Background: an optimization exercise with open tools, aiming at small area and a short achievable clock period. Do not read the settings as production practice. Only simulation tests tie the RTL to the original design; equivalence was not proved. Not every run is shown, and edits may drop behaviour that the tests do not exercise. Power figures rest on the tool's default switching activity, not on a simulated workload.

===== flow/constraint.sdc =====
create_clock -name core_clock -period 65.0 [get_ports {i_clk}]
set_input_delay 13.0000 -clock core_clock [delete_from_list [all_inputs] [get_ports {i_clk}]]
set_output_delay 13.0000 -clock core_clock [all_outputs]
set_load 0.01 [all_outputs]

===== flow/design.v =====
module trysim(input i_clk, input i_rst, input i_cfg_we, input [4:0] i_cfg_idx, input [3:0] i_cfg_vel,
              output o2,o3,o4,o5,o6,o7,o8,o9,o10,o11,o12,o13,o14,o15,o16,o17,o18,o19,o20,o21);
parameter dim = 20;
parameter step = 2;
parameter t = 200;
reg [2:0] b21,b2,b3,b4,b5,b6,b7,b8,b9,b10,b11,b12,b13,b14,b15,b16,b17,b18,b19,b20;
reg [3:0] vel [0:99];
reg [10:0] tim;
reg [10:0] pos [0:99];
reg [1:0] ans [0:99];
integer ctr;
integer i;
reg [1:0] stopp;
integer l;
always @(posedge i_clk) begin
	if (i_rst) begin
		for (i = 0; i < 30; i = i + 1) begin
			if (i_cfg_we && i_cfg_idx == i) begin
				vel[i] <= i_cfg_vel;
			end
			pos[i] <= 0;
		end
		ctr <= 0;
		stopp <= 2'b00;
		b2 <= 0; b3 <= 0; b4 <= 0; b5 <= 0; b6 <= 0; b7 <= 0; b8 <= 0; b9 <= 0; b10 <= 0; b11 <= 0;
		b12 <= 0; b13 <= 0; b14 <= 0; b15 <= 0; b16 <= 0; b17 <= 0; b18 <= 0; b19 <= 0; b20 <= 0; b21 <= 0;
	end else if (stopp==2'b00) begin
			for (i = 0; i < 30; i = i + 1) begin
					tim = 2*i;  
					if (ctr < tim) begin
						pos[i] = 0;
					end 
					if (ctr == tim) begin
							pos[i] = 11'b00000000001;
					end
					if (ctr > tim) begin
							pos[i] = pos[i] + vel[i];
					end
			end
		  for (i = 1; i < 30; i = i + 1) begin
				if ((pos[i] != 0) && (pos[i-1] != 0) && (pos[i] >= pos[i-1])) begin
					 pos[i] = pos[i-1] - 1;
					 vel[i] = vel[i-1];
				 end
		  end
		  for (l = 0; l < dim +1; l = l + 1) begin
				ans[l]=0;
			end
		  for (l = 1; l < dim+1 ; l = l + 1) begin
				for (i = 0; i < 30; i = i + 1) begin
					 if (l == pos[i] ) begin
						  ans[l] = 3'b001;
					 end
				end
		  end
		  for (i = 3; i < 30; i = i + 1) begin
				if ((pos[i] != 0) && (pos[i-3] < dim) && (pos[i] == pos[i-1] - 1) && (pos[i-1] == pos[i-2] - 1) && (pos[i-2] == pos[i-3] - 1)) begin
					 stopp = 2'b01;
				 end
		  end
			ctr <= ctr + 1;
	b2 <= ans[1];
	b3 <= ans[2];
	b4 <= ans[3];
	b5 <= ans[4];
	b6 <= ans[5];
	b7 <= ans[6];
	b8 <= ans[7];
	b9 <= ans[8];
	b10 <= ans[9];
	b11 <= ans[10];
	b12 <= ans[11];
	b13 <= ans[12];
	b14 <= ans[13];
	b15 <= ans[14];
	b16 <= ans[15];
	b17 <= ans[16];
	b18 <= ans[17];
	b19 <= ans[18];
	b20 <= ans[19];
	b21 <= ans[20];
end
end
	assign o2 = b2;
	assign o3 = b3;
	assign o4 = b4;
	assign o5 = b5;
	assign o6 = b6;
	assign o7 = b7;
	assign o8 = b8;
	assign o9 = b9;
	assign o10 = b10;
	assign o11 = b11;
	assign o12 = b12;
	assign o13 = b13;
	assign o14 = b14;
	assign o15 = b15;
	assign o16 = b16;
	assign o17 = b17;
	assign o18 = b18;
	assign o19 = b19;
	assign o20 = b20;
	assign o21 = b21;
endmodule

===== flow/run.sh =====
#!/bin/bash
# synth_recipe.tcl (not shown) runs the flow's synth.tcl, then flattens the netlist and writes it again
# the make line also repeats each setting of config.mk as NAME=value (left out here)
make -C /OpenROAD-flow-scripts/flow DESIGN_CONFIG=/design/flow/config.mk WORK_HOME=/design/flow/orfs CLKGATE_MAP_FILE= SYNTH_SCRIPT=/design/flow/synth_recipe.tcl finish

===== flow/config.mk =====
export PLATFORM = sky130hd
export DESIGN_NAME = trysim
export DESIGN_NICKNAME = trysim
export VERILOG_FILES = /design/flow/design.v
export SDC_FILE = /design/flow/constraint.sdc
export NUM_CORES = 4
export LEC_CHECK = 0
export CAP_MARGIN = 20
export CORE_MARGIN = 2
export CORE_UTILIZATION = 40
export PLACE_DENSITY = 0.6
export SLEW_MARGIN = 20

==> flow_results.xml, run 1 <==
<?xml version="1.0" encoding="UTF-8"?>
<metrics>
  <group name="routing">
    <metric name="met2_wirelength" unit="mm">139</metric>
    <metric name="drt_first_iter_violations" unit="">8897</metric>
    <metric name="routedWlPerCell" unit="um">25.6</metric>
    <metric name="met1_length" unit="mm">148</metric>
    <metric name="routed_via_density" unit="">6.30</metric>
    <metric name="routed-via-count" unit="">79400</metric>
    <metric name="drt_wl_total" unit="mm">322</metric>
    <metric name="drtPass1Iterations" unit="">9</metric>
    <metric name="route.detailed.drc" unit="">0</metric>
    <metric name="drt.antenna.violating_nets" unit="">0</metric>
    <metric name="routed.top_layer" unit="">met5</metric>
    <metric name="wl_met3" unit="mm">25.7</metric>
  </group>
  <group name="floorplan">
    <metric name="die_area" unit="um^2">186000</metric>
    <metric name="rows" unit="">156</metric>
    <metric name="die_x" unit="um">432</metric>
    <metric name="core-area" unit="um^2">181000</metric>
    <metric name="boundaryPins" unit="">32</metric>
    <metric name="initial_core_util" unit="%">40.4</metric>
    <metric name="die_h" unit="um">432</metric>
  </group>
  <group name="timing">
    <metric name="timing.fmax" unit="MHz">16.0</metric>
    <metric name="hold_violations" unit="">0</metric>
    <metric name="timing.final.setup_violations" unit="">0</metric>
    <metric name="max_slew.worst_pin.slew" unit="ns">1.23</metric>
    <metric name="finalMaxSlewViolations" unit="">0</metric>
    <metric name="finClkSkew" unit="ns">0.0509</metric>
    <metric name="max-slew-margin-rel" unit="%">17.3</metric>
    <metric name="finalCriticalPeriod" unit="ns">62.43</metric>
    <metric name="hold-worst-slack" unit="ns">0.459</metric>
    <metric name="layout_worst_path_cycle_share" unit="%">96.0</metric>
  </group>
  <group name="logic_synthesis">
    <metric name="ys_async_sr_fraction" unit="%">0</metric>
    <metric name="share_of_synthesized_area_occupied_by_flip_flops_and_latches" unit="%">15.4</metric>
    <metric name="synth_nets" unit="">10400</metric>
    <metric name="synthesis.instances" unit="">9872</metric>
    <metric name="synth_enable_flop_cells" unit="">120</metric>
    <metric name="post_synth_instance_area" unit="um^2">73200</metric>
    <metric name="synthFlopType" unit="">sky130_fd_sc_hd__dfxtp_1</metric>
    <metric name="yosys_cell_types" unit="">215</metric>
    <metric name="postSynthAreaPerCell" unit="um^2">7.41</metric>
    <metric name="synth-warning-count" unit="">4</metric>
    <metric name="number_of_synthesized_register_bits" unit="">503</metric>
  </group>
  <group name="final_layout">
    <metric name="nNetsFinal" unit="">10700</metric>
    <metric name="registers.top_by_ff_count" unit="">pos</metric>
    <metric name="top_regs" unit="">pos (330), vel (120), ctr (32)</metric>
    <metric name="largest_register_ffs" unit="">330</metric>
    <metric name="drive_gt1_share" unit="%">18.0</metric>
    <metric name="area_growth" unit="%">14.1</metric>
    <metric name="post_layout_cell_count" unit="">12600</metric>
  </group>
  <group name="clock_network">
    <metric name="cts_tree" unit="">built</metric>
    <metric name="cts_made_buffers" unit="">73</metric>
    <metric name="cts.clk_slew.worst_paths" unit="ns">0.06</metric>
    <metric name="clock_tree.buffer_depth" unit="">3</metric>
    <metric name="cts.sinks" unit="">503</metric>
    <metric name="clock_latency" unit="ns">0.74</metric>
    <metric name="clock_tree.htree_level_count" unit="">3</metric>
    <metric name="clk_root_buffer_cell" unit="">sky130_fd_sc_hd__clkbuf_16</metric>
  </group>
  <group name="place">
    <metric name="io_buffer_count" unit="">31</metric>
    <metric name="place.detailed.hpwl" unit="mm">254</metric>
    <metric name="place.gp.congestion" unit="">1.01</metric>
    <metric name="place.detailed.instances" unit="">12200</metric>
  </group>
  <group name="setup_path">
    <metric name="timing.critical_path.from_type" unit="">register</metric>
    <metric name="timing.critical_path.slowest_stage_cell" unit="">sky130_fd_sc_hd__or4_4</metric>
    <metric name="cp_num_buf_inv" unit="">44</metric>
    <metric name="critPathTopFamily" unit="">compound AO/OA/AOI/OAI gates</metric>
    <metric name="critical_path_peak_fanout" unit="">25</metric>
    <metric name="critPathMaxStageDelay" unit="ns">0.57</metric>
    <metric name="cpMostUsedCell" unit="">sky130_fd_sc_hd__a21o_1</metric>
    <metric name="worst-endpoint-arrival" unit="ns">63.04</metric>
    <metric name="setup.worst_path.end_class" unit="">register</metric>
    <metric name="cp.required" unit="ns">65.61</metric>
    <metric name="critPathKind" unit="">reg2reg</metric>
  </group>
  <group name="pwr">
    <metric name="power.leakage" unit="uW">0.0335</metric>
    <metric name="power-per-cell-area" unit="nW/um^2">13.0</metric>
    <metric name="vdd_ir_drop_max" unit="mV">0.0199</metric>
  </group>
  <group name="global_routing">
    <metric name="grt.met3_usage" unit="%">4.81</metric>
    <metric name="grt_start_max_net_pins" unit="">130</metric>
    <metric name="grt_pass1_wl" unit="mm">475</metric>
    <metric name="number_of_antenna_violations_at_the_first_check_in_global_routing" unit="">11</metric>
    <metric name="grt_overflow_total" unit="">0</metric>
    <metric name="via_count_of_the_first_global_routing_pass" unit="">73500</metric>
    <metric name="grt_util_met2" unit="%">50.0</metric>
  </group>
  <group name="flow_run">
    <metric name="maxCapViolCount" unit="">0</metric>
  </group>
  <group name="worst_hold_path">
    <metric name="type_of_the_worst_min_delay_path" unit="">reg2reg</metric>
  </group>
  <group name="run_status">
    <metric name="status" unit="">finished clean</metric>
  </group>
</metrics>
-- run 1: power by group --
| group | internal, uW | switching [uW] | leakage (uW) |
|---|---|---|---|
| Combinational | 107 | 205 | 0.0281 |
| Clock | 248 | 185 | 0.00121 |
| Sequential | 330 | 9.57 | 0.00425 |
-- run 1: synth_stat cells, types with 44 or more instances --
library cell / instances / area share (%)
sky130_fd_sc_hd__a21o_1: 196 / 2.0
sky130_fd_sc_hd__a21oi_1: 869 / 5.9
sky130_fd_sc_hd__a221o_1: 81 / 1.1
sky130_fd_sc_hd__a221oi_1: 95 / 1.1
sky130_fd_sc_hd__a31oi_1: 114 / 0.97
sky130_fd_sc_hd__and2_1: 137 / 1.2
sky130_fd_sc_hd__and3_1: 94 / 0.80
sky130_fd_sc_hd__buf_6: 77 / 1.2
sky130_fd_sc_hd__clkbuf_1: 232 / 1.2
sky130_fd_sc_hd__dfxtp_1: 383 / 10
sky130_fd_sc_hd__edfxtp_1: 120 / 4.9
sky130_fd_sc_hd__ha_1: 501 / 8.6
sky130_fd_sc_hd__inv_1: 318 / 1.6
sky130_fd_sc_hd__mux2i_1: 187 / 2.6
sky130_fd_sc_hd__nand2_1: 955 / 4.9
sky130_fd_sc_hd__nand2b_1: 98 / 0.84
sky130_fd_sc_hd__nand3_1: 240 / 1.6
sky130_fd_sc_hd__nand4_1: 140 / 1.2
sky130_fd_sc_hd__nor2_1: 1377 / 7.1
sky130_fd_sc_hd__nor2b_1: 123 / 1.1
sky130_fd_sc_hd__nor3_1: 229 / 1.6
sky130_fd_sc_hd__nor4_1: 82 / 0.70
sky130_fd_sc_hd__o211ai_1: 65 / 0.67
sky130_fd_sc_hd__o21a_1: 88 / 0.90
sky130_fd_sc_hd__o21ai_0: 493 / 3.4
sky130_fd_sc_hd__o21ai_1: 60 / 0.41
sky130_fd_sc_hd__o221ai_1: 69 / 0.83
sky130_fd_sc_hd__o22ai_1: 44 / 0.38
sky130_fd_sc_hd__o31ai_1: 55 / 0.56
sky130_fd_sc_hd__or2_2: 74 / 0.63
sky130_fd_sc_hd__or3_1: 74 / 0.63
sky130_fd_sc_hd__xnor2_1: 555 / 6.6
sky130_fd_sc_hd__xor2_1: 231 / 2.8
-- run 1: layout by cell type, fill, tap and decap left out, drive strengths merged, types with 256 or more instances in the layout --
cell type / n
nor2: 1421
o21ai: 583
ha: 501
buf: 615
nand2: 986
xnor2: 567
a21oi: 908
nor3: 256
inv: 348
dfxtp: 383
-- run 1: per-stage QoR --
step / setup slack (ns) / total power (uW) / utilization [%] / setup TNS, ns / instance area, um^2
detailed placement: -1.23 / 637 / 42.9 / -32.64 / 77800
finish: 2.57 / 1080 / 46.1 / 0 / 83500
global route: -0.342 / 1120 / 46.1 / -5.89 / 83500
floorplan: 0.00308 / 533 / - / 0 / 74700
CTS: 0.00912 / 1070 / 44.5 / 0 / 80700
global placement: -0.180 / 637 / 42.9 / -1.44 / 77800
-- run 1: cells by family after synthesis --
| family | after synthesis | synth area share (%) |
|---|---|---|
| adders and majority gates | 539 | 9.50 |
| AOI/OAI and AO/OA | 2895 | 27.7 |
| muxes | 288 | 4.35 |
| xor gates and xnor gates | 805 | 9.87 |
| buffers and inverters | 784 | 5.65 |
| DFF | 503 | 15.4 |
| and+or+nand+nor | 4058 | 27.5 |
-- run 1: path summary, 6_finish.rpt --
path	startpoint	end	slack (ns)	cells after the start
setup / recovery	ctr[12]	b4[0]	2.57	349
hold / removal	pos[27][3]	pos[27][3]	0.46	2
setup reg to reg	ctr[12]	b4[0]	2.57	349
hold reg to reg	pos[27][3]	pos[27][3]	0.46	2
-- run 1: what timing repair did --
item	4_1_cts	5_1_grt
buffers inserted	23	192
gates cloned	1	12
setup endpoints to repair	36	70
hold buffers	0	0
pin swaps	13	147
resized for setup	43	256
-- run 1: cell type report --
type	instances	area, um^2
antenna	5	12.5
clock buffer	95	2020
clock inverter	40	497
fill	18400	97800
inverter	348	1360
multi-input combinational	8594	60200
sequential	503	11300
tap	2370	2970
timing repair buffer	649	5210
-- run 1: worst reg2reg max path, delay by kind of cell (launching register included) --
family                     cells  cell delay (ns)
buffers and inverters         44             5.73
xor gates and xnor gates       2             0.35
adders and majority gates     33             8.75
muxes                          7             2.12
and+or+nand+nor              100            15.85
AOI/OAI and AO/OA            163            29.18
DFF                            1             0.33
==> run_1/ff_map.png <==
(1 px per um) Other sequential cells in the stronger gray, the rest of the logic in the fainter gray.
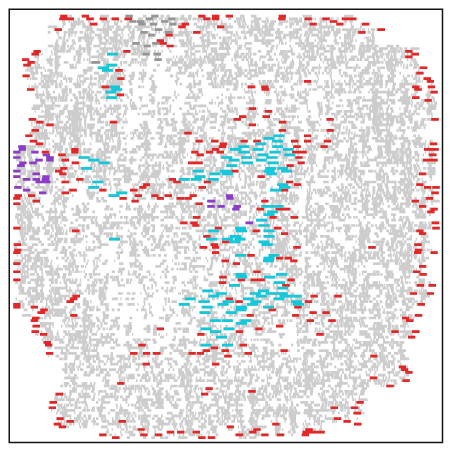
| name in the netlist | color | flops |
|---|---|---|
| pos | red | 330 |
| vel | cyan | 120 |
| ctr | purple | 32 |
not colored: 21

==> run_1/congestion_map.png <==
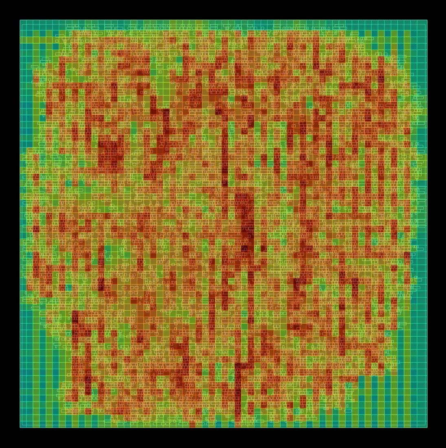
busiest layer in global routing: met2
Global Route met1 Usage: 47.3%
overall routing resource usage: 32.7%

==> run_1/util_map.png <==
22 x 22 tiles, from black (low) to pale yellow (high), 0 to 100% covered.
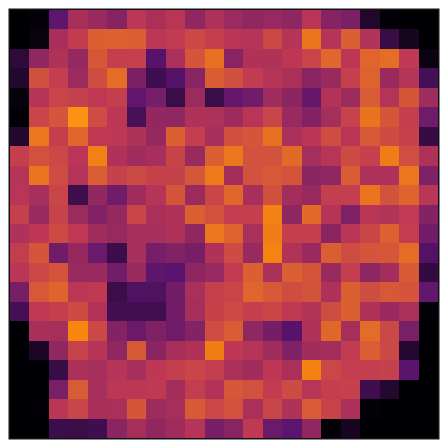
fullest tile: 77%
nearly empty tiles: 7.0%
tiles over 75% full: 0.20%
mean over tiles: 43%

==> run_1/sizing.png <==
(2 px per um)
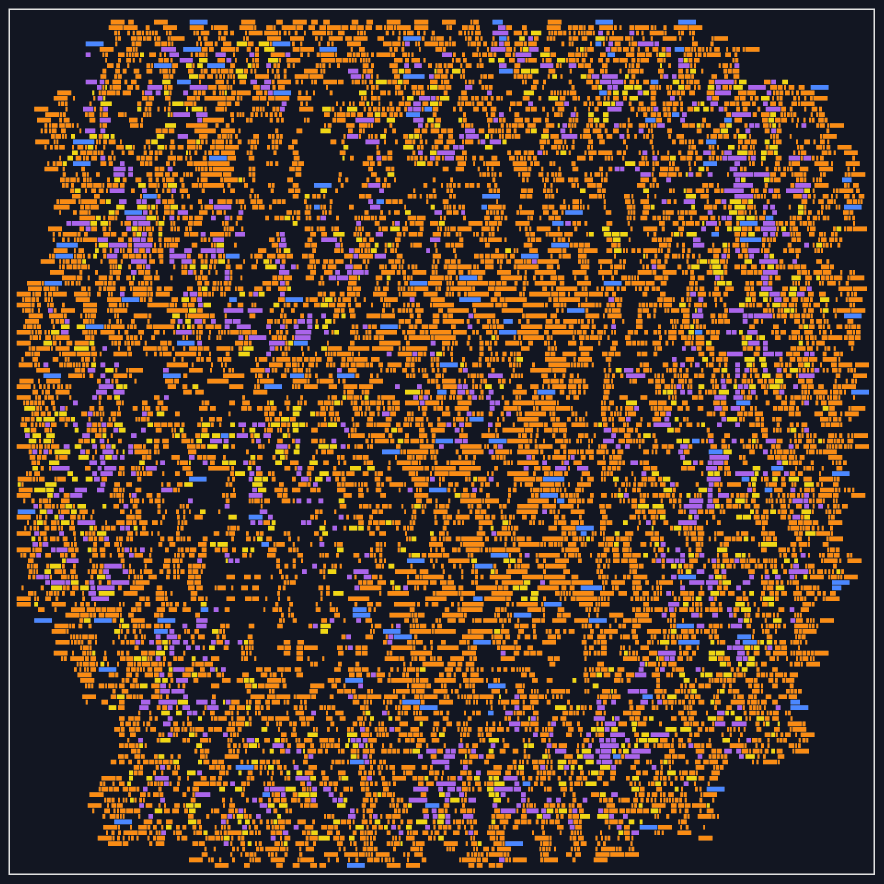

--- run 2 (diff from run 1) ---
==> flow/design.v (replaced) <==
module trysim(input i_clk, input i_rst, input i_cfg_we, input [4:0] i_cfg_idx, input [3:0] i_cfg_vel,
              output o2,o3,o4,o5,o6,o7,o8,o9,o10,o11,o12,o13,o14,o15,o16,o17,o18,o19,o20,o21);
localparam N = 30;
localparam W = 12;
reg [W-1:0] pos [0:N-1];     
reg [3:0]   vel [0:N-1];
reg [5:0]   ctr;             
reg         stopp;
reg [20:1]  occ;
wire [W-1:0] c  [0:N-1];
wire [W-1:0] u  [0:N-1];
wire [3:0]   nv [0:N-1];
wire [N-1:0] zero;
wire [N-1:0] eq;             
genvar i, k;
generate
for (i = 0; i < N; i = i + 1) begin : car
	wire notent = !stopp && (ctr < 2*i);
	wire enter  = !stopp && (ctr == 2*i);
	wire [3:0] vm = stopp ? 4'd0 : vel[i];
	wire [W-1:0] s = pos[i] + {8'd0, vm};
	wire wrap = s[W-1] && (s[W-2:0] >= i);
	wire [W-1:0] mv = {s[W-1] & ~wrap, s[W-2:0]};
	assign c[i] = notent ? i : enter ? i + 1 : mv;
	wire [N:i+1] ge;
	wire [N:i+1] g;
	for (k = i + 1; k <= N; k = k + 1) begin : th
		assign ge[k] = (c[i] >= k);
		if (i == 0) begin : g0
			assign g[k] = ge[k];
		end else begin : gn
			assign g[k] = ge[k] & (zero[i-1] | car[i-1].g[k]);
		end
	end
	assign zero[i] = ~g[i+1];
	if (i == 0) begin : r0
		assign u[i]  = c[i];
		assign nv[i] = vel[i];
		assign eq[i] = 1'b0;
	end else begin : rn
		wire [W:0] sa, sb;   
		assign sa[W] = zero[i-1];
		assign sb[W] = 1'b0;
		for (k = W - 1; k >= 0; k = k - 1) begin : bt
			wire a = c[i][k];
			wire b = u[i-1][k];
			assign u[i][k] = (a | sb[k+1]) & (b | sa[k+1]);
			assign sa[k] = sa[k+1] | (~sb[k+1] & ~a & b);
			assign sb[k] = sb[k+1] | (~sa[k+1] & a & ~b);
		end
		assign nv[i] = sb[0] ? nv[i-1] : vel[i];
		assign eq[i] = ~sa[0];
	end
end
endgenerate
wire [20:1] hit [0:N-1];
wire [N-1:0] jam;
generate
for (i = 0; i < N; i = i + 1) begin : res
	for (k = 1; k <= 20; k = k + 1) begin : dec
		assign hit[i][k] = (u[i] == i + k);
	end
	if (i >= 3) begin : jm
		assign jam[i] = eq[i] & eq[i-1] & eq[i-2] & ~zero[i] & (u[i] <= i + 16);
	end else begin : nj
		assign jam[i] = 1'b0;
	end
	always @(posedge i_clk) begin
		pos[i] <= u[i];
		if (i_rst) begin
			if (i_cfg_we && i_cfg_idx == i) vel[i] <= i_cfg_vel;
		end else begin
			vel[i] <= nv[i];
		end
	end
end
endgenerate
reg [20:1] any;
integer j;
always @* begin
	any = 20'd0;
	for (j = 0; j < N; j = j + 1) any = any | hit[j];
end
always @(posedge i_clk) begin
	if (i_rst) begin
		ctr <= 6'd0;
		stopp <= 1'b0;
		occ <= 20'd0;
	end else begin
		if (ctr != 6'd63) ctr <= ctr + 6'd1;
		stopp <= |jam;
		occ <= any;
	end
end
assign {o21,o20,o19,o18,o17,o16,o15,o14,o13,o12,o11,o10,o9,o8,o7,o6,o5,o4,o3,o2} = occ;
endmodule
--- a/flow/config.mk
+++ b/flow/config.mk
@@ -5,6 +5,7 @@
 export SDC_FILE = /design/flow/constraint.sdc
 export NUM_CORES = 4
 export LEC_CHECK = 0
+export ABC_AREA = 1
 export CAP_MARGIN = 20
 export CORE_MARGIN = 2
 export CORE_UTILIZATION = 40
==> run_2/sizing.png <==
(2 px per um)
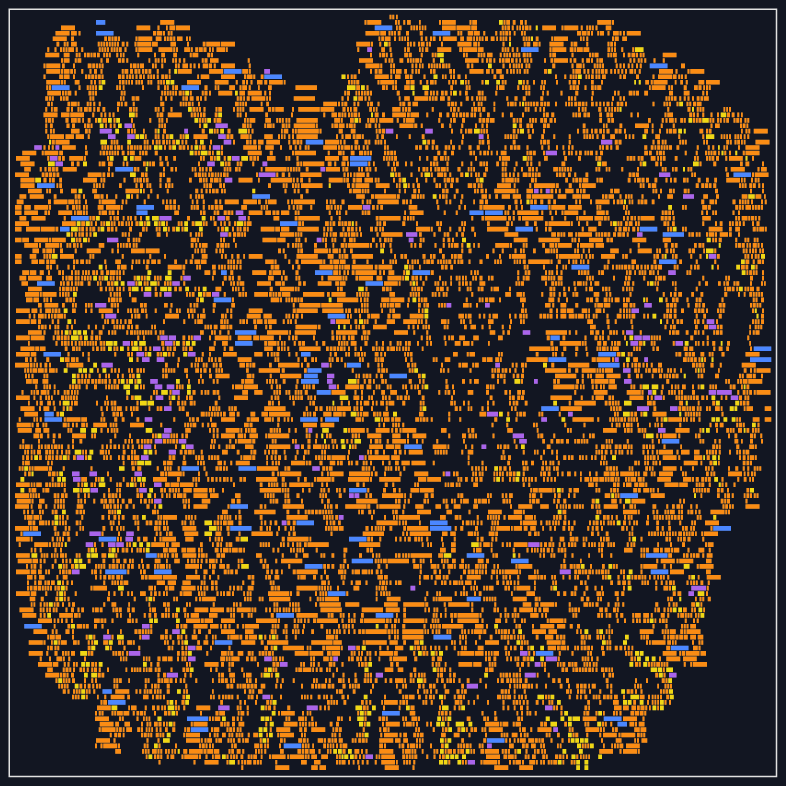
| size | color | cells | most used |
|---|---|---|---|
| x3 and x4 | purple | 171 | nand2_4 |
| x6 and larger | blue | 100 | clkbuf_16 |
| x2 | yellow | 599 | nand2_2 |
| x1 and smaller | orange | 9,250 | nand2_1 |

==> run_2/congestion_map.png <==
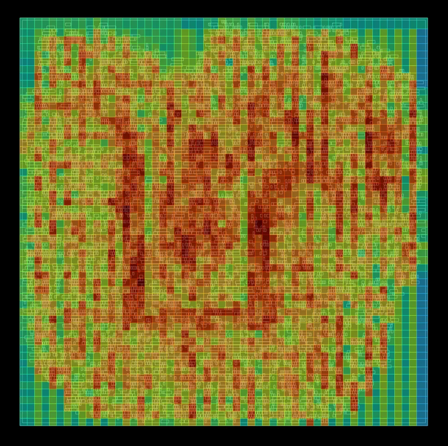
met2 Usage GRT: 49.3%
final cell utilization of the core: 43.4%
Global Route met1 Usage: 41.1%

==> run_2/util_map.png <==
(1 px per um) 38 x 38 tiles, from black (low) to pale yellow (high), 0 to 100% covered.
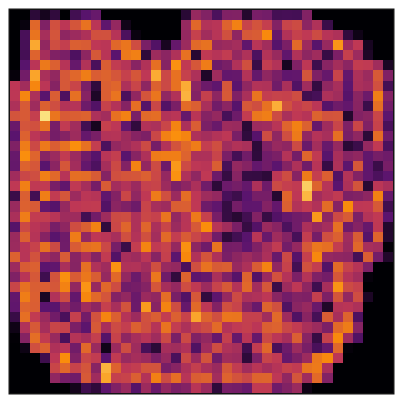
mean over tiles: 41%
tiles over 75% full: 1.9%
nearly empty tiles: 8.2%
emptiest ninth of the die: lower right
fullest tile: 94%

==> run_2/layers.png <==
(1 px per um) Two of the layers only.
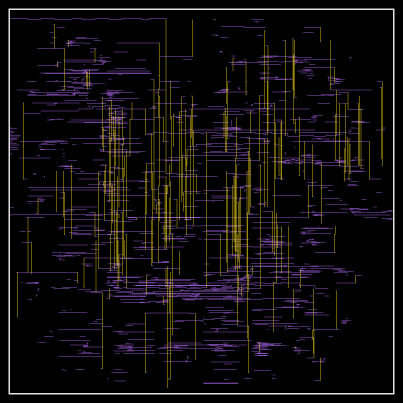
| layer | color | wire length |
|---|---|---|
| M4 | yellow | 9,690 um |
| M3 | purple | 15,300 um |

==> run 2 against run 1 <==
Effect of this change:
- still clean
- register-to-register slack better by 45 ns
- power is 2.5% lower
- clock power is 2% lower
- flip-flop and latch count is 3 higher
- critical path type unchanged
- highest routed layer unchanged
==> flow_results.xml, run 2 <==
<?xml version="1.0" encoding="UTF-8"?>
<metrics>
  <group name="final_layout">
    <metric name="top_regs" unit="">pos (359), vel (120), occ (20)</metric>
    <metric name="final_common_cell" unit="">sky130_fd_sc_hd__nand2_1</metric>
    <metric name="area_growth" unit="%">8.24</metric>
    <metric name="drive_gt1_share" unit="%">8.60</metric>
    <metric name="largest_register_ffs" unit="">359</metric>
    <metric name="fin_area" unit="um^2">62200</metric>
    <metric name="register_area" unit="um^2">11300</metric>
    <metric name="registers.top_by_ff_count" unit="">pos</metric>
    <metric name="layout.cells.most_common_list" unit="">sky130_fd_sc_hd__nand2_1 (2,946), sky130_fd_sc_hd__inv_1 (1,655), sky130_fd_sc_hd__nor2_1 (1,196)</metric>
    <metric name="fillers" unit="">15600</metric>
  </group>
  <group name="logic_synthesis">
    <metric name="yosys_cell_types" unit="">84</metric>
    <metric name="synthTopCellsByArea" unit="">sky130_fd_sc_hd__nand2_1 (19%), sky130_fd_sc_hd__dfxtp_1 (13%), sky130_fd_sc_hd__inv_1 (11%)</metric>
    <metric name="ys_async_sr_fraction" unit="%">0</metric>
    <metric name="synthesis.instances" unit="">10000</metric>
    <metric name="yosysMostFrequentCell" unit="">sky130_fd_sc_hd__nand2_1</metric>
    <metric name="top_area_cell_type_share_of_the_netlist_area" unit="%">19.3</metric>
    <metric name="synth_enable_flop_cells" unit="">120</metric>
    <metric name="netlist.top_cell.by_area" unit="">sky130_fd_sc_hd__nand2_1</metric>
    <metric name="post_synth_instance_area" unit="um^2">57400</metric>
    <metric name="synth-warning-count" unit="">3</metric>
    <metric name="synthFlopType" unit="">sky130_fd_sc_hd__dfxtp_1</metric>
    <metric name="postSynthAreaPerCell" unit="um^2">5.72</metric>
    <metric name="synth_common_cells" unit="">sky130_fd_sc_hd__nand2_1 (2,948), sky130_fd_sc_hd__inv_1 (1,655), sky130_fd_sc_hd__nor2_1 (1,196), sky130_fd_sc_hd__nand3_1 (709), sky130_fd_sc_hd__o21ai_0 (597)</metric>
  </group>
  <group name="setup_path">
    <metric name="setup.worst_path.end_class" unit="">register</metric>
    <metric name="critical_path_peak_fanout" unit="">84</metric>
    <metric name="reg2reg_path_depth" unit="">76</metric>
    <metric name="cpMostUsedCell" unit="">sky130_fd_sc_hd__nand2_1</metric>
    <metric name="regToRegEndpoint" unit="">vel[29][1]</metric>
    <metric name="timing.critical_path.slowest_stage_cell" unit="">sky130_fd_sc_hd__a21oi_2</metric>
    <metric name="cp.required" unit="ns">65.34</metric>
    <metric name="timing.critical_path.from_type" unit="">register</metric>
    <metric name="critPathKind" unit="">reg2reg</metric>
    <metric name="critPathMaxStageDelay" unit="ns">0.78</metric>
    <metric name="timing.reg2reg.setup_slack" unit="ns">47.66</metric>
    <metric name="regToRegStartpoint" unit="">stopp</metric>
    <metric name="worst-endpoint-arrival" unit="ns">17.68</metric>
  </group>
  <group name="routing">
    <metric name="drt_wl_total" unit="mm">231</metric>
    <metric name="routed_via_density" unit="">5.41</metric>
    <metric name="route.detailed.drc" unit="">0</metric>
    <metric name="routed-via-count" unit="">65100</metric>
    <metric name="drt_first_iter_violations" unit="">6063</metric>
    <metric name="routedWlPerCell" unit="um">19.2</metric>
  </group>
  <group name="pwr">
    <metric name="net-switching-power" unit="uW">391</metric>
    <metric name="clock_power_share" unit="%">40.1</metric>
    <metric name="power-per-cell-area" unit="nW/um^2">17.0</metric>
    <metric name="combinational_cell_fraction_of_total_power" unit="%">27.6</metric>
    <metric name="power.share.sequential" unit="%">32.3</metric>
    <metric name="netSwitchingFraction" unit="%">37.0</metric>
  </group>
  <group name="global_routing">
    <metric name="via_count_of_the_first_global_routing_pass" unit="">60500</metric>
    <metric name="grt.met3_usage" unit="%">4.04</metric>
    <metric name="grt_start_max_net_pins" unit="">85</metric>
    <metric name="grt_pass1_wl" unit="mm">349</metric>
    <metric name="grt_use_total" unit="%">30.5</metric>
  </group>
  <group name="timing">
    <metric name="fin_setup_tns" unit="ns">0</metric>
    <metric name="hold_violations" unit="">0</metric>
    <metric name="timing.fmax" unit="MHz">57.7</metric>
    <metric name="max_slew.worst_pin.slew" unit="ns">1.14</metric>
    <metric name="finalMaxSlewViolations" unit="">0</metric>
    <metric name="finalCriticalPeriod" unit="ns">17.34</metric>
    <metric name="max-slew-margin-rel" unit="%">23.9</metric>
    <metric name="timing.final.setup_violations" unit="">0</metric>
    <metric name="layout_worst_path_cycle_share" unit="%">26.7</metric>
  </group>
  <group name="clock_network">
    <metric name="cts_made_buffers" unit="">72</metric>
    <metric name="cts_tree" unit="">built</metric>
    <metric name="cts.sinks" unit="">506</metric>
    <metric name="clock_latency" unit="ns">0.71</metric>
    <metric name="clock_tree.buffer_depth" unit="">3</metric>
    <metric name="cts.clk_slew.worst_paths" unit="ns">0.06</metric>
    <metric name="cts.repair_timing.setup_buffer_count" unit="">0</metric>
  </group>
  <group name="floorplan">
    <metric name="die_area" unit="um^2">147000</metric>
    <metric name="boundaryPins" unit="">32</metric>
    <metric name="initial_core_util" unit="%">40.1</metric>
    <metric name="rows" unit="">139</metric>
    <metric name="die_h" unit="um">383</metric>
    <metric name="die_x" unit="um">383</metric>
    <metric name="core-area" unit="um^2">143000</metric>
  </group>
  <group name="worst_hold_path">
    <metric name="min_delay_path_depth" unit="">2</metric>
    <metric name="type_of_the_worst_min_delay_path" unit="">reg2reg</metric>
  </group>
  <group name="place">
    <metric name="place.gp.congestion" unit="">1.04</metric>
    <metric name="place.detailed.hpwl" unit="mm">194</metric>
    <metric name="dpl-instance-area" unit="um^2">59700</metric>
  </group>
  <group name="flow_run">
    <metric name="maxCapViolCount" unit="">0</metric>
  </group>
  <group name="run_status">
    <metric name="status" unit="">finished clean</metric>
  </group>
</metrics>
[run 2: layer usage]
metal	share of wire (%)	vias up	wire length (um)
li1	-	32200	-
met4	4.2	4	9690
met2	44	2355	103000
met3	6.6	408	15300
met5	0.0099	-	23
met1	45	30100	103000
[run 2: how the worst max path moves through the flow]
stage | to | depth (start not counted) | start | slack, ns
final | vel[29][1] | 76 | stopp | 47.66
after global routing | vel[29][1] | 76 | stopp | 45.91
after CTS | occ[19] | 74 | stopp | 47.88
after detailed placement | vel[29][1] | 76 | stopp | 47.92
after global placement | vel[29][0] | 76 | stopp | 48.50
after floorplan | vel[0][0] | 5 | i_rst | 50.59
[run 2: final cells by class]
| cell class | instances | share of cell area (%) |
|---|---|---|
| Antenna cell | 2 | 0.00805 |
| Timing Repair Buffer | 51 | 0.757 |
| Clock buffer | 92 | 3.13 |
| Sequential cell | 506 | 18.2 |
| Clock inverter | 38 | 0.872 |
| Multi-Input combinational cell | 7693 | 62.6 |
| Tap cell | 1903 | 3.83 |
| Inverter | 1740 | 10.5 |
[run 2: cell families (layout without fill, tap and decap cells)]
group,Yosys count,count (layout),synth area share (%)
adders and majority gates,153,153,3.73
and+or+nand+nor,5907,5907,46.0
buffers and inverters,1845,1921,12.5
AOI/OAI and AO/OA,1419,1419,14.7
other,0,2,0
xor gates and xnor gates,214,214,3.26
DFF,506,506,19.7
[run 2: power groups by stage]
stage	registers [uW]	clock network, uW	logic (uW)
after floorplan	346	0	185
final	342	424	292
after global routing	343	443	316
after global placement	348	0	283
after detailed placement	348	0	283
after CTS	342	433	285
[run 2: metrics by stage]
step | instances | total power (uW) | hold slack [ns] | utilization (%) | setup WS, ns
floorplan | 10000 | 531 | 0.495 | - | 50.59
global placement | 11900 | 632 | 0.510 | 41.7 | 48.50
detailed placement | 11900 | 632 | 0.518 | 41.7 | 47.92
CTS | 12000 | 1060 | 0.532 | 43.4 | 47.88
global route | 12000 | 1100 | 0.546 | 43.4 | 45.91
finish | 12000 | 1060 | 0.527 | 43.4 | 47.66
[run 2: worst max-delay path: cells and delay by family, from the launching register on]
family                   cells  cell delay [ns]
AO/OA/AOI/OAI               23             8.66
buffers and inverters        5             1.07
flip-flops                   1             0.74
adder cells (fa/ha/maj)      2             0.46
XOR/XNOR                     1             0.36
AND/OR/NAND/NOR             45             5.39
--- run 3 (diff from run 2) ---
--- a/flow/design.v
+++ b/flow/design.v
@@ -17,15 +17,27 @@
 for (i = 0; i < N; i = i + 1) begin : car
 	wire notent = !stopp && (ctr < 2*i);
 	wire enter  = !stopp && (ctr == 2*i);
+	wire move   = !notent && !enter;
 	wire [3:0] vm = stopp ? 4'd0 : vel[i];
-	wire [W-1:0] s = pos[i] + {8'd0, vm};
-	wire wrap = s[W-1] && (s[W-2:0] >= i);
+	wire [5:0] lo = {1'b0, pos[i][4:0]} + {2'b00, vm};
+	wire [6:0] hi = pos[i][W-1:5];
+	wire       k5 = lo[5];
+	wire [W-1:0] s = {hi + {6'd0, k5}, lo[4:0]};
+	wire hz = (hi == 7'd0) && !k5;                               
+	wire hw = ((hi == 7'd64) && !k5) || ((hi == 7'd63) && k5);    
+	wire loi = (lo[4:0] >= i);
+	wire wrap = s[W-1] && !(hw && !loi);
 	wire [W-1:0] mv = {s[W-1] & ~wrap, s[W-2:0]};
 	assign c[i] = notent ? i : enter ? i + 1 : mv;
+	wire sml = hz || (hw && loi);
 	wire [N:i+1] ge;
 	wire [N:i+1] g;
 	for (k = i + 1; k <= N; k = k + 1) begin : th
-		assign ge[k] = (c[i] >= k);
+		if (k == i + 1) begin : ent
+			assign ge[k] = enter || (move && (!sml || lo[4:0] >= k));
+		end else begin : mov
+			assign ge[k] = move && (!sml || lo[4:0] >= k);
+		end
 		if (i == 0) begin : g0
 			assign g[k] = ge[k];
 		end else begin : gn
--- a/flow/config.mk
+++ b/flow/config.mk
@@ -8,6 +8,6 @@
 export ABC_AREA = 1
 export CAP_MARGIN = 20
 export CORE_MARGIN = 2
-export CORE_UTILIZATION = 40
-export PLACE_DENSITY = 0.6
+export CORE_UTILIZATION = 60
+export PLACE_DENSITY = 0.72
 export SLEW_MARGIN = 20
==> run 3 against run 2 <==
Effect of this change:
- still clean on timing, DRC and antenna
- critical path depth is 2 lower
- via count grew 5.1%
- synthesized cell count shrank 0.45%
- worst setup slack better by 0.66 ns
- critical endpoint is now vel[28][3]
- largest power group unchanged
==> flow_results.xml, run 3 <==
<?xml version="1.0" encoding="UTF-8"?>
<metrics>
  <group name="final_layout">
    <metric name="registers.top_by_ff_count" unit="">pos</metric>
    <metric name="top_regs" unit="">pos (359), vel (120), occ (20)</metric>
    <metric name="post_layout_cell_count" unit="">11300</metric>
    <metric name="largest_register_ffs" unit="">359</metric>
    <metric name="fin_area" unit="um^2">62000</metric>
    <metric name="area_growth" unit="%">6.54</metric>
    <metric name="final_common_cell" unit="">sky130_fd_sc_hd__nand2_1</metric>
    <metric name="layout.cells.most_common_list" unit="">sky130_fd_sc_hd__nand2_1 (2,784), sky130_fd_sc_hd__inv_1 (1,661), sky130_fd_sc_hd__nor2_1 (1,148)</metric>
  </group>
  <group name="logic_synthesis">
    <metric name="yosys_cell_types" unit="">85</metric>
    <metric name="synthTopCellsByArea" unit="">sky130_fd_sc_hd__nand2_1 (18%), sky130_fd_sc_hd__dfxtp_1 (13%), sky130_fd_sc_hd__inv_1 (11%)</metric>
    <metric name="post_synth_instance_area" unit="um^2">58200</metric>
    <metric name="share_of_synthesized_area_occupied_by_flip_flops_and_latches" unit="%">19.5</metric>
    <metric name="netlist.top_cell.by_area" unit="">sky130_fd_sc_hd__nand2_1</metric>
    <metric name="synthFlopType" unit="">sky130_fd_sc_hd__dfxtp_1</metric>
    <metric name="ys_async_sr_fraction" unit="%">0</metric>
    <metric name="synth_enable_flop_cells" unit="">120</metric>
    <metric name="yosysMostFrequentCell" unit="">sky130_fd_sc_hd__nand2_1</metric>
    <metric name="top_area_cell_type_share_of_the_netlist_area" unit="%">18.0</metric>
    <metric name="synth-warning-count" unit="">3</metric>
    <metric name="synth_nets" unit="">10200</metric>
  </group>
  <group name="clock_network">
    <metric name="cts_tree" unit="">built</metric>
    <metric name="clk_root_buffer_cell" unit="">sky130_fd_sc_hd__clkbuf_16</metric>
    <metric name="clock_tree.buffer_depth" unit="">3</metric>
    <metric name="post_cts.resized_instances" unit="">0</metric>
    <metric name="cts_made_buffers" unit="">69</metric>
    <metric name="cts.sinks" unit="">506</metric>
    <metric name="cts.hold.buffers_added" unit="">0</metric>
    <metric name="clock_tree.htree_level_count" unit="">3</metric>
  </group>
  <group name="routing">
    <metric name="routed-via-count" unit="">68400</metric>
    <metric name="wl_met3" unit="mm">20.3</metric>
    <metric name="route.detailed.drc" unit="">0</metric>
    <metric name="met2_wirelength" unit="mm">104</metric>
    <metric name="drt_wl_total" unit="mm">224</metric>
    <metric name="routed.top_layer" unit="">met5</metric>
    <metric name="drt_first_iter_violations" unit="">8642</metric>
    <metric name="drt.antenna.violating_nets" unit="">0</metric>
  </group>
  <group name="place">
    <metric name="dpl-instance-area" unit="um^2">59400</metric>
    <metric name="io_buffer_count" unit="">31</metric>
    <metric name="place.gp.congestion" unit="">1.11</metric>
    <metric name="place.detailed.instances" unit="">11200</metric>
  </group>
  <group name="setup_path">
    <metric name="critPathKind" unit="">reg2reg</metric>
    <metric name="regToRegStartpoint" unit="">stopp</metric>
    <metric name="cpMostUsedCell" unit="">sky130_fd_sc_hd__a21oi_4</metric>
    <metric name="reg2reg_path_depth" unit="">74</metric>
    <metric name="critPathTopFamily" unit="">compound AO/OA/AOI/OAI gates</metric>
    <metric name="regToRegEndpoint" unit="">vel[28][3]</metric>
    <metric name="cp_num_buf_inv" unit="">4</metric>
    <metric name="critPathMaxStageDelay" unit="ns">0.92</metric>
    <metric name="timing.critical_path.slowest_stage_cell" unit="">sky130_fd_sc_hd__dfxtp_4</metric>
    <metric name="worst-endpoint-arrival" unit="ns">17.03</metric>
    <metric name="cp.required" unit="ns">65.36</metric>
  </group>
  <group name="floorplan">
    <metric name="boundaryPins" unit="">32</metric>
    <metric name="core-area" unit="um^2">96400</metric>
    <metric name="die_x" unit="um">315</metric>
    <metric name="rows" unit="">114</metric>
    <metric name="die_area" unit="um^2">99400</metric>
    <metric name="die_h" unit="um">315</metric>
  </group>
  <group name="pwr">
    <metric name="power-per-cell-area" unit="nW/um^2">17.2</metric>
    <metric name="vdd_ir_drop_max" unit="mV">0.0195</metric>
    <metric name="power.leakage" unit="uW">0.0322</metric>
  </group>
  <group name="timing">
    <metric name="hold-worst-slack" unit="ns">0.639</metric>
    <metric name="finalMaxSlewViolations" unit="">0</metric>
    <metric name="finClkSkew" unit="ns">0.0409</metric>
    <metric name="layout_worst_path_cycle_share" unit="%">25.7</metric>
    <metric name="timing.final.setup_violations" unit="">0</metric>
    <metric name="fin_setup_tns" unit="ns">0</metric>
  </group>
  <group name="global_routing">
    <metric name="number_of_antenna_violations_at_the_first_check_in_global_routing" unit="">4</metric>
    <metric name="via_count_of_the_first_global_routing_pass" unit="">64100</metric>
    <metric name="grt_start_max_net_pins" unit="">99</metric>
  </group>
  <group name="worst_hold_path">
    <metric name="hold-path-endpoint" unit="">pos[0][10]</metric>
    <metric name="type_of_the_worst_min_delay_path" unit="">reg2reg</metric>
    <metric name="hold_start" unit="">pos[0][10]</metric>
  </group>
  <group name="run_status">
    <metric name="status" unit="">finished clean</metric>
  </group>
</metrics>
## run 3: cell count changes in the layout (fill, tap and decap cells not counted), moves of 55 or more
cell,previous run,this run
sky130_fd_sc_hd__a21oi_1,350,415
sky130_fd_sc_hd__nand2_1,2946,2784
sky130_fd_sc_hd__xor2_1,178,100
sky130_fd_sc_hd__ha_1,123,183
sky130_fd_sc_hd__nand3b_1,33,88
sky130_fd_sc_hd__nand3_1,709,615
sky130_fd_sc_hd__nand2_2,396,512
## run 3: how the worst max path moves through the flow
stage / slack (ns) / cells past startpoint / startpoint / endpoint
CTS: 48.93 / 73 / stopp / vel[28][3]
global placement: 49.33 / 75 / stopp / vel[29][0]
detailed placement: 49.08 / 73 / stopp / vel[28][0]
floorplan: 50.51 / 4 / i_rst / vel[29][0]
global route: 47.22 / 77 / stopp / vel[29][3]
finish: 48.32 / 74 / stopp / vel[28][3]
## run 3: logic make-up (layout without fill, tap and decap cells)
group | Yosys count | count (layout) | synth area share (%)
flops | 506 | 506 | 19.5
buf+inv | 1871 | 1938 | 12.7
compound gates | 1486 | 1486 | 15.4
other cells | 0 | 4 | 0
simple gates | 5814 | 5814 | 45.7
xor+xnor | 109 | 109 | 1.68
fa+ha+maj | 213 | 213 | 4.97
## run 3: metrics by stage
step           setup WS, ns  power, uW
4_1_cts               48.93       1050
2_1_floorplan         50.51        533
6_report              48.32       1070
3_3_place_gp          49.33        628
5_1_grt               47.22       1100
3_5_place_dp          49.08        630
## run 3: routing by layer
metal / vias up / GRT usage, %
li1: 32300 / -
met1: 31100 / 49.2
met2: 3905 / 74.0
met3: 1024 / 7.83
met4: 6 / 30.2
met5: - / 0
## run 3: area by class of cell
class,instances,area [um^2]
Antenna cell,4,10.0
Clock buffer,82,1900
Clock inverter,43,566
Fill cell,8989,34500
Inverter,1769,6680
Multi-Input combinational cell,7622,39400
Sequential cell,506,11300
Tap cell,1276,1600
Timing Repair Buffer,44,433
## run 3: power breakdown
| part | total [uW] | leakage [uW] | switching [uW] | internal (uW) |
|---|---|---|---|---|
| clock | 427 | 0.00120 | 175 | 252 |
| combinational | 301 | 0.0267 | 223 | 78.3 |
| sequential | 340 | 0.00430 | 5.46 | 335 |
| total | 1070 | 0.0322 | 404 | 665 |
## run 3: worst min-delay path: stages, from the launching register on
cell	delay [ns]
sky130_fd_sc_hd__dfxtp_1	0.33
sky130_fd_sc_hd__a21oi_1	0.11
sky130_fd_sc_hd__nor2_1	0.12
==> run_3/layers.png <==
(1 px per um) Two of the layers only.
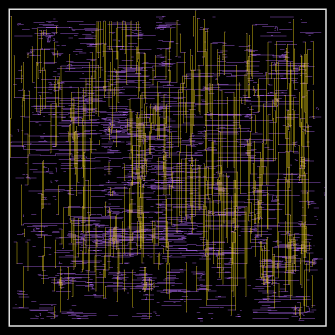
| layer | color | wire length |
|---|---|---|
| M3 | purple | 20.3 mm |
| M4 | yellow | 18,200 um |

==> run_3/util_map.png <==
(1 px per um) 32 x 32 tiles, from black (low) to pale yellow (high), 0 to 100% covered.
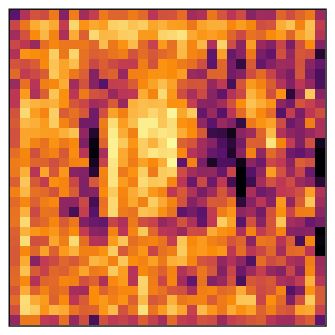
mean over tiles: 61%
emptiest ninth of the die: middle right
fullest tile: 99%

==> run_3/ff_map.png <==
(1.5 px per um) Other sequential cells in the stronger gray, the rest of the logic in the fainter gray.
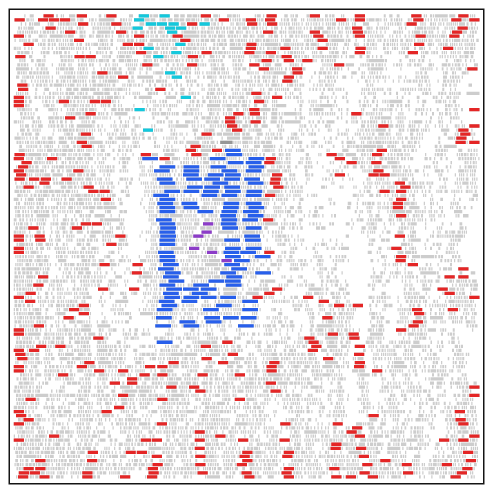
| name in the netlist | color | flops |
|---|---|---|
| pos | red | 359 |
| vel | blue | 120 |
| occ | cyan | 20 |
| ctr | purple | 6 |

==> run_3/congestion_map.png <==
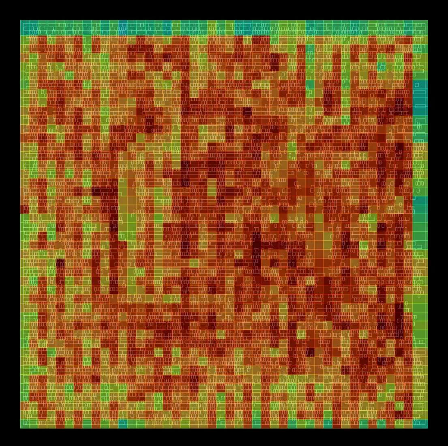
final cell utilization of the core: 64.3%
fraction of met3 tracks used by global routing: 7.83%
Global Route met1 Usage: 49.2%
overall routing resource usage: 43.4%

--- run 4 (diff from run 3) ---
--- a/flow/design.v
+++ b/flow/design.v
@@ -57,8 +57,8 @@
 			wire a = c[i][k];
 			wire b = u[i-1][k];
 			assign u[i][k] = (a | sb[k+1]) & (b | sa[k+1]);
-			assign sa[k] = sa[k+1] | (~sb[k+1] & ~a & b);
-			assign sb[k] = sb[k+1] | (~sa[k+1] & a & ~b);
+			assign sa[k] = sa[k+1] | (b & ~u[i][k]);
+			assign sb[k] = sb[k+1] | (a & ~u[i][k]);
 		end
 		assign nv[i] = sb[0] ? nv[i-1] : vel[i];
 		assign eq[i] = ~sa[0];
@@ -69,11 +69,17 @@
 wire [N-1:0] jam;
 generate
 for (i = 0; i < N; i = i + 1) begin : res
+	wire hz6 = (u[i][W-1:6] == 0);
+	wire [7:0] ah, bl;
+	for (k = 0; k < 8; k = k + 1) begin : pd
+		assign ah[k] = hz6 && (u[i][5:3] == k);
+		assign bl[k] = (u[i][2:0] == k);
+	end
 	for (k = 1; k <= 20; k = k + 1) begin : dec
-		assign hit[i][k] = (u[i] == i + k);
+		assign hit[i][k] = ah[(i + k) >> 3] & bl[(i + k) & 7];
 	end
 	if (i >= 3) begin : jm
-		assign jam[i] = eq[i] & eq[i-1] & eq[i-2] & ~zero[i] & (u[i] <= i + 16);
+		assign jam[i] = eq[i] & eq[i-1] & eq[i-2] & (|hit[i][16:1]);
 	end else begin : nj
 		assign jam[i] = 1'b0;
 	end
==> run_4/congestion_map.png <==
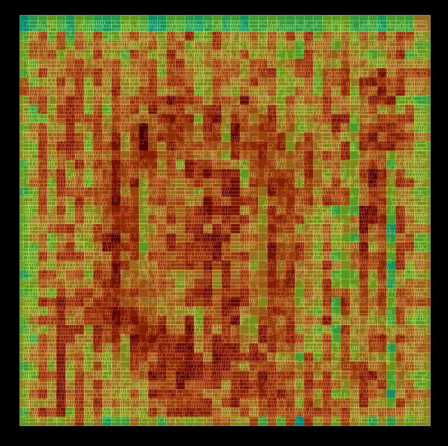
fraction of met3 tracks used by global routing: 7.83%
Global Route met1 Usage: 51.6%
met2 Usage GRT: 67.6%
overall routing resource usage: 41.2%

==> run_4/layers.png <==
(1 px per um) Two of the layers only.
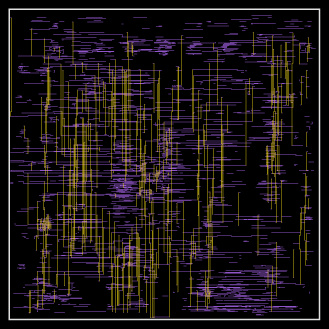
| layer | color | wire length |
|---|---|---|
| M3 | purple | 18,600 um |
| M4 | yellow | 11,400 um |

==> run_4/sizing.png <==
(2 px per um)
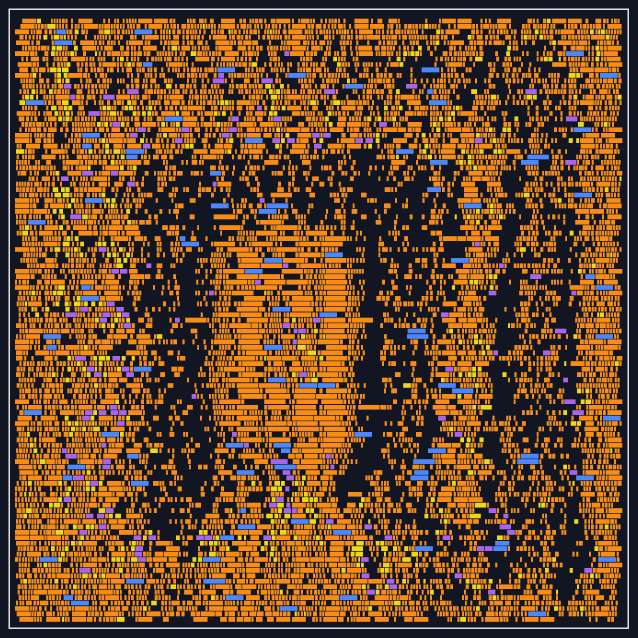
| size | color | cells | most used |
|---|---|---|---|
| x2 | yellow | 538 | nand2_2 |
| x6 and larger | blue | 96 | clkbuf_16 |
| x1 and smaller | orange | 8,846 | nand2_1 |
| x3 and x4 | purple | 146 | nand2_4 |

==> run_4/util_map.png <==
(1 px per um) 31 x 31 tiles, from black (low) to pale yellow (high), 0 to 100% covered.
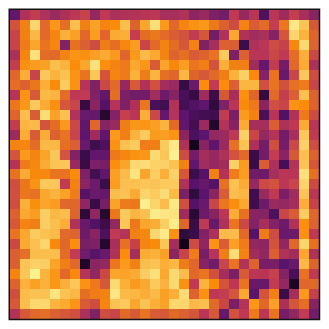
mean over tiles: 61%
fullest tile: 97%
tiles over 75% full: 32%

==> run 4 against run 3 <==
Effect of this change:
- synthesized cell count is 4.4% lower
- worst setup slack better by 0.86 ns
- via count is 5.5% lower
- clock power is 6.1% lower
- combinational power is 3% lower
- die area is 4.1% lower
- global-route usage is 2.2 points lower
- final area is 4.2% lower
==> flow_results.xml, run 4 <==
<?xml version="1.0" encoding="UTF-8"?>
<metrics>
  <group name="place">
    <metric name="io_buffer_count" unit="">31</metric>
    <metric name="dp_worst_setup_slack" unit="ns">49.49</metric>
    <metric name="place.gp.congestion" unit="">1.07</metric>
    <metric name="place.detailed.instances" unit="">10700</metric>
    <metric name="place.detailed.hpwl" unit="mm">166</metric>
  </group>
  <group name="setup_path">
    <metric name="cp.required" unit="ns">65.37</metric>
    <metric name="setup.worst_path.end_class" unit="">register</metric>
    <metric name="timing.critical_path.slowest_stage_cell" unit="">sky130_fd_sc_hd__a21oi_2</metric>
    <metric name="regToRegEndpoint" unit="">vel[29][2]</metric>
    <metric name="cp_num_buf_inv" unit="">3</metric>
    <metric name="critPathMaxStageDelay" unit="ns">0.73</metric>
    <metric name="timing.critical_path.from_type" unit="">register</metric>
    <metric name="reg2reg_path_depth" unit="">74</metric>
    <metric name="critPathTopFamily" unit="">compound AO/OA/AOI/OAI gates</metric>
    <metric name="timing.reg2reg.setup_slack" unit="ns">49.18</metric>
    <metric name="regToRegStartpoint" unit="">stopp</metric>
    <metric name="critical_path_peak_fanout" unit="">68</metric>
    <metric name="cpMostUsedCell" unit="">sky130_fd_sc_hd__nand2_1</metric>
    <metric name="worst-endpoint-arrival" unit="ns">16.19</metric>
    <metric name="critPathKind" unit="">reg2reg</metric>
  </group>
  <group name="logic_synthesis">
    <metric name="synthesis.instances" unit="">9560</metric>
    <metric name="synth-warning-count" unit="">3</metric>
    <metric name="post_synth_instance_area" unit="um^2">55700</metric>
    <metric name="synthTopCellsByArea" unit="">sky130_fd_sc_hd__nand2_1 (19%), sky130_fd_sc_hd__dfxtp_1 (14%), sky130_fd_sc_hd__inv_1 (11%)</metric>
    <metric name="postSynthAreaPerCell" unit="um^2">5.83</metric>
    <metric name="synth_nets" unit="">9785</metric>
    <metric name="synth_common_cells" unit="">sky130_fd_sc_hd__nand2_1 (2,790), sky130_fd_sc_hd__inv_1 (1,580), sky130_fd_sc_hd__nor2_1 (970), sky130_fd_sc_hd__nand3_1 (573), sky130_fd_sc_hd__o21ai_0 (573)</metric>
    <metric name="share_of_synthesized_area_occupied_by_flip_flops_and_latches" unit="%">20.3</metric>
    <metric name="netlist.top_cell.by_area" unit="">sky130_fd_sc_hd__nand2_1</metric>
    <metric name="top_area_cell_type_share_of_the_netlist_area" unit="%">18.8</metric>
    <metric name="yosys_cell_types" unit="">88</metric>
    <metric name="yosysMostFrequentCell" unit="">sky130_fd_sc_hd__nand2_1</metric>
    <metric name="synth_enable_flop_cells" unit="">120</metric>
    <metric name="number_of_synthesized_register_bits" unit="">506</metric>
    <metric name="ys_async_sr_fraction" unit="%">0</metric>
    <metric name="synthFlopType" unit="">sky130_fd_sc_hd__dfxtp_1</metric>
  </group>
  <group name="routing">
    <metric name="route.detailed.drc" unit="">0</metric>
    <metric name="drt_wl_total" unit="mm">203</metric>
    <metric name="drtPass1Iterations" unit="">7</metric>
    <metric name="routed_via_density" unit="">5.95</metric>
    <metric name="routed-via-count" unit="">64600</metric>
    <metric name="drt_first_iter_violations" unit="">7664</metric>
    <metric name="routedWlPerCell" unit="um">18.7</metric>
    <metric name="drt.antenna.violating_nets" unit="">0</metric>
  </group>
  <group name="final_layout">
    <metric name="drive_gt1_share" unit="%">8.10</metric>
    <metric name="layout.cells.most_common_list" unit="">sky130_fd_sc_hd__nand2_1 (2,790), sky130_fd_sc_hd__inv_1 (1,580), sky130_fd_sc_hd__nor2_1 (970)</metric>
    <metric name="top_regs" unit="">pos (359), vel (120), occ (20)</metric>
    <metric name="nNetsFinal" unit="">9795</metric>
    <metric name="utilization" unit="%">64.6</metric>
    <metric name="largest_register_ffs" unit="">359</metric>
    <metric name="area_growth" unit="%">6.49</metric>
    <metric name="registers.top_by_ff_count" unit="">pos</metric>
    <metric name="register_area" unit="um^2">11300</metric>
    <metric name="fillers" unit="">8462</metric>
    <metric name="post_layout_cell_count" unit="">10900</metric>
    <metric name="final_common_cell" unit="">sky130_fd_sc_hd__nand2_1</metric>
    <metric name="multi_input_comb_area" unit="um^2">37400</metric>
  </group>
  <group name="timing">
    <metric name="finalCriticalPeriod" unit="ns">15.82</metric>
    <metric name="rsz0062_at_grt" unit="">no</metric>
    <metric name="timing.fmax" unit="MHz">63.2</metric>
    <metric name="post-route-worst-setup-slack" unit="ns">49.18</metric>
    <metric name="max-slew-margin-rel" unit="%">16.5</metric>
    <metric name="finClkSkew" unit="ns">0.0524</metric>
    <metric name="finalMaxSlewViolations" unit="">0</metric>
    <metric name="fin_setup_tns" unit="ns">0</metric>
    <metric name="hold_violations" unit="">0</metric>
    <metric name="max_slew.worst_pin.slew" unit="ns">1.22</metric>
    <metric name="timing.final.setup_violations" unit="">0</metric>
    <metric name="hold-worst-slack" unit="ns">0.592</metric>
    <metric name="layout_worst_path_cycle_share" unit="%">24.3</metric>
  </group>
  <group name="floorplan">
    <metric name="die_area" unit="um^2">95300</metric>
    <metric name="die_x" unit="um">309</metric>
    <metric name="die_h" unit="um">309</metric>
    <metric name="boundaryPins" unit="">32</metric>
    <metric name="core-area" unit="um^2">91800</metric>
    <metric name="initial_core_util" unit="%">60.7</metric>
    <metric name="rows" unit="">111</metric>
  </group>
  <group name="global_routing">
    <metric name="grt_start_max_net_pins" unit="">98</metric>
    <metric name="grt_overflow_total" unit="">0</metric>
    <metric name="via_count_of_the_first_global_routing_pass" unit="">60000</metric>
    <metric name="grt_pass1_wl" unit="mm">315</metric>
    <metric name="number_of_antenna_violations_at_the_first_check_in_global_routing" unit="">7</metric>
  </group>
  <group name="clock_network">
    <metric name="clock_tree.buffer_depth" unit="">3</metric>
    <metric name="cts_made_buffers" unit="">68</metric>
    <metric name="clk_root_buffer_cell" unit="">sky130_fd_sc_hd__clkbuf_16</metric>
    <metric name="cts.hold.buffers_added" unit="">0</metric>
    <metric name="cts_tree" unit="">built</metric>
    <metric name="clock_latency" unit="ns">0.68</metric>
    <metric name="clock_tree.htree_level_count" unit="">3</metric>
    <metric name="post_cts.resized_instances" unit="">0</metric>
    <metric name="cts.sinks" unit="">506</metric>
    <metric name="cts.repair_timing.setup_buffer_count" unit="">0</metric>
    <metric name="cts.clk_slew.worst_paths" unit="ns">0.06</metric>
  </group>
  <group name="worst_hold_path">
    <metric name="type_of_the_worst_min_delay_path" unit="">reg2reg</metric>
    <metric name="hold-path-endpoint" unit="">ctr[0]</metric>
    <metric name="hold_start" unit="">ctr[0]</metric>
    <metric name="min_delay_path_depth" unit="">1</metric>
  </group>
  <group name="pwr">
    <metric name="vdd_ir_drop_max" unit="mV">0.0176</metric>
    <metric name="power-per-cell-area" unit="nW/um^2">17.4</metric>
    <metric name="power.leakage" unit="uW">0.0305</metric>
  </group>
  <group name="flow_run">
    <metric name="maxCapViolCount" unit="">0</metric>
  </group>
  <group name="run_status">
    <metric name="status" unit="">finished clean</metric>
  </group>
</metrics>
[run 4: changes by cell type after synthesis, moves of 27 or more]
| cell | delta |
|---|---|
| sky130_fd_sc_hd__inv_2 | -27 |
| sky130_fd_sc_hd__nand4_1 | -31 |
| sky130_fd_sc_hd__nor3_1 | +68 |
| sky130_fd_sc_hd__nor2_1 | -178 |
| sky130_fd_sc_hd__nor4_1 | +29 |
| sky130_fd_sc_hd__nand3_1 | -42 |
| sky130_fd_sc_hd__nand3_2 | -39 |
| sky130_fd_sc_hd__inv_1 | -81 |
| sky130_fd_sc_hd__nand2_2 | -163 |
| sky130_fd_sc_hd__o21ai_0 | +29 |
| sky130_fd_sc_hd__a221oi_1 | -30 |
[run 4: final cells by class]
type / count / area share (%)
clock inverters: 38 / 0.818
multi-input cells: 7284 / 63.0
clock buffers: 88 / 3.15
inverters: 1665 / 10.6
diodes: 3 / 0.0127
repair buffers: 45 / 0.696
flip-flops and latches: 506 / 19.1
well taps: 1243 / 2.62
[run 4: per-stage QoR]
stage | instance area [um^2] | power, uW
floorplan | 55700 | 539
global placement | 57000 | 623
detailed placement | 57000 | 625
CTS | 59300 | 1020
global route | 59300 | 1070
finish | 59300 | 1030
[run 4: cells by family (layout without fill, tap and decap cells)]
| group | Yosys count | after routing | share of synthesized area (%) |
|---|---|---|---|
| AND/OR/NAND/NOR | 5433 | 5433 | 43.6 |
| AO/OA/AOI/OAI | 1514 | 1514 | 16.3 |
| flip-flops | 506 | 506 | 20.3 |
| XOR/XNOR | 120 | 120 | 1.94 |
| other | 0 | 3 | 0 |
| multiplexers | 4 | 4 | 0.0763 |
| adder cells (fa/ha/maj) | 213 | 213 | 5.19 |
| buffers and inverters | 1770 | 1836 | 12.5 |
[run 4: per-layer routing]
| metal | up-vias | GRT usage (%) | routed length, um |
|---|---|---|---|
| met4 | 8 | 20.9 | 11400 |
| li1 | 31100 | - | - |
| met2 | 3364 | 67.6 | 90500 |
| met1 | 29500 | 51.6 | 82300 |
| met5 | - | 0 | 54 |
| met3 | 695 | 7.83 | 18600 |
[run 4: worst max path at each step]
stage | start | cells past startpoint | slack (ns) | endpoint
after floorplan | i_rst | 5 | 50.57 | vel[0][0]
after global placement | i_rst | 4 | 49.69 | vel[28][1]
after detailed placement | i_rst | 4 | 49.49 | vel[13][3]
after CTS | stopp | 74 | 49.58 | vel[29][2]
after global routing | stopp | 77 | 47.65 | occ[8]
final | stopp | 74 | 49.18 | vel[29][2]
[run 4: where the power goes]
group          leakage (uW)  internal, uW  switching (uW)  total, uW
combinational        0.0251          79.7             211        291
clock               0.00114           231             170        401
sequential          0.00430           335            6.43        342
==> run_4/ff_map.png <==
(1.5 px per um) Other sequential cells in the stronger gray, the rest of the logic in the fainter gray.
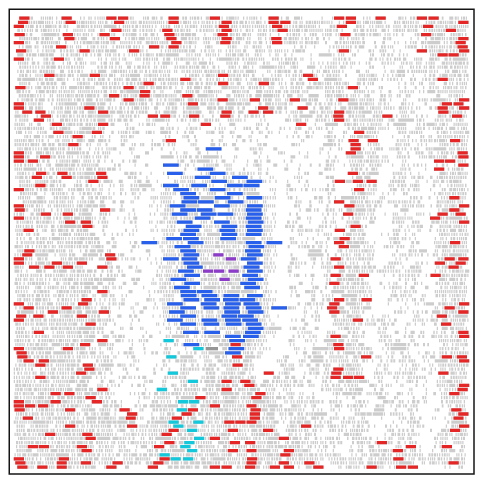

--- run 5 (diff from run 4) ---
--- a/flow/config.mk
+++ b/flow/config.mk
@@ -8,6 +8,6 @@
 export ABC_AREA = 1
 export CAP_MARGIN = 20
 export CORE_MARGIN = 2
-export CORE_UTILIZATION = 60
-export PLACE_DENSITY = 0.72
+export CORE_UTILIZATION = 70
+export PLACE_DENSITY = 0.8
 export SLEW_MARGIN = 20
==> run_5/ff_map.png <==
(1.5 px per um) Other sequential cells in the stronger gray, the rest of the logic in the fainter gray.
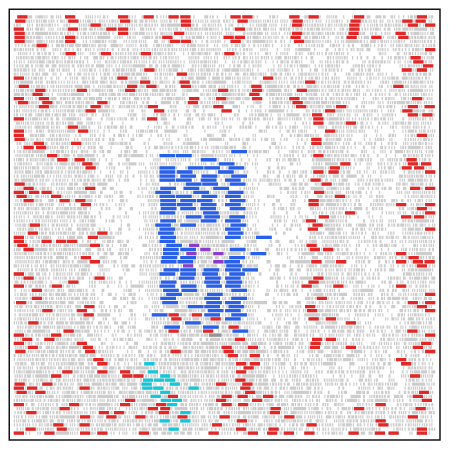
| name in the netlist | color | flops |
|---|---|---|
| pos | red | 359 |
| occ | cyan | 20 |
| vel | blue | 120 |
| ctr | purple | 6 |
not colored: 1

==> run_5/sizing.png <==
(3 px per um)
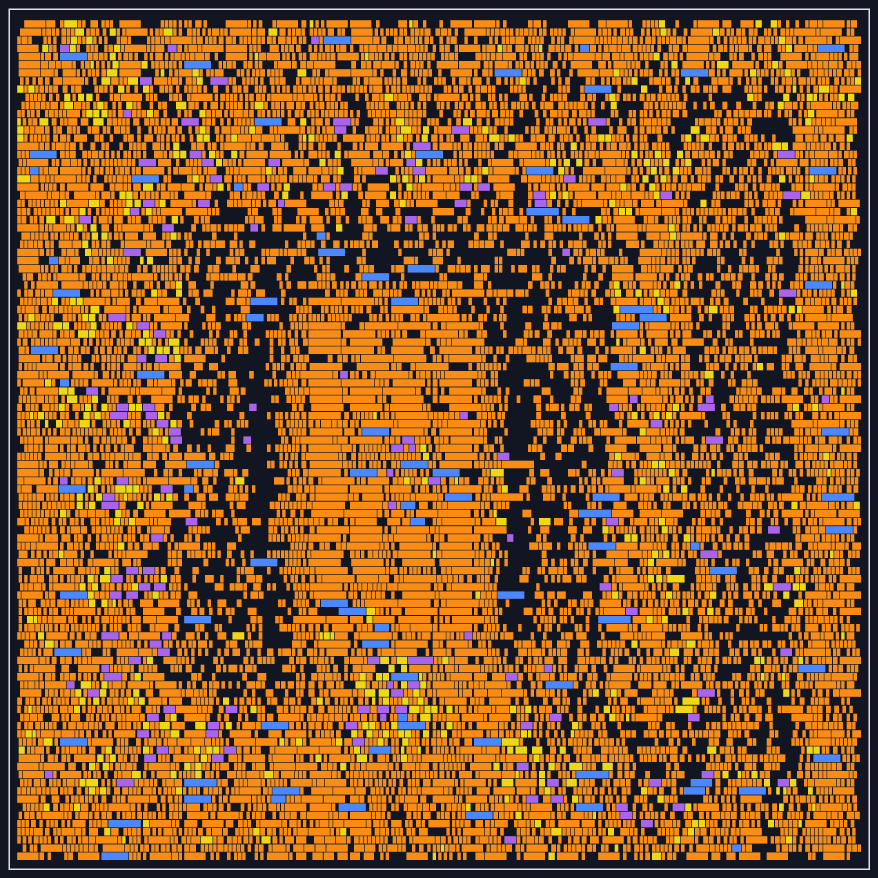
| size | color | cells | most used |
|---|---|---|---|
| x1 and smaller | orange | 8,838 | nand2_1 |
| x6 and larger | blue | 87 | clkbuf_16 |
| x3 and x4 | purple | 148 | nand2_4 |
| x2 | yellow | 536 | nand2_2 |

==> run_5/congestion_map.png <==
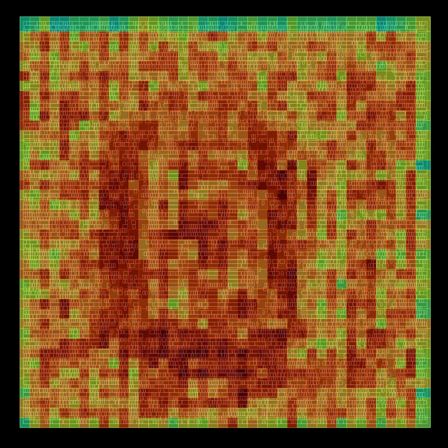
overall routing resource usage: 45.3%
final cell utilization of the core: 74.6%
final routed wire length divided by cell count: 18.3 um
met2 Usage GRT: 74.3%

==> run_5/layers.png <==
(1 px per um) Two of the layers only.
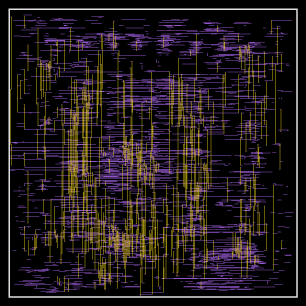
| layer | color | wire length |
|---|---|---|
| M4 | yellow | 12,200 um |
| M3 | purple | 21.8 mm |

==> run 5 against run 4 <==
Effect of this change:
- fmax fell by 1.8%
- non-clock buffer count fell by 5
- synthesized cell count did not move
- global-route usage rose by 4.1 points
- sequential share of layout area rose by 0.16 points
- register-to-register slack got worse by 0.29 ns
- clock power fell by 7.7%
- cell count fell by 1.9%
- final area fell by 0.85%
- die area fell by 14%
- worst setup slack got worse by 0.29 ns
- hold slack improved by 0.0057 ns
==> flow_results.xml, run 5 <==
<?xml version="1.0" encoding="UTF-8"?>
<metrics>
  <group name="timing">
    <metric name="timing.fmax" unit="MHz">62.1</metric>
    <metric name="rsz0062_at_grt" unit="">no</metric>
    <metric name="finClkSkew" unit="ns">0.0402</metric>
    <metric name="hold_violations" unit="">0</metric>
    <metric name="max_slew.worst_pin.slew" unit="ns">1.23</metric>
    <metric name="layout_worst_path_cycle_share" unit="%">24.8</metric>
    <metric name="fin_setup_tns" unit="ns">0</metric>
    <metric name="finalMaxSlewViolations" unit="">0</metric>
  </group>
  <group name="final_layout">
    <metric name="registers.top_by_ff_count" unit="">pos</metric>
    <metric name="drive_gt1_share" unit="%">8.02</metric>
    <metric name="final_common_cell" unit="">sky130_fd_sc_hd__nand2_1</metric>
    <metric name="area_growth" unit="%">5.58</metric>
    <metric name="layout.cells.most_common_list" unit="">sky130_fd_sc_hd__nand2_1 (2,790), sky130_fd_sc_hd__inv_1 (1,580), sky130_fd_sc_hd__nor2_1 (970)</metric>
    <metric name="top_regs" unit="">pos (359), vel (120), occ (20)</metric>
    <metric name="largest_register_ffs" unit="">359</metric>
    <metric name="nNetsFinal" unit="">9782</metric>
  </group>
  <group name="routing">
    <metric name="drt.antenna.violating_nets" unit="">0</metric>
    <metric name="routed_via_density" unit="">6.19</metric>
    <metric name="routed-via-count" unit="">66000</metric>
    <metric name="route.detailed.drc" unit="">0</metric>
  </group>
  <group name="place">
    <metric name="place.detailed.hpwl" unit="mm">154</metric>
    <metric name="dpl-instance-area" unit="um^2">56700</metric>
    <metric name="place.detailed.instances" unit="">10500</metric>
    <metric name="place.gp.congestion" unit="">1.14</metric>
  </group>
  <group name="floorplan">
    <metric name="initial_core_util" unit="%">70.7</metric>
    <metric name="die_area" unit="um^2">81900</metric>
    <metric name="rows" unit="">103</metric>
    <metric name="boundaryPins" unit="">32</metric>
  </group>
  <group name="pwr">
    <metric name="power.leakage" unit="uW">0.0304</metric>
    <metric name="vdd_ir_drop_max" unit="mV">0.0234</metric>
    <metric name="net-switching-power" unit="uW">382</metric>
    <metric name="combinational_cell_fraction_of_total_power" unit="%">28.8</metric>
    <metric name="power.share.sequential" unit="%">34.2</metric>
  </group>
  <group name="global_routing">
    <metric name="grt_overflow_total" unit="">0</metric>
    <metric name="number_of_antenna_violations_at_the_first_check_in_global_routing" unit="">9</metric>
    <metric name="grt_start_max_net_pins" unit="">114</metric>
    <metric name="via_count_of_the_first_global_routing_pass" unit="">60500</metric>
  </group>
  <group name="setup_path">
    <metric name="timing.critical_path.from_type" unit="">register</metric>
    <metric name="critPathKind" unit="">reg2reg</metric>
    <metric name="cp.depth" unit="">74</metric>
    <metric name="critPathMaxStageDelay" unit="ns">0.84</metric>
    <metric name="regToRegStartpoint" unit="">ctr[1]</metric>
    <metric name="setup.worst_path.start" unit="">ctr[1]</metric>
    <metric name="timing.reg2reg.setup_slack" unit="ns">48.89</metric>
    <metric name="setup.worst_path.end_class" unit="">register</metric>
    <metric name="critPathTopFamily" unit="">compound AO/OA/AOI/OAI gates</metric>
    <metric name="cp-endpoint" unit="">occ[6]</metric>
    <metric name="regToRegEndpoint" unit="">occ[6]</metric>
  </group>
  <group name="logic_synthesis">
    <metric name="number_of_synthesized_register_bits" unit="">506</metric>
    <metric name="synth-warning-count" unit="">3</metric>
    <metric name="yosysMostFrequentCell" unit="">sky130_fd_sc_hd__nand2_1</metric>
    <metric name="netlist.top_cell.by_area" unit="">sky130_fd_sc_hd__nand2_1</metric>
    <metric name="synth_common_cells" unit="">sky130_fd_sc_hd__nand2_1 (2,790), sky130_fd_sc_hd__inv_1 (1,580), sky130_fd_sc_hd__nor2_1 (970), sky130_fd_sc_hd__nand3_1 (573), sky130_fd_sc_hd__o21ai_0 (573)</metric>
    <metric name="yosys_cell_types" unit="">88</metric>
    <metric name="ys_async_sr_fraction" unit="%">0</metric>
    <metric name="share_of_synthesized_area_occupied_by_flip_flops_and_latches" unit="%">20.3</metric>
  </group>
  <group name="clock_network">
    <metric name="clock_latency" unit="ns">0.70</metric>
    <metric name="clock_tree.buffer_depth" unit="">3</metric>
    <metric name="cts.clk_slew.worst_paths" unit="ns">0.07</metric>
  </group>
  <group name="flow_run">
    <metric name="maxCapViolCount" unit="">0</metric>
  </group>
  <group name="run_status">
    <metric name="status" unit="">finished clean</metric>
  </group>
</metrics>
==> run 5: cell counts after synthesis <==
No cell type changed its count.
==> run 5: power groups by stage <==
stage	clock, uW	combinational (uW)	sequential, uW
after floorplan	0	193	346
after global placement	0	265	348
after detailed placement	0	270	348
after CTS	367	272	341
after global routing	379	308	342
final	370	288	342
==> run 5: stage by stage <==
step	util, %	hold WS, ns	setup WS [ns]
global route	74.6	0.608	47.67
CTS	74.6	0.573	49.48
global placement	71.9	0.533	49.61
floorplan	-	0.483	50.57
detailed placement	71.9	0.553	49.42
finish	74.6	0.597	48.89
==> run 5: worst min-delay path by stage <==
| stage | from | to | slack [ns] | cells past startpoint |
|---|---|---|---|---|
| 2_1_floorplan | ctr[0] | ctr[0] | 0.48 | 1 |
| 3_3_place_gp | ctr[0] | ctr[0] | 0.53 | 1 |
| 3_5_place_dp | ctr[0] | ctr[0] | 0.55 | 1 |
| 4_1_cts | ctr[0] | ctr[0] | 0.57 | 1 |
| 5_1_grt | ctr[0] | ctr[0] | 0.61 | 1 |
| 6_report | ctr[0] | ctr[0] | 0.60 | 1 |
==> run 5: cell families (layout without fill, tap and decap cells) <==
group                    after synthesis  count (layout)  synth area share (%)
multiplexers                           4               4                0.0763
XOR/XNOR                             120             120                  1.94
AO/OA/AOI/OAI                       1514            1514                  16.3
other                                  0               9                     0
flip-flops                           506             506                  20.3
adder cells (fa/ha/maj)              213             213                  5.19
buffers and inverters               1770            1819                  12.5
AND/OR/NAND/NOR                     5433            5433                  43.6
==> run 5: layout make-up <==
class	count	area, um^2	share of cell area (%)
Sequential cell	506	11300	19.3
Multi-Input combinational cell	7284	37400	63.6
Antenna cell	9	22.5	0.0383
Clock inverter	46	523	0.889
Clock buffer	68	1590	2.71
Timing Repair Buffer	40	375	0.638
Inverter	1665	6270	10.7
Tap cell	1050	1310	2.23
==> run 5: per-layer routing <==
metal	global-route usage (%)	up-vias	routed length [um]	share of wire, %
met5	0	-	105	0.054
met4	24.3	6	12200	6.3
met3	9.13	959	21800	11
met2	74.3	4314	86600	44
met1	56.1	29700	74000	38
li1	-	31000	-	-
==> run 5: worst register-to-register path, delay by kind of cell, from the launching register on <==
family	cells	cell delay, ns
AOI/OAI and AO/OA	23	8.19
and+or+nand+nor	45	5.62
buffers and inverters	5	1.05
DFF	1	0.84
adders and majority gates	1	0.28
==> run_5/util_map.png <==
(1 px per um) 29 x 29 tiles, from black (low) to pale yellow (high), 0 to 100% covered.
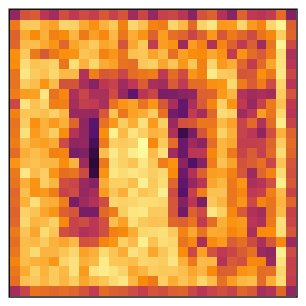

--- run 6 (diff from run 5) ---
--- a/flow/design.v
+++ b/flow/design.v
@@ -6,6 +6,7 @@
 reg [3:0]   vel [0:N-1];
 reg [5:0]   ctr;             
 reg         stopp;
+reg [5:0]   stp;             
 reg [20:1]  occ;
 wire [W-1:0] c  [0:N-1];
 wire [W-1:0] u  [0:N-1];
@@ -15,10 +16,11 @@
 genvar i, k;
 generate
 for (i = 0; i < N; i = i + 1) begin : car
-	wire notent = !stopp && (ctr < 2*i);
-	wire enter  = !stopp && (ctr == 2*i);
+	wire st = stp[i / 5];
+	wire notent = !st && (ctr < 2*i);
+	wire enter  = !st && (ctr == 2*i);
 	wire move   = !notent && !enter;
-	wire [3:0] vm = stopp ? 4'd0 : vel[i];
+	wire [3:0] vm = st ? 4'd0 : vel[i];
 	wire [5:0] lo = {1'b0, pos[i][4:0]} + {2'b00, vm};
 	wire [6:0] hi = pos[i][W-1:5];
 	wire       k5 = lo[5];
@@ -103,10 +105,12 @@
 	if (i_rst) begin
 		ctr <= 6'd0;
 		stopp <= 1'b0;
+		stp <= 6'd0;
 		occ <= 20'd0;
 	end else begin
 		if (ctr != 6'd63) ctr <= ctr + 6'd1;
 		stopp <= |jam;
+		for (j = 0; j < 6; j = j + 1) stp[j] <= (|(jam >> (5 * j + 3))) | (|(jam << (30 - 5 * j - 3)));
 		occ <= any;
 	end
 end
--- a/flow/config.mk
+++ b/flow/config.mk
@@ -8,6 +8,6 @@
 export ABC_AREA = 1
 export CAP_MARGIN = 20
 export CORE_MARGIN = 2
-export CORE_UTILIZATION = 70
-export PLACE_DENSITY = 0.8
+export CORE_UTILIZATION = 60
+export PLACE_DENSITY = 0.72
 export SLEW_MARGIN = 20
==> run_6/util_map.png <==
(1 px per um) 31 x 31 tiles, from black (low) to pale yellow (high), 0 to 100% covered.
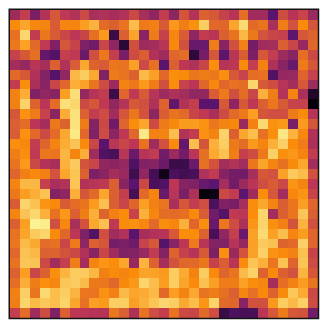
mean over tiles: 61%
fullest tile: 97%
tiles over 75% full: 24%
nearly empty tiles: 0.20%

==> run_6/sizing.png <==
(2 px per um)
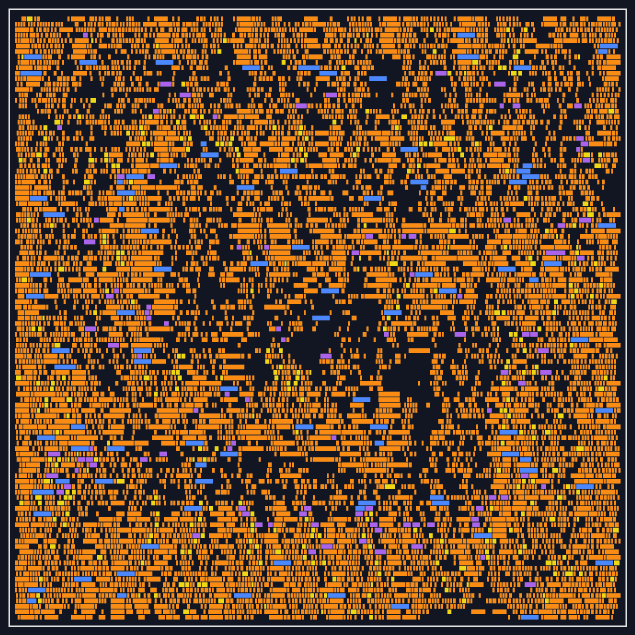
| size | color | cells | most used |
|---|---|---|---|
| x6 and larger | blue | 94 | clkbuf_16 |
| x2 | yellow | 351 | nand2_2 |
| x1 and smaller | orange | 9,243 | nand2_1 |
| x3 and x4 | purple | 101 | nand2_4 |

==> run_6/congestion_map.png <==
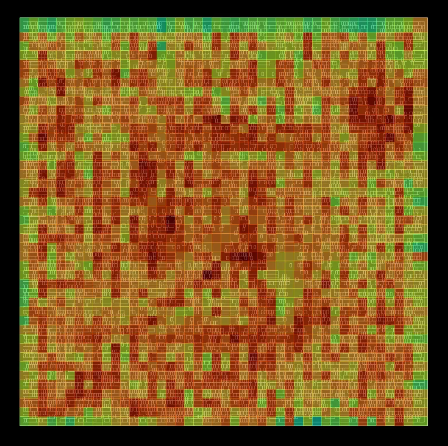
final cell utilization of the core: 64.6%
final routed wire length divided by cell count: 19.4 um
Global Route met1 Usage: 58.2%
met2 Usage GRT: 65.4%

==> run_6/layers.png <==
(1 px per um) Two of the layers only.
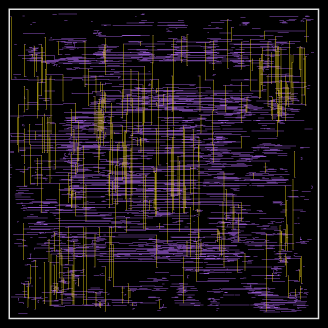
| layer | color | wire length |
|---|---|---|
| M3 | purple | 27.1 mm |
| M4 | yellow | 8,690 um |

==> run 6 against run 5 <==
Effect of this change:
- still clean
- hold slack worse by 0.025 ns
- area after synthesis is 0.70% lower
- cell count rose by 2.9%
- critical path depth rose by 3
- critical path type unchanged
- largest power group unchanged
- highest routed layer unchanged
==> flow_results.xml, run 6 <==
<?xml version="1.0" encoding="UTF-8"?>
<metrics>
  <group name="run_status">
    <metric name="status" unit="">finished clean</metric>
  </group>
  <group name="floorplan">
    <metric name="initial_core_util" unit="%">60.5</metric>
    <metric name="die_x" unit="um">308</metric>
    <metric name="rows" unit="">111</metric>
    <metric name="die_h" unit="um">308</metric>
    <metric name="core-area" unit="um^2">91500</metric>
    <metric name="die_area" unit="um^2">94700</metric>
    <metric name="boundaryPins" unit="">32</metric>
  </group>
  <group name="logic_synthesis">
    <metric name="share_of_synthesized_area_occupied_by_flip_flops_and_latches" unit="%">20.7</metric>
    <metric name="synth_common_cells" unit="">sky130_fd_sc_hd__nand2_1 (3,033), sky130_fd_sc_hd__inv_1 (1,640), sky130_fd_sc_hd__nor2_1 (975), sky130_fd_sc_hd__nand3_1 (650), sky130_fd_sc_hd__o21ai_0 (529)</metric>
    <metric name="synthesis.instances" unit="">9719</metric>
    <metric name="synth-warning-count" unit="">3</metric>
    <metric name="synth_nets" unit="">9944</metric>
    <metric name="postSynthAreaPerCell" unit="um^2">5.69</metric>
    <metric name="synthTopCellsByArea" unit="">sky130_fd_sc_hd__nand2_1 (21%), sky130_fd_sc_hd__dfxtp_1 (14%), sky130_fd_sc_hd__inv_1 (11%)</metric>
    <metric name="yosys_cell_types" unit="">79</metric>
    <metric name="synth_enable_flop_cells" unit="">120</metric>
    <metric name="ys_async_sr_fraction" unit="%">0</metric>
    <metric name="post_synth_instance_area" unit="um^2">55300</metric>
    <metric name="synthFlopType" unit="">sky130_fd_sc_hd__dfxtp_1</metric>
    <metric name="netlist.top_cell.by_area" unit="">sky130_fd_sc_hd__nand2_1</metric>
  </group>
  <group name="routing">
    <metric name="drtPass1Iterations" unit="">9</metric>
    <metric name="drt.antenna.violating_nets" unit="">0</metric>
    <metric name="route.detailed.drc" unit="">0</metric>
    <metric name="drt_first_iter_violations" unit="">9186</metric>
  </group>
  <group name="clock_network">
    <metric name="clk_root_buffer_cell" unit="">sky130_fd_sc_hd__clkbuf_16</metric>
    <metric name="cts.hold.buffers_added" unit="">0</metric>
    <metric name="cts_made_buffers" unit="">69</metric>
    <metric name="post_cts.resized_instances" unit="">0</metric>
    <metric name="cts.sinks" unit="">511</metric>
    <metric name="cts.repair_timing.setup_buffer_count" unit="">0</metric>
    <metric name="clock_latency" unit="ns">0.67</metric>
    <metric name="cts.clk_slew.worst_paths" unit="ns">0.05</metric>
    <metric name="clock_tree.htree_level_count" unit="">3</metric>
  </group>
  <group name="timing">
    <metric name="timing.fmax" unit="MHz">60.6</metric>
    <metric name="max_slew.worst_pin.slew" unit="ns">1.32</metric>
    <metric name="rsz0062_at_grt" unit="">no</metric>
    <metric name="finClkSkew" unit="ns">0.0282</metric>
    <metric name="fin_setup_tns" unit="ns">0</metric>
    <metric name="finalMaxSlewViolations" unit="">0</metric>
    <metric name="layout_worst_path_cycle_share" unit="%">25.4</metric>
    <metric name="max-slew-margin-rel" unit="%">11.9</metric>
    <metric name="hold_violations" unit="">0</metric>
    <metric name="timing.final.setup_violations" unit="">0</metric>
  </group>
  <group name="final_layout">
    <metric name="layout.cells.most_common_list" unit="">sky130_fd_sc_hd__nand2_1 (3,033), sky130_fd_sc_hd__inv_1 (1,640), sky130_fd_sc_hd__nor2_1 (975)</metric>
    <metric name="final_common_cell" unit="">sky130_fd_sc_hd__nand2_1</metric>
    <metric name="nNetsFinal" unit="">9961</metric>
    <metric name="area_growth" unit="%">6.85</metric>
    <metric name="drive_gt1_share" unit="%">5.58</metric>
    <metric name="fillers" unit="">8671</metric>
    <metric name="largest_register_ffs" unit="">359</metric>
    <metric name="multi_input_comb_area" unit="um^2">37000</metric>
    <metric name="registers.top_by_ff_count" unit="">pos</metric>
  </group>
  <group name="place">
    <metric name="place.detailed.hpwl" unit="mm">173</metric>
    <metric name="place.gp.congestion" unit="">1.12</metric>
  </group>
  <group name="pwr">
    <metric name="vdd_ir_drop_max" unit="mV">0.0231</metric>
    <metric name="power-per-cell-area" unit="nW/um^2">17.7</metric>
    <metric name="power.leakage" unit="uW">0.0311</metric>
  </group>
  <group name="setup_path">
    <metric name="worst-endpoint-arrival" unit="ns">17.06</metric>
    <metric name="critPathKind" unit="">reg2reg</metric>
    <metric name="cpMostUsedCell" unit="">sky130_fd_sc_hd__nand2_1</metric>
    <metric name="critPathTopFamily" unit="">simple AND/OR/NAND/NOR gates</metric>
    <metric name="critical_path_peak_fanout" unit="">28</metric>
    <metric name="timing.reg2reg.setup_slack" unit="ns">48.49</metric>
    <metric name="cp.required" unit="ns">65.54</metric>
    <metric name="cp_num_buf_inv" unit="">3</metric>
    <metric name="setup.worst_path.end_class" unit="">register</metric>
  </group>
  <group name="global_routing">
    <metric name="grt_use_total" unit="%">42.9</metric>
    <metric name="via_count_of_the_first_global_routing_pass" unit="">60100</metric>
    <metric name="number_of_antenna_violations_at_the_first_check_in_global_routing" unit="">5</metric>
    <metric name="grt.met3_usage" unit="%">10.9</metric>
    <metric name="grt_pass1_wl" unit="mm">323</metric>
    <metric name="grt_overflow_total" unit="">0</metric>
    <metric name="globalRoute.busiestLayer" unit="">met2</metric>
  </group>
  <group name="flow_run">
    <metric name="maxCapViolCount" unit="">0</metric>
  </group>
  <group name="worst_hold_path">
    <metric name="type_of_the_worst_min_delay_path" unit="">reg2reg</metric>
  </group>
</metrics>
==> run 6: worst register-to-register path, delay by kind of cell, from the launching register on <==
| family | cells | cell delay, ns |
|---|---|---|
| and+or+nand+nor | 55 | 7.92 |
| adders and majority gates | 1 | 0.33 |
| buffers and inverters | 3 | 0.50 |
| AOI/OAI and AO/OA | 18 | 6.67 |
| DFF | 1 | 0.98 |
==> run 6: worst paths after layout <==
kind / startpoint / end / depth (start not counted)
max: ctr[1] / stp[0] / 77
min: ctr[0] / ctr[0] / 1
max reg2reg: ctr[1] / stp[0] / 77
min reg2reg: ctr[0] / ctr[0] / 1
==> run 6: kinds of logic after synthesis <==
group | share of synthesized area [%]
buffers and inverters | 12.5
and+or+nand+nor | 44.1
DFF | 20.7
xor gates and xnor gates | 1.61
adders and majority gates | 5.22
AOI/OAI and AO/OA | 15.8
==> run 6: cell type report <==
class,instances,share of cell area (%)
multi-input combinational,7398,62.6
clock inverter,41,0.766
sequential,511,19.3
inverter,1702,10.8
antenna,5,0.0212
tap,1186,2.51
timing repair buffer,54,0.813
clock buffer,83,3.16
==> run 6: report_power, final <==
| part | internal, uW | switching, uW |
|---|---|---|
| logic | 79.0 | 221 |
| registers | 338 | 5.96 |
| clock network | 235 | 167 |
| total | 652 | 395 |
==> run 6: metrics by stage <==
stage               std cells  total power, uW  instance area [um^2]  setup WS [ns]  utilization (%)
global placement        10900              631                 56800          49.56             62.0
global route            11000             1080                 59100          47.01             64.6
detailed placement      10900              633                 56800          49.26             62.0
CTS                     11000             1030                 59100          49.20             64.6
floorplan                9719              542                 55300          50.70                -
finish                  11000             1050                 59100          48.49             64.6
==> run 6: layer usage <==
metal / vias up / wire length (um)
met5: - / 32
li1: 31600 / -
met4: 6 / 8690
met1: 30500 / 87700
met2: 4009 / 89000
met3: 587 / 27100
--- run 7 (diff from run 6) ---
--- a/flow/design.v
+++ b/flow/design.v
@@ -6,21 +6,20 @@
 reg [3:0]   vel [0:N-1];
 reg [5:0]   ctr;             
 reg         stopp;
-reg [5:0]   stp;             
 reg [20:1]  occ;
 wire [W-1:0] c  [0:N-1];
 wire [W-1:0] u  [0:N-1];
 wire [3:0]   nv [0:N-1];
 wire [N-1:0] zero;
-wire [N-1:0] eq;             
+wire [N-1:0] eq;
+wire [N-1:0] cp;             
 genvar i, k;
 generate
 for (i = 0; i < N; i = i + 1) begin : car
-	wire st = stp[i / 5];
-	wire notent = !st && (ctr < 2*i);
-	wire enter  = !st && (ctr == 2*i);
+	wire notent = (ctr < 2*i);
+	wire enter  = (ctr == 2*i);
 	wire move   = !notent && !enter;
-	wire [3:0] vm = st ? 4'd0 : vel[i];
+	wire [3:0] vm = vel[i];
 	wire [5:0] lo = {1'b0, pos[i][4:0]} + {2'b00, vm};
 	wire [6:0] hi = pos[i][W-1:5];
 	wire       k5 = lo[5];
@@ -50,6 +49,7 @@
 	if (i == 0) begin : r0
 		assign u[i]  = c[i];
 		assign nv[i] = vel[i];
+		assign cp[i] = 1'b0;
 		assign eq[i] = 1'b0;
 	end else begin : rn
 		wire [W:0] sa, sb;   
@@ -62,6 +62,7 @@
 			assign sa[k] = sa[k+1] | (b & ~u[i][k]);
 			assign sb[k] = sb[k+1] | (a & ~u[i][k]);
 		end
+		assign cp[i] = sb[0];
 		assign nv[i] = sb[0] ? nv[i-1] : vel[i];
 		assign eq[i] = ~sa[0];
 	end
@@ -85,12 +86,13 @@
 	end else begin : nj
 		assign jam[i] = 1'b0;
 	end
+	wire wr = i_rst && i_cfg_we && (i_cfg_idx == i);
 	always @(posedge i_clk) begin
 		pos[i] <= u[i];
-		if (i_rst) begin
-			if (i_cfg_we && i_cfg_idx == i) vel[i] <= i_cfg_vel;
-		end else begin
-			vel[i] <= nv[i];
+		if (wr) begin
+			vel[i] <= i_cfg_vel;
+		end else if (!i_rst && !stopp && cp[i]) begin
+			vel[i] <= nv[(i == 0) ? 0 : i - 1];
 		end
 	end
 end
@@ -105,13 +107,13 @@
 	if (i_rst) begin
 		ctr <= 6'd0;
 		stopp <= 1'b0;
-		stp <= 6'd0;
 		occ <= 20'd0;
 	end else begin
 		if (ctr != 6'd63) ctr <= ctr + 6'd1;
-		stopp <= |jam;
-		for (j = 0; j < 6; j = j + 1) stp[j] <= (|(jam >> (5 * j + 3))) | (|(jam << (30 - 5 * j - 3)));
-		occ <= any;
+		if (!stopp) begin
+			stopp <= |jam;
+			occ <= any;
+		end
 	end
 end
 assign {o21,o20,o19,o18,o17,o16,o15,o14,o13,o12,o11,o10,o9,o8,o7,o6,o5,o4,o3,o2} = occ;
==> run_7/sizing.png <==
(2 px per um)
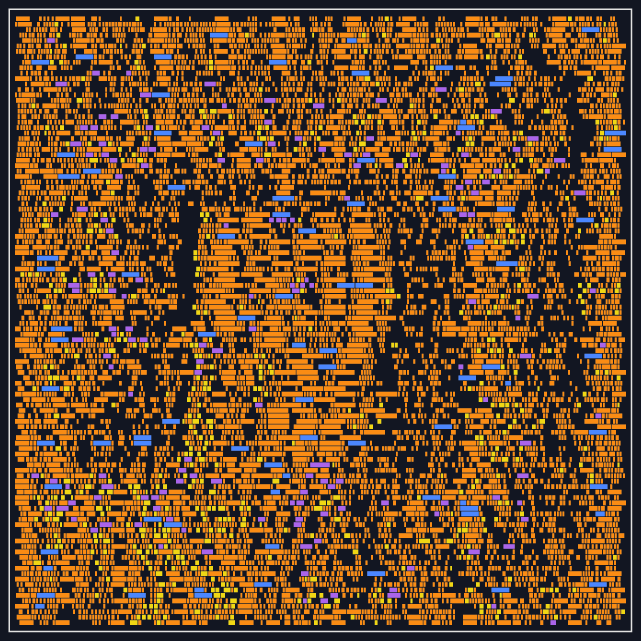
| size | color | cells | most used |
|---|---|---|---|
| x6 and larger | blue | 88 | clkbuf_16 |
| x3 and x4 | purple | 165 | nand2_4 |
| x2 | yellow | 577 | nand2_2 |
| x1 and smaller | orange | 8,930 | nand2_1 |

==> run_7/congestion_map.png <==
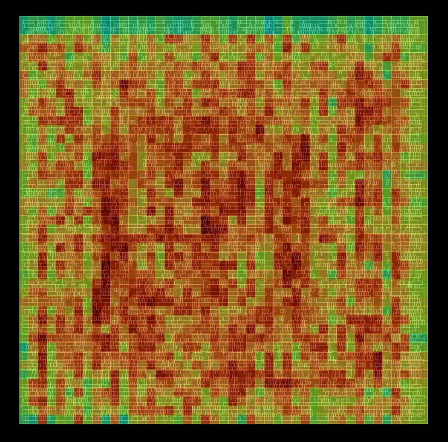
final routed wire length divided by cell count: 18.1 um
Global Route met1 Usage: 50.3%
met2 Usage GRT: 66.4%
final cell utilization of the core: 64.3%
overall routing resource usage: 40.0%

==> run_7/layers.png <==
(1 px per um) Two of the layers only.
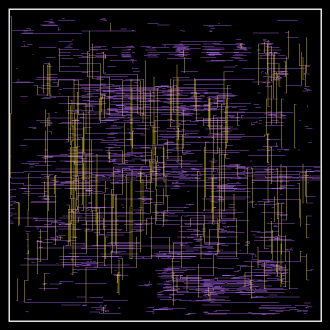
| layer | color | wire length |
|---|---|---|
| M3 | purple | 20.2 mm |
| M4 | yellow | 8,820 um |

==> run_7/util_map.png <==
(1 px per um) 31 x 31 tiles, from black (low) to pale yellow (high), 0 to 100% covered.
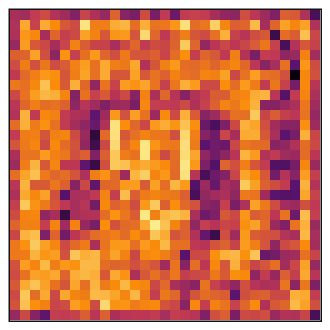
fullest tile: 96%
tiles over 75% full: 21%
mean over tiles: 61%

==> run 7 against run 6 <==
Effect of this change:
- global-route usage shrank 2.8 points
- area after synthesis is 1.8% higher
- critical path type is now in2reg
- critical endpoint is now vel[7][0]
- via count down 3.3%
- synthesized cell count fell by 0.45%
- clock power fell by 3%
- non-clock buffer count fell by 1
- still clean on timing, DRC and antenna
- sequential power fell by 3%
==> flow_results.xml, run 7 <==
<?xml version="1.0" encoding="UTF-8"?>
<metrics>
  <group name="setup_path">
    <metric name="worst-endpoint-arrival" unit="ns">15.82</metric>
    <metric name="reg2reg_path_depth" unit="">73</metric>
    <metric name="critical_path_peak_fanout" unit="">13</metric>
    <metric name="setup.worst_path.end_class" unit="">register</metric>
    <metric name="cp.required" unit="ns">65.27</metric>
    <metric name="timing.critical_path.from_type" unit="">input port</metric>
    <metric name="critPathKind" unit="">in2reg</metric>
  </group>
  <group name="worst_hold_path">
    <metric name="type_of_the_worst_min_delay_path" unit="">reg2reg</metric>
    <metric name="min_delay_path_depth" unit="">2</metric>
  </group>
  <group name="logic_synthesis">
    <metric name="combinational_family_with_the_most_area_after_synthesis" unit="">simple AND/OR/NAND/NOR gates</metric>
    <metric name="synth_nets" unit="">9900</metric>
    <metric name="post_synth_and_or_nand_nor_area_fraction" unit="%">45.5</metric>
    <metric name="muxShareOfSynthArea" unit="%">0.0555</metric>
    <metric name="synth_enable_flop_cells" unit="">120</metric>
    <metric name="post_synth_instance_area" unit="um^2">56300</metric>
    <metric name="share_of_synthesized_area_occupied_by_flip_flops_and_latches" unit="%">20.1</metric>
    <metric name="synth_compound_gate_area_share" unit="%">15.5</metric>
    <metric name="yosys_cell_types" unit="">89</metric>
    <metric name="postSynthAreaPerCell" unit="um^2">5.82</metric>
    <metric name="synth-warning-count" unit="">3</metric>
    <metric name="netlist.top_cell.by_area" unit="">sky130_fd_sc_hd__nand2_1</metric>
    <metric name="synthesis.instances" unit="">9675</metric>
    <metric name="synth_common_cells" unit="">sky130_fd_sc_hd__nand2_1 (2,995), sky130_fd_sc_hd__inv_1 (1,541), sky130_fd_sc_hd__nor2_1 (924), sky130_fd_sc_hd__nand3_1 (583), sky130_fd_sc_hd__o21ai_0 (483)</metric>
    <metric name="number_of_synthesized_register_bits" unit="">506</metric>
    <metric name="synthTopCellsByArea" unit="">sky130_fd_sc_hd__nand2_1 (20%), sky130_fd_sc_hd__dfxtp_1 (14%), sky130_fd_sc_hd__inv_1 (10%)</metric>
    <metric name="synthFlopType" unit="">sky130_fd_sc_hd__dfxtp_1</metric>
    <metric name="synth_fa_ha_area_share" unit="%">5.13</metric>
  </group>
  <group name="pwr">
    <metric name="internal_power_summed_over_all_cells" unit="uW">617</metric>
    <metric name="vdd_ir_drop_max" unit="mV">0.0220</metric>
    <metric name="net-switching-power" unit="uW">321</metric>
    <metric name="combinational_cell_fraction_of_total_power" unit="%">23.0</metric>
    <metric name="power-per-cell-area" unit="nW/um^2">15.7</metric>
    <metric name="netSwitchingFraction" unit="%">34.2</metric>
    <metric name="clock_power_share" unit="%">41.4</metric>
    <metric name="power.share.sequential" unit="%">35.6</metric>
    <metric name="power.leakage" unit="uW">0.0309</metric>
  </group>
  <group name="timing">
    <metric name="rsz0062_at_grt" unit="">no</metric>
    <metric name="finalCriticalPeriod" unit="ns">15.55</metric>
    <metric name="fin_setup_tns" unit="ns">0</metric>
    <metric name="timing.fmax" unit="MHz">64.3</metric>
    <metric name="finalMaxSlewViolations" unit="">0</metric>
    <metric name="max-slew-margin-rel" unit="%">17.7</metric>
    <metric name="max_slew.worst_pin.slew" unit="ns">1.20</metric>
    <metric name="hold_violations" unit="">0</metric>
    <metric name="timing.final.setup_violations" unit="">0</metric>
    <metric name="layout_worst_path_cycle_share" unit="%">23.9</metric>
  </group>
  <group name="clock_network">
    <metric name="cts.hold.buffers_added" unit="">0</metric>
    <metric name="post_cts.resized_instances" unit="">0</metric>
    <metric name="clock_tree.htree_level_count" unit="">3</metric>
    <metric name="cts_made_buffers" unit="">67</metric>
    <metric name="clock_latency" unit="ns">0.66</metric>
    <metric name="clk_root_buffer_cell" unit="">sky130_fd_sc_hd__clkbuf_16</metric>
    <metric name="cts.clk_slew.worst_paths" unit="ns">0.06</metric>
    <metric name="cts_tree" unit="">built</metric>
    <metric name="cts.sinks" unit="">506</metric>
  </group>
  <group name="floorplan">
    <metric name="core-area" unit="um^2">93200</metric>
    <metric name="die_area" unit="um^2">96300</metric>
    <metric name="die_x" unit="um">310</metric>
    <metric name="initial_core_util" unit="%">60.4</metric>
    <metric name="rows" unit="">112</metric>
    <metric name="die_h" unit="um">310</metric>
    <metric name="boundaryPins" unit="">32</metric>
  </group>
  <group name="routing">
    <metric name="drtPass1Iterations" unit="">7</metric>
    <metric name="routed-via-count" unit="">64500</metric>
    <metric name="route.detailed.drc" unit="">0</metric>
    <metric name="drt_first_iter_violations" unit="">6797</metric>
    <metric name="routed_via_density" unit="">5.85</metric>
    <metric name="drt.antenna.violating_nets" unit="">0</metric>
    <metric name="drt_wl_total" unit="mm">200</metric>
  </group>
  <group name="final_layout">
    <metric name="drive_gt1_share" unit="%">8.50</metric>
    <metric name="layout.cells.most_common_list" unit="">sky130_fd_sc_hd__nand2_1 (2,995), sky130_fd_sc_hd__inv_1 (1,541), sky130_fd_sc_hd__nor2_1 (923)</metric>
    <metric name="registers.top_by_ff_count" unit="">pos</metric>
    <metric name="fillers" unit="">9131</metric>
    <metric name="nNetsFinal" unit="">9939</metric>
    <metric name="top_regs" unit="">pos (359), vel (120), occ (20)</metric>
    <metric name="area_growth" unit="%">6.33</metric>
    <metric name="register_area" unit="um^2">11300</metric>
    <metric name="largest_register_ffs" unit="">359</metric>
    <metric name="final_common_cell" unit="">sky130_fd_sc_hd__nand2_1</metric>
  </group>
  <group name="place">
    <metric name="place.gp.congestion" unit="">1.09</metric>
    <metric name="io_buffer_count" unit="">31</metric>
    <metric name="place.detailed.hpwl" unit="mm">163</metric>
  </group>
  <group name="run_status">
    <metric name="status" unit="">finished clean</metric>
  </group>
  <group name="global_routing">
    <metric name="number_of_antenna_violations_at_the_first_check_in_global_routing" unit="">10</metric>
    <metric name="grt_pass1_wl" unit="mm">307</metric>
    <metric name="grt_start_max_net_pins" unit="">32</metric>
    <metric name="via_count_of_the_first_global_routing_pass" unit="">58700</metric>
  </group>
  <group name="flow_run">
    <metric name="maxCapViolCount" unit="">0</metric>
  </group>
</metrics>
run 7: cell types whose count changed after synthesis, moves of 36 or more:
cell                       delta
sky130_fd_sc_hd__nand2_2    +131
sky130_fd_sc_hd__inv_1       -99
sky130_fd_sc_hd__o21ai_0     -46
sky130_fd_sc_hd__nand3_1     -67
sky130_fd_sc_hd__nor2_1      -51
sky130_fd_sc_hd__nand2_4     +51
sky130_fd_sc_hd__clkbuf_1    -37
sky130_fd_sc_hd__nand3_2     +36
sky130_fd_sc_hd__or2_2       +38
sky130_fd_sc_hd__nand2_1     -38
sky130_fd_sc_hd__a21oi_1     +62
run 7: path summary, 6_finish.rpt:
kind / startpoint / slack [ns] / end
setup / recovery: i_rst / 49.45 / vel[7][0]
hold / removal: occ[3] / 0.54 / occ[3]
setup reg to reg: ctr[1] / 49.48 / vel[29][3]
hold reg to reg: occ[3] / 0.54 / occ[3]
run 7: kinds of logic after synthesis:
family / after synthesis
flip-flops: 506
AO/OA/AOI/OAI: 1449
AND/OR/NAND/NOR: 5704
XOR/XNOR: 102
multiplexers: 3
buffers and inverters: 1698
adder cells (fa/ha/maj): 213
run 7: final cells by class:
class | instances | share of cell area, %
repair buffers | 53 | 0.756
clock inverters | 34 | 0.631
inverters | 1615 | 10.2
clock buffers | 81 | 3.06
multi-input cells | 7471 | 63.8
diodes | 10 | 0.0418
flip-flops and latches | 506 | 18.9
well taps | 1254 | 2.62
run 7: per-layer routing:
layer  wire [um]  global-route usage [%]
met5          13                       0
met4        8820                    16.9
met1       80900                    50.3
met3       20200                    8.23
met2       89800                    66.4
run 7: metrics by stage:
stage | cells | setup slack [ns] | total power, uW | hold slack [ns] | cell area [um^2]
finish | 11000 | 49.45 | 938 | 0.542 | 59900
global route | 11000 | 48.41 | 964 | 0.571 | 59900
CTS | 11000 | 49.55 | 929 | 0.550 | 59900
detailed placement | 10900 | 48.90 | 545 | 0.531 | 57600
global placement | 10900 | 48.94 | 544 | 0.535 | 57600
floorplan | 9675 | 50.70 | 482 | 0.506 | 56300
run 7: worst max-delay path, cell delays in order:
cell and delay (ns):
sky130_fd_sc_hd__clkdlybuf4s50_1 0.76, sky130_fd_sc_hd__nand2_1 0.18, sky130_fd_sc_hd__nor2_1 0.77, sky130_fd_sc_hd__inv_1 0.15, sky130_fd_sc_hd__nor2_1 0.33, sky130_fd_sc_hd__nand3_1 0.32
sky130_fd_sc_hd__o21ai_0 0.30
run 7: power groups by stage:
stage	Combinational (uW)	Sequential [uW]	Clock, uW
2_1_floorplan	144	339	0
3_3_place_gp	203	340	0
3_5_place_dp	205	340	0
4_1_cts	207	334	389
5_1_grt	230	334	401
6_report	216	334	388
--- run 8 (diff from run 7) ---
--- a/flow/design.v
+++ b/flow/design.v
@@ -68,6 +68,16 @@
 	end
 end
 endgenerate
+wire [3:0] wa;
+wire [7:0] wb;
+generate
+for (i = 0; i < 8; i = i + 1) begin : wdec
+	if (i < 4) begin : ha
+		assign wa[i] = i_rst & i_cfg_we & (i_cfg_idx[4:3] == i);
+	end
+	assign wb[i] = (i_cfg_idx[2:0] == i);
+end
+endgenerate
 wire [20:1] hit [0:N-1];
 wire [N-1:0] jam;
 generate
@@ -86,7 +96,7 @@
 	end else begin : nj
 		assign jam[i] = 1'b0;
 	end
-	wire wr = i_rst && i_cfg_we && (i_cfg_idx == i);
+	wire wr = wa[i >> 3] & wb[i & 7];
 	always @(posedge i_clk) begin
 		pos[i] <= u[i];
 		if (wr) begin
==> run_8/ff_map.png <==
(1.5 px per um) Other sequential cells in the stronger gray, the rest of the logic in the fainter gray.
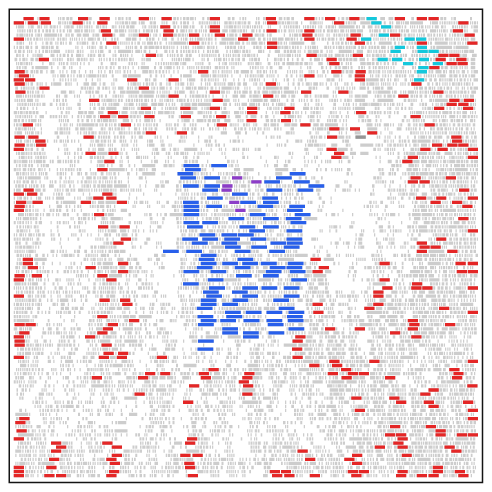
| name in the netlist | color | flops |
|---|---|---|
| vel | blue | 120 |
| ctr | purple | 6 |
| pos | red | 359 |
| occ | cyan | 20 |

==> run_8/congestion_map.png <==
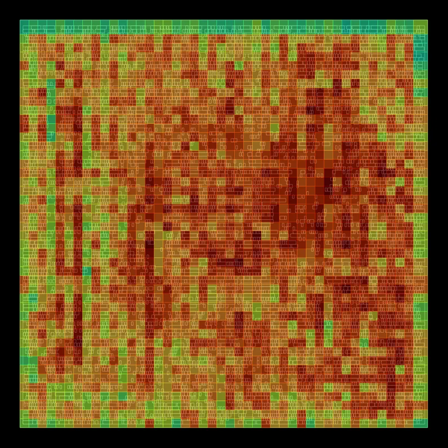
fraction of met3 tracks used by global routing: 8.63%
final cell utilization of the core: 64.9%

==> run 8 against run 7 <==
Effect of this change:
- core utilization up 0.60 points
- worst setup slack worse by 0.46 ns
- first-iteration DRC count up 2.4%
- synthesized cell count barely moved
- critical endpoint is now vel[29][3]
==> flow_results.xml, run 8 <==
<?xml version="1.0" encoding="UTF-8"?>
<metrics>
  <group name="run_status">
    <metric name="status" unit="">finished clean</metric>
  </group>
  <group name="setup_path">
    <metric name="critPathKind" unit="">reg2reg</metric>
    <metric name="worst-endpoint-arrival" unit="ns">16.39</metric>
    <metric name="timing.critical_path.slowest_stage_cell" unit="">sky130_fd_sc_hd__dfxtp_1</metric>
    <metric name="timing.critical_path.from_type" unit="">register</metric>
    <metric name="cpMostUsedCell" unit="">sky130_fd_sc_hd__nand2_2</metric>
    <metric name="setup.worst_path.end_class" unit="">register</metric>
    <metric name="cp.required" unit="ns">65.38</metric>
    <metric name="critical_path_peak_fanout" unit="">27</metric>
    <metric name="critPathMaxStageDelay" unit="ns">0.87</metric>
  </group>
  <group name="logic_synthesis">
    <metric name="post_synth_instance_area" unit="um^2">57900</metric>
    <metric name="yosys_cell_types" unit="">92</metric>
    <metric name="synthTopCellsByArea" unit="">sky130_fd_sc_hd__nand2_1 (17%), sky130_fd_sc_hd__dfxtp_1 (13%), sky130_fd_sc_hd__inv_1 (9.6%)</metric>
    <metric name="synth-warning-count" unit="">3</metric>
    <metric name="synth_common_cells" unit="">sky130_fd_sc_hd__nand2_1 (2,612), sky130_fd_sc_hd__inv_1 (1,479), sky130_fd_sc_hd__nor2_1 (904), sky130_fd_sc_hd__nand2_2 (613), sky130_fd_sc_hd__nand3_1 (589)</metric>
    <metric name="netlist.top_cell.by_area" unit="">sky130_fd_sc_hd__nand2_1</metric>
    <metric name="share_of_synthesized_area_occupied_by_flip_flops_and_latches" unit="%">19.6</metric>
    <metric name="number_of_synthesized_register_bits" unit="">506</metric>
    <metric name="synthesis.instances" unit="">9672</metric>
    <metric name="postSynthAreaPerCell" unit="um^2">5.98</metric>
    <metric name="synth_enable_flop_cells" unit="">120</metric>
    <metric name="synthFlopType" unit="">sky130_fd_sc_hd__dfxtp_1</metric>
    <metric name="top_area_cell_type_share_of_the_netlist_area" unit="%">16.9</metric>
    <metric name="ys_async_sr_fraction" unit="%">0</metric>
    <metric name="yosysMostFrequentCell" unit="">sky130_fd_sc_hd__nand2_1</metric>
    <metric name="synth_nets" unit="">9897</metric>
  </group>
  <group name="routing">
    <metric name="drtPass1Iterations" unit="">8</metric>
    <metric name="route.detailed.drc" unit="">0</metric>
    <metric name="routed_via_density" unit="">6.01</metric>
    <metric name="drt.antenna.violating_nets" unit="">0</metric>
    <metric name="routedWlPerCell" unit="um">20.0</metric>
    <metric name="routed-via-count" unit="">66400</metric>
    <metric name="drt_wl_total" unit="mm">220</metric>
    <metric name="drt_first_iter_violations" unit="">6963</metric>
  </group>
  <group name="timing">
    <metric name="max-slew-margin-rel" unit="%">16.0</metric>
    <metric name="fin_setup_tns" unit="ns">0</metric>
    <metric name="timing.final.setup_violations" unit="">0</metric>
    <metric name="post-route-worst-setup-slack" unit="ns">49.00</metric>
    <metric name="hold_violations" unit="">0</metric>
    <metric name="finalCriticalPeriod" unit="ns">16.00</metric>
    <metric name="layout_worst_path_cycle_share" unit="%">24.6</metric>
    <metric name="finalMaxSlewViolations" unit="">0</metric>
    <metric name="timing.fmax" unit="MHz">62.5</metric>
    <metric name="max_slew.worst_pin.slew" unit="ns">1.23</metric>
    <metric name="rsz0062_at_grt" unit="">no</metric>
    <metric name="finClkSkew" unit="ns">0.0384</metric>
  </group>
  <group name="final_layout">
    <metric name="registers.top_by_ff_count" unit="">pos</metric>
    <metric name="area_growth" unit="%">6.84</metric>
    <metric name="post_layout_cell_count" unit="">11000</metric>
    <metric name="fillers" unit="">8830</metric>
    <metric name="nNetsFinal" unit="">9949</metric>
    <metric name="layout.cells.most_common_list" unit="">sky130_fd_sc_hd__nand2_1 (2,612), sky130_fd_sc_hd__inv_1 (1,479), sky130_fd_sc_hd__nor2_1 (903)</metric>
    <metric name="top_regs" unit="">pos (359), vel (120), occ (20)</metric>
    <metric name="largest_register_ffs" unit="">359</metric>
    <metric name="final_common_cell" unit="">sky130_fd_sc_hd__nand2_1</metric>
    <metric name="register_area" unit="um^2">11300</metric>
    <metric name="drive_gt1_share" unit="%">13.5</metric>
    <metric name="multi_input_comb_area" unit="um^2">39900</metric>
  </group>
  <group name="global_routing">
    <metric name="grt_use_total" unit="%">43.0</metric>
    <metric name="grt_start_max_net_pins" unit="">31</metric>
    <metric name="grt_pass1_wl" unit="mm">336</metric>
    <metric name="via_count_of_the_first_global_routing_pass" unit="">61700</metric>
    <metric name="grt_overflow_total" unit="">0</metric>
    <metric name="number_of_antenna_violations_at_the_first_check_in_global_routing" unit="">10</metric>
  </group>
  <group name="pwr">
    <metric name="vdd_ir_drop_max" unit="mV">0.0202</metric>
    <metric name="power.leakage" unit="uW">0.0310</metric>
    <metric name="power-per-cell-area" unit="nW/um^2">16.9</metric>
  </group>
  <group name="clock_network">
    <metric name="clock_tree.buffer_depth" unit="">3</metric>
    <metric name="cts_made_buffers" unit="">70</metric>
    <metric name="clk_root_buffer_cell" unit="">sky130_fd_sc_hd__clkbuf_16</metric>
    <metric name="clock_tree.htree_level_count" unit="">3</metric>
    <metric name="cts.hold.buffers_added" unit="">0</metric>
    <metric name="cts.clk_slew.worst_paths" unit="ns">0.07</metric>
    <metric name="cts.sinks" unit="">506</metric>
    <metric name="clock_latency" unit="ns">0.67</metric>
    <metric name="post_cts.resized_instances" unit="">0</metric>
    <metric name="cts.repair_timing.setup_buffer_count" unit="">0</metric>
    <metric name="cts_tree" unit="">built</metric>
  </group>
  <group name="floorplan">
    <metric name="rows" unit="">113</metric>
    <metric name="boundaryPins" unit="">32</metric>
    <metric name="die_area" unit="um^2">98900</metric>
    <metric name="initial_core_util" unit="%">60.7</metric>
    <metric name="die_h" unit="um">315</metric>
    <metric name="die_x" unit="um">315</metric>
    <metric name="core-area" unit="um^2">95300</metric>
  </group>
  <group name="place">
    <metric name="place.gp.congestion" unit="">1.08</metric>
    <metric name="place.detailed.instances" unit="">10900</metric>
    <metric name="place.detailed.hpwl" unit="mm">180</metric>
    <metric name="io_buffer_count" unit="">31</metric>
    <metric name="dp_worst_setup_slack" unit="ns">48.82</metric>
  </group>
  <group name="worst_hold_path">
    <metric name="type_of_the_worst_min_delay_path" unit="">reg2reg</metric>
  </group>
  <group name="flow_run">
    <metric name="maxCapViolCount" unit="">0</metric>
  </group>
</metrics>
==> run_8/layers.png <==
(1 px per um) Two of the layers only.
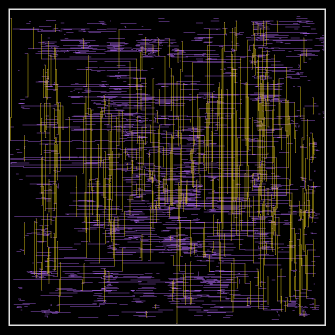
| layer | color | wire length |
|---|---|---|
| M3 | purple | 21.5 mm |
| M4 | yellow | 14,900 um |

==> run_8/sizing.png <==
(2 px per um)
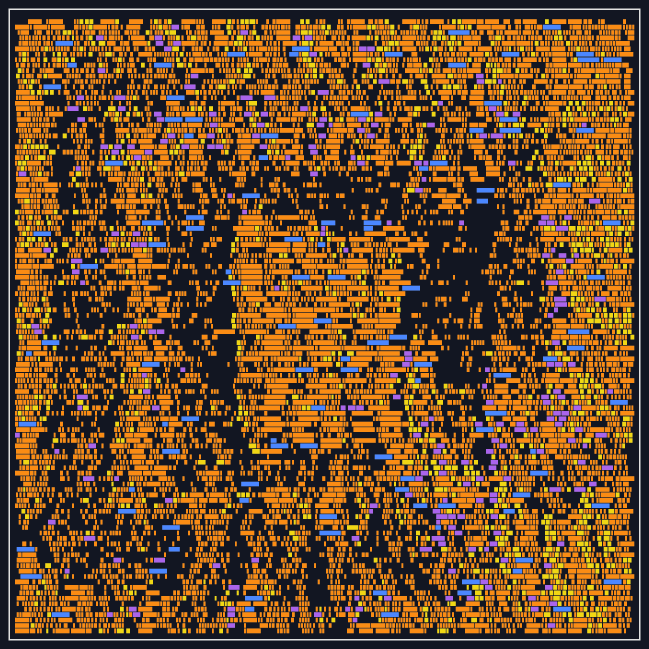
| size | color | cells | most used |
|---|---|---|---|
| x6 and larger | blue | 112 | clkbuf_16 |
| x2 | yellow | 959 | nand2_2 |
| x1 and smaller | orange | 8,457 | nand2_1 |
| x3 and x4 | purple | 249 | nand2_4 |

[run 8: layout make-up]
type / instances / area share (%)
Multi-Input combinational cell: 7488 / 64.5
Sequential cell: 506 / 18.3
Inverter: 1602 / 9.81
Clock buffer: 89 / 3.18
Tap cell: 1265 / 2.56
Timing Repair Buffer: 56 / 0.798
Clock inverter: 36 / 0.781
Antenna cell: 4 / 0.0162
[run 8: path summary, 6_finish.rpt]
check / start / cells past startpoint / slack (ns) / end
max: ctr[1] / 80 / 49.00 / vel[29][3]
min: occ[12] / 2 / 0.56 / occ[12]
max reg2reg: ctr[1] / 80 / 49.00 / vel[29][3]
min reg2reg: occ[12] / 2 / 0.56 / occ[12]
[run 8: kinds of logic after synthesis]
group / after synthesis / synth area share, %
and+or+nand+nor: 5773 / 48.0
adders and majority gates: 213 / 5.00
muxes: 2 / 0.0346
xor gates and xnor gates: 93 / 1.43
AOI/OAI and AO/OA: 1407 / 14.5
buffers and inverters: 1678 / 11.5
DFF: 506 / 19.6
[run 8: where the power goes]
part           switching, uW  internal [uW]  total, uW
clock                    171            251        422
combinational            208           75.2        283
sequential              6.84            331        338
[run 8: layer usage]
layer	GRT usage (%)	vias up	wire length [um]
met5	0	-	74
li1	-	31600	-
met3	8.63	845	21500
met1	52.1	30400	85200
met2	70.7	3556	98700
met4	25.3	14	14900
[run 8: critical path: cells and delay by family, from the launching register on]
family | cells | cell delay (ns)
simple gates | 48 | 5.24
fa+ha+maj | 1 | 0.26
flops | 1 | 0.87
buf+inv | 8 | 1.81
compound gates | 23 | 7.43
[run 8: through the flow]
stage	hold WS [ns]	power [uW]	area (um^2)
after floorplan	0.522	527	57900
after global placement	0.515	611	59400
after detailed placement	0.539	613	59400
after CTS	0.557	1030	61800
after global routing	0.588	1070	61800
final	0.558	1040	61800
--- run 9 (diff from run 8) ---
--- a/flow/design.v
+++ b/flow/design.v
@@ -12,6 +12,10 @@
 wire [3:0]   nv [0:N-1];
 wire [N-1:0] zero;
 wire [N-1:0] eq;
+wire [3:0]   ve [0:N-1];    
+reg         wq;              
+reg [4:0]   iq;
+reg [3:0]   vq;
 wire [N-1:0] cp;             
 genvar i, k;
 generate
@@ -19,7 +23,7 @@
 	wire notent = (ctr < 2*i);
 	wire enter  = (ctr == 2*i);
 	wire move   = !notent && !enter;
-	wire [3:0] vm = vel[i];
+	wire [3:0] vm = ve[i];
 	wire [5:0] lo = {1'b0, pos[i][4:0]} + {2'b00, vm};
 	wire [6:0] hi = pos[i][W-1:5];
 	wire       k5 = lo[5];
@@ -48,7 +52,7 @@
 	assign zero[i] = ~g[i+1];
 	if (i == 0) begin : r0
 		assign u[i]  = c[i];
-		assign nv[i] = vel[i];
+		assign nv[i] = ve[i];
 		assign cp[i] = 1'b0;
 		assign eq[i] = 1'b0;
 	end else begin : rn
@@ -63,19 +67,9 @@
 			assign sb[k] = sb[k+1] | (a & ~u[i][k]);
 		end
 		assign cp[i] = sb[0];
-		assign nv[i] = sb[0] ? nv[i-1] : vel[i];
+		assign nv[i] = sb[0] ? nv[i-1] : ve[i];
 		assign eq[i] = ~sa[0];
 	end
-end
-endgenerate
-wire [3:0] wa;
-wire [7:0] wb;
-generate
-for (i = 0; i < 8; i = i + 1) begin : wdec
-	if (i < 4) begin : ha
-		assign wa[i] = i_rst & i_cfg_we & (i_cfg_idx[4:3] == i);
-	end
-	assign wb[i] = (i_cfg_idx[2:0] == i);
 end
 endgenerate
 wire [20:1] hit [0:N-1];
@@ -96,13 +90,13 @@
 	end else begin : nj
 		assign jam[i] = 1'b0;
 	end
-	wire wr = wa[i >> 3] & wb[i & 7];
+	assign ve[i] = (wq && iq == i) ? vq : vel[i];
 	always @(posedge i_clk) begin
 		pos[i] <= u[i];
-		if (wr) begin
-			vel[i] <= i_cfg_vel;
-		end else if (!i_rst && !stopp && cp[i]) begin
+		if (!i_rst && !stopp && cp[i]) begin
 			vel[i] <= nv[(i == 0) ? 0 : i - 1];
+		end else begin
+			vel[i] <= ve[i];
 		end
 	end
 end
@@ -114,6 +108,9 @@
 	for (j = 0; j < N; j = j + 1) any = any | hit[j];
 end
 always @(posedge i_clk) begin
+	wq <= i_rst && i_cfg_we;
+	iq <= i_cfg_idx;
+	vq <= i_cfg_vel;
 	if (i_rst) begin
 		ctr <= 6'd0;
 		stopp <= 1'b0;
==> run 9 against run 8 <==
Effect of this change:
- largest cell class unchanged
- clock skew down 0.0017 ns
- hold slack worse by 0.011 ns
- sequential share of layout area down 0.87 points
- core utilization down 0.22 points
- still clean
- combinational power up 18%
- count of clock-buffer cells in the layout up 1
- flip-flop and latch count up 10
- non-clock buffer count up 8
- final area down 4.3%
==> flow_results.xml, run 9 <==
<?xml version="1.0" encoding="UTF-8"?>
<metrics>
  <group name="place">
    <metric name="place.gp.congestion" unit="">1.12</metric>
  </group>
  <group name="final_layout">
    <metric name="area_share_nonclk_buffers" unit="%">0.943</metric>
    <metric name="layout.non_clock_buffers" unit="">64</metric>
    <metric name="area.share.sequential" unit="%">17.5</metric>
  </group>
  <group name="run_status">
    <metric name="status" unit="">finished clean</metric>
  </group>
  <group name="routing">
    <metric name="drtPass1Iterations" unit="">13</metric>
    <metric name="routedWlPerCell" unit="um">18.9</metric>
    <metric name="drt_first_iter_violations" unit="">7927</metric>
    <metric name="route.detailed.drc" unit="">0</metric>
  </group>
  <group name="timing">
    <metric name="fin_setup_tns" unit="ns">0</metric>
    <metric name="timing.final.setup_violations" unit="">0</metric>
  </group>
  <group name="floorplan">
    <metric name="n_tap_cell" unit="">1186</metric>
    <metric name="rows" unit="">111</metric>
  </group>
  <group name="flow_run">
    <metric name="maxCapViolCount" unit="">0</metric>
  </group>
  <group name="setup_path">
    <metric name="critPathKind" unit="">reg2reg</metric>
  </group>
  <group name="clock_network">
    <metric name="cts_made_buffers" unit="">68</metric>
  </group>
  <group name="worst_hold_path">
    <metric name="type_of_the_worst_min_delay_path" unit="">reg2reg</metric>
  </group>
</metrics>
run 9: cell types whose count changed in the layout (fill, tap and decap cells not counted), sizes merged, moves of 44 or more:
cell    before   now
nor2       955   911
dfxtp      386   516
edfxtp     120     0
mux2         0    80
or2         79    32
a21oi      469   422
nand2     3391  3471
run 9: per-stage QoR:
stage	instances	area (um^2)	utilization (%)	worst slack, ns
after floorplan	9761	55300	-	50.76
after global placement	10900	56900	62.2	48.98
after detailed placement	10900	56900	62.2	48.50
after CTS	11000	59200	64.6	48.43
after global routing	11000	59200	64.6	46.14
final	11000	59200	64.6	48.04
run 9: cell families after synthesis:
group,synth area share [%]
xor+xnor,1.31
simple gates,45.2
compound gates,16.3
buf+inv,11.6
mux,1.70
fa+ha+maj,5.25
flops,18.7
run 9: worst max-delay path, delay by kind of cell (launching register included):
family / cells / cell delay [ns]
compound gates: 27 / 9.57
simple gates: 45 / 5.33
fa+ha+maj: 2 / 0.86
buf+inv: 4 / 0.70
flops: 1 / 0.32
run 9: power breakdown:
part | leakage (uW) | total (uW) | switching [uW] | internal [uW]
sequential | 0.00419 | 341 | 8.11 | 333
clock | 0.00111 | 397 | 164 | 233
combinational | 0.0255 | 333 | 236 | 97.5
total | 0.0308 | 1070 | 408 | 664
run 9: worst paths after layout:
check | from | end | slack [ns] | cells after the start
hold / removal | occ[11] | occ[11] | 0.55 | 2
setup / recovery | wq | occ[12] | 48.04 | 78
setup reg to reg | wq | occ[12] | 48.04 | 78
hold reg to reg | occ[11] | occ[11] | 0.55 | 2
run 9: metal layers:
| layer | vias to the layer above | track usage, % | wire length (um) |
|---|---|---|---|
| li1 | 31900 | - | - |
| met1 | 30400 | 53.3 | 83200 |
| met2 | 3716 | 68.7 | 91400 |
| met3 | 789 | 7.66 | 20800 |
| met4 | 4 | 23.3 | 13300 |
| met5 | - | 0 | 32 |
==> run_9/util_map.png <==
(1 px per um) 31 x 31 tiles, from black (low) to pale yellow (high), 0 to 100% covered.
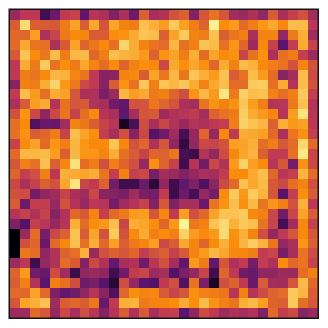
nearly empty tiles: 0.30%
emptiest ninth of the die: center
mean over tiles: 61%
fullest tile: 98%
tiles over 75% full: 26%

==> run_9/congestion_map.png <==
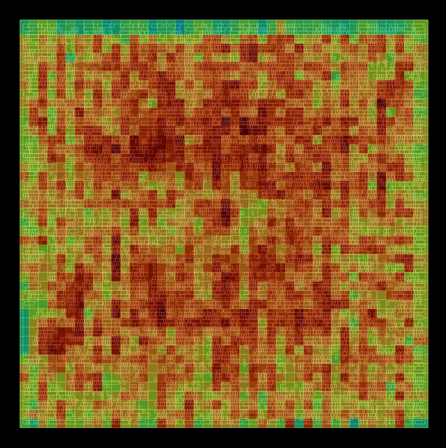
fraction of met3 tracks used by global routing: 7.66%
Global Route met1 Usage: 53.3%
met2 Usage GRT: 68.7%
final cell utilization of the core: 64.6%

==> run_9/layers.png <==
(1 px per um) Two of the layers only.
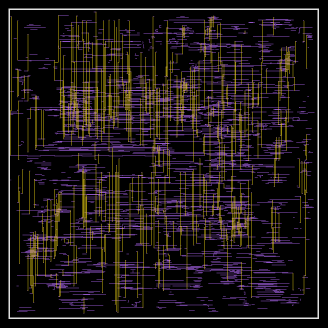
| layer | color | wire length |
|---|---|---|
| M3 | purple | 20.8 mm |
| M4 | yellow | 13,300 um |

==> run_9/ff_map.png <==
(1.5 px per um) Other sequential cells in the stronger gray, the rest of the logic in the fainter gray.
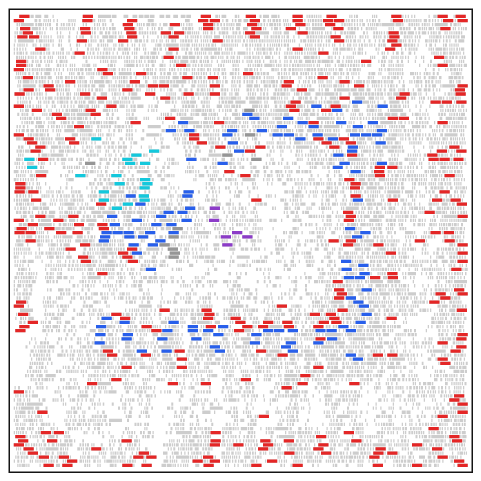
| name in the netlist | color | flops |
|---|---|---|
| occ | cyan | 20 |
| vel | blue | 120 |
| ctr | purple | 6 |
| pos | red | 359 |


## Gallery

Sequential cells grouped by signal name.
panel A
(1 px per um) Other sequential cells in the stronger gray, the rest of the logic in the fainter gray.
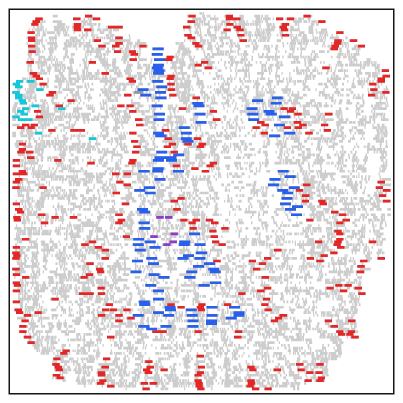
panel B
(1.5 px per um) Other sequential cells in the stronger gray, the rest of the logic in the fainter gray.
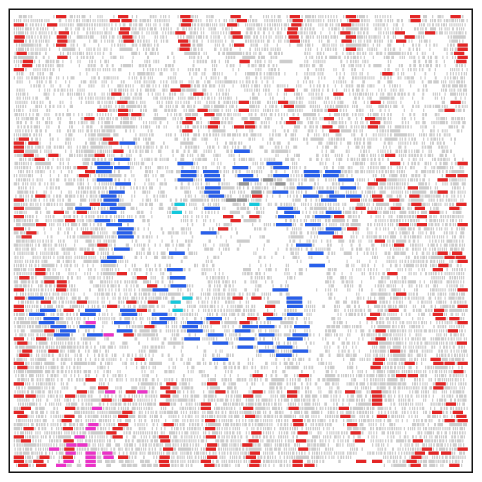
panel C
(1.5 px per um) Other sequential cells in the stronger gray, the rest of the logic in the fainter gray.
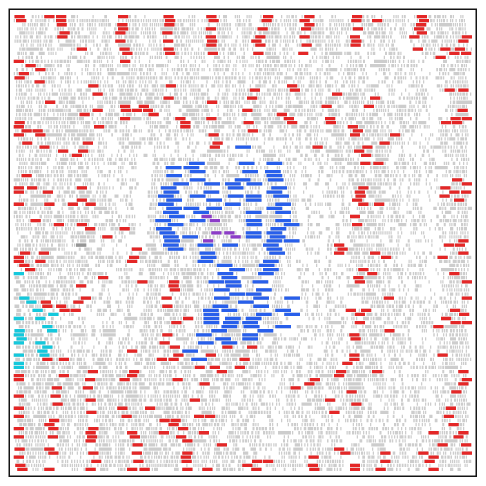
- largest die: panel A
| picture | from |
|---|---|
| panel B | run 6 |
| panel A | run 2 |
| panel C | run 7 |

==> static timing again, ports no longer ideal <==
The flow's constraints put no driver on any port. The routed layouts listed below were extracted and timed again, unchanged, in two steps. Step 1 (the two cells are an assumption about what drives the block):
set clk [get_ports {i_clk}]
set_driving_cell -lib_cell sky130_fd_sc_hd__clkbuf_16 $clk
set_driving_cell -lib_cell sky130_fd_sc_hd__buf_2 [delete_from_list [all_inputs] $clk]
Step 2 times the ports against the registers' clock, not the clock port: input delays grow and output delays shrink by t, the midpoint of the rising clock arrivals with the driver on. a / b / c = ideal ports / drivers / drivers and shift; a / b = the first two.
run | t (ns) | setup WS [ns] | hold WS [ns] | latest minus earliest clock arrival (ns) | worst register clock-pin slew, ns
run 1 | 0.812 | 2.568 / 2.568 / 2.568 | 0.459 / 0.459 / 0.459 | 0.051 / 0.051 | 0.08 / 0.08
run 2 | 0.764 | 47.659 / 47.659 / 47.659 | 0.527 / 0.527 / 0.527 | 0.044 / 0.045 | 0.06 / 0.06
run 3 | 0.740 | 48.324 / 48.324 / 48.324 | 0.639 / 0.639 / 0.639 | 0.041 / 0.040 | 0.07 / 0.07
run 4 | 0.727 | 49.182 / 49.182 / 49.182 | 0.592 / 0.592 / 0.592 | 0.052 / 0.052 | 0.07 / 0.07
run 5 | 0.754 | 48.894 / 48.894 / 48.894 | 0.597 / 0.597 / 0.597 | 0.040 / 0.040 | 0.07 / 0.07
run 6 | 0.736 | 48.487 / 48.487 / 48.487 | 0.573 / 0.573 / 0.573 | 0.028 / 0.029 | 0.06 / 0.06
run 7 | 0.721 | 49.454 / 49.480 / 48.784 | 0.542 / 0.542 / 0.542 | 0.033 / 0.034 | 0.07 / 0.07
run 8 | 0.726 | 48.996 / 48.996 / 48.654 | 0.558 / 0.558 / 0.558 | 0.039 / 0.038 | 0.07 / 0.07
run 9 | 0.727 | 48.044 / 48.044 / 48.044 | 0.547 / 0.547 / 0.547 | 0.037 / 0.036 | 0.07 / 0.07
After both steps every run listed still meets setup and hold. The setup slack of run 7, which loses most, moves by +0.026 ns with the drivers and by -0.670 ns with both steps.
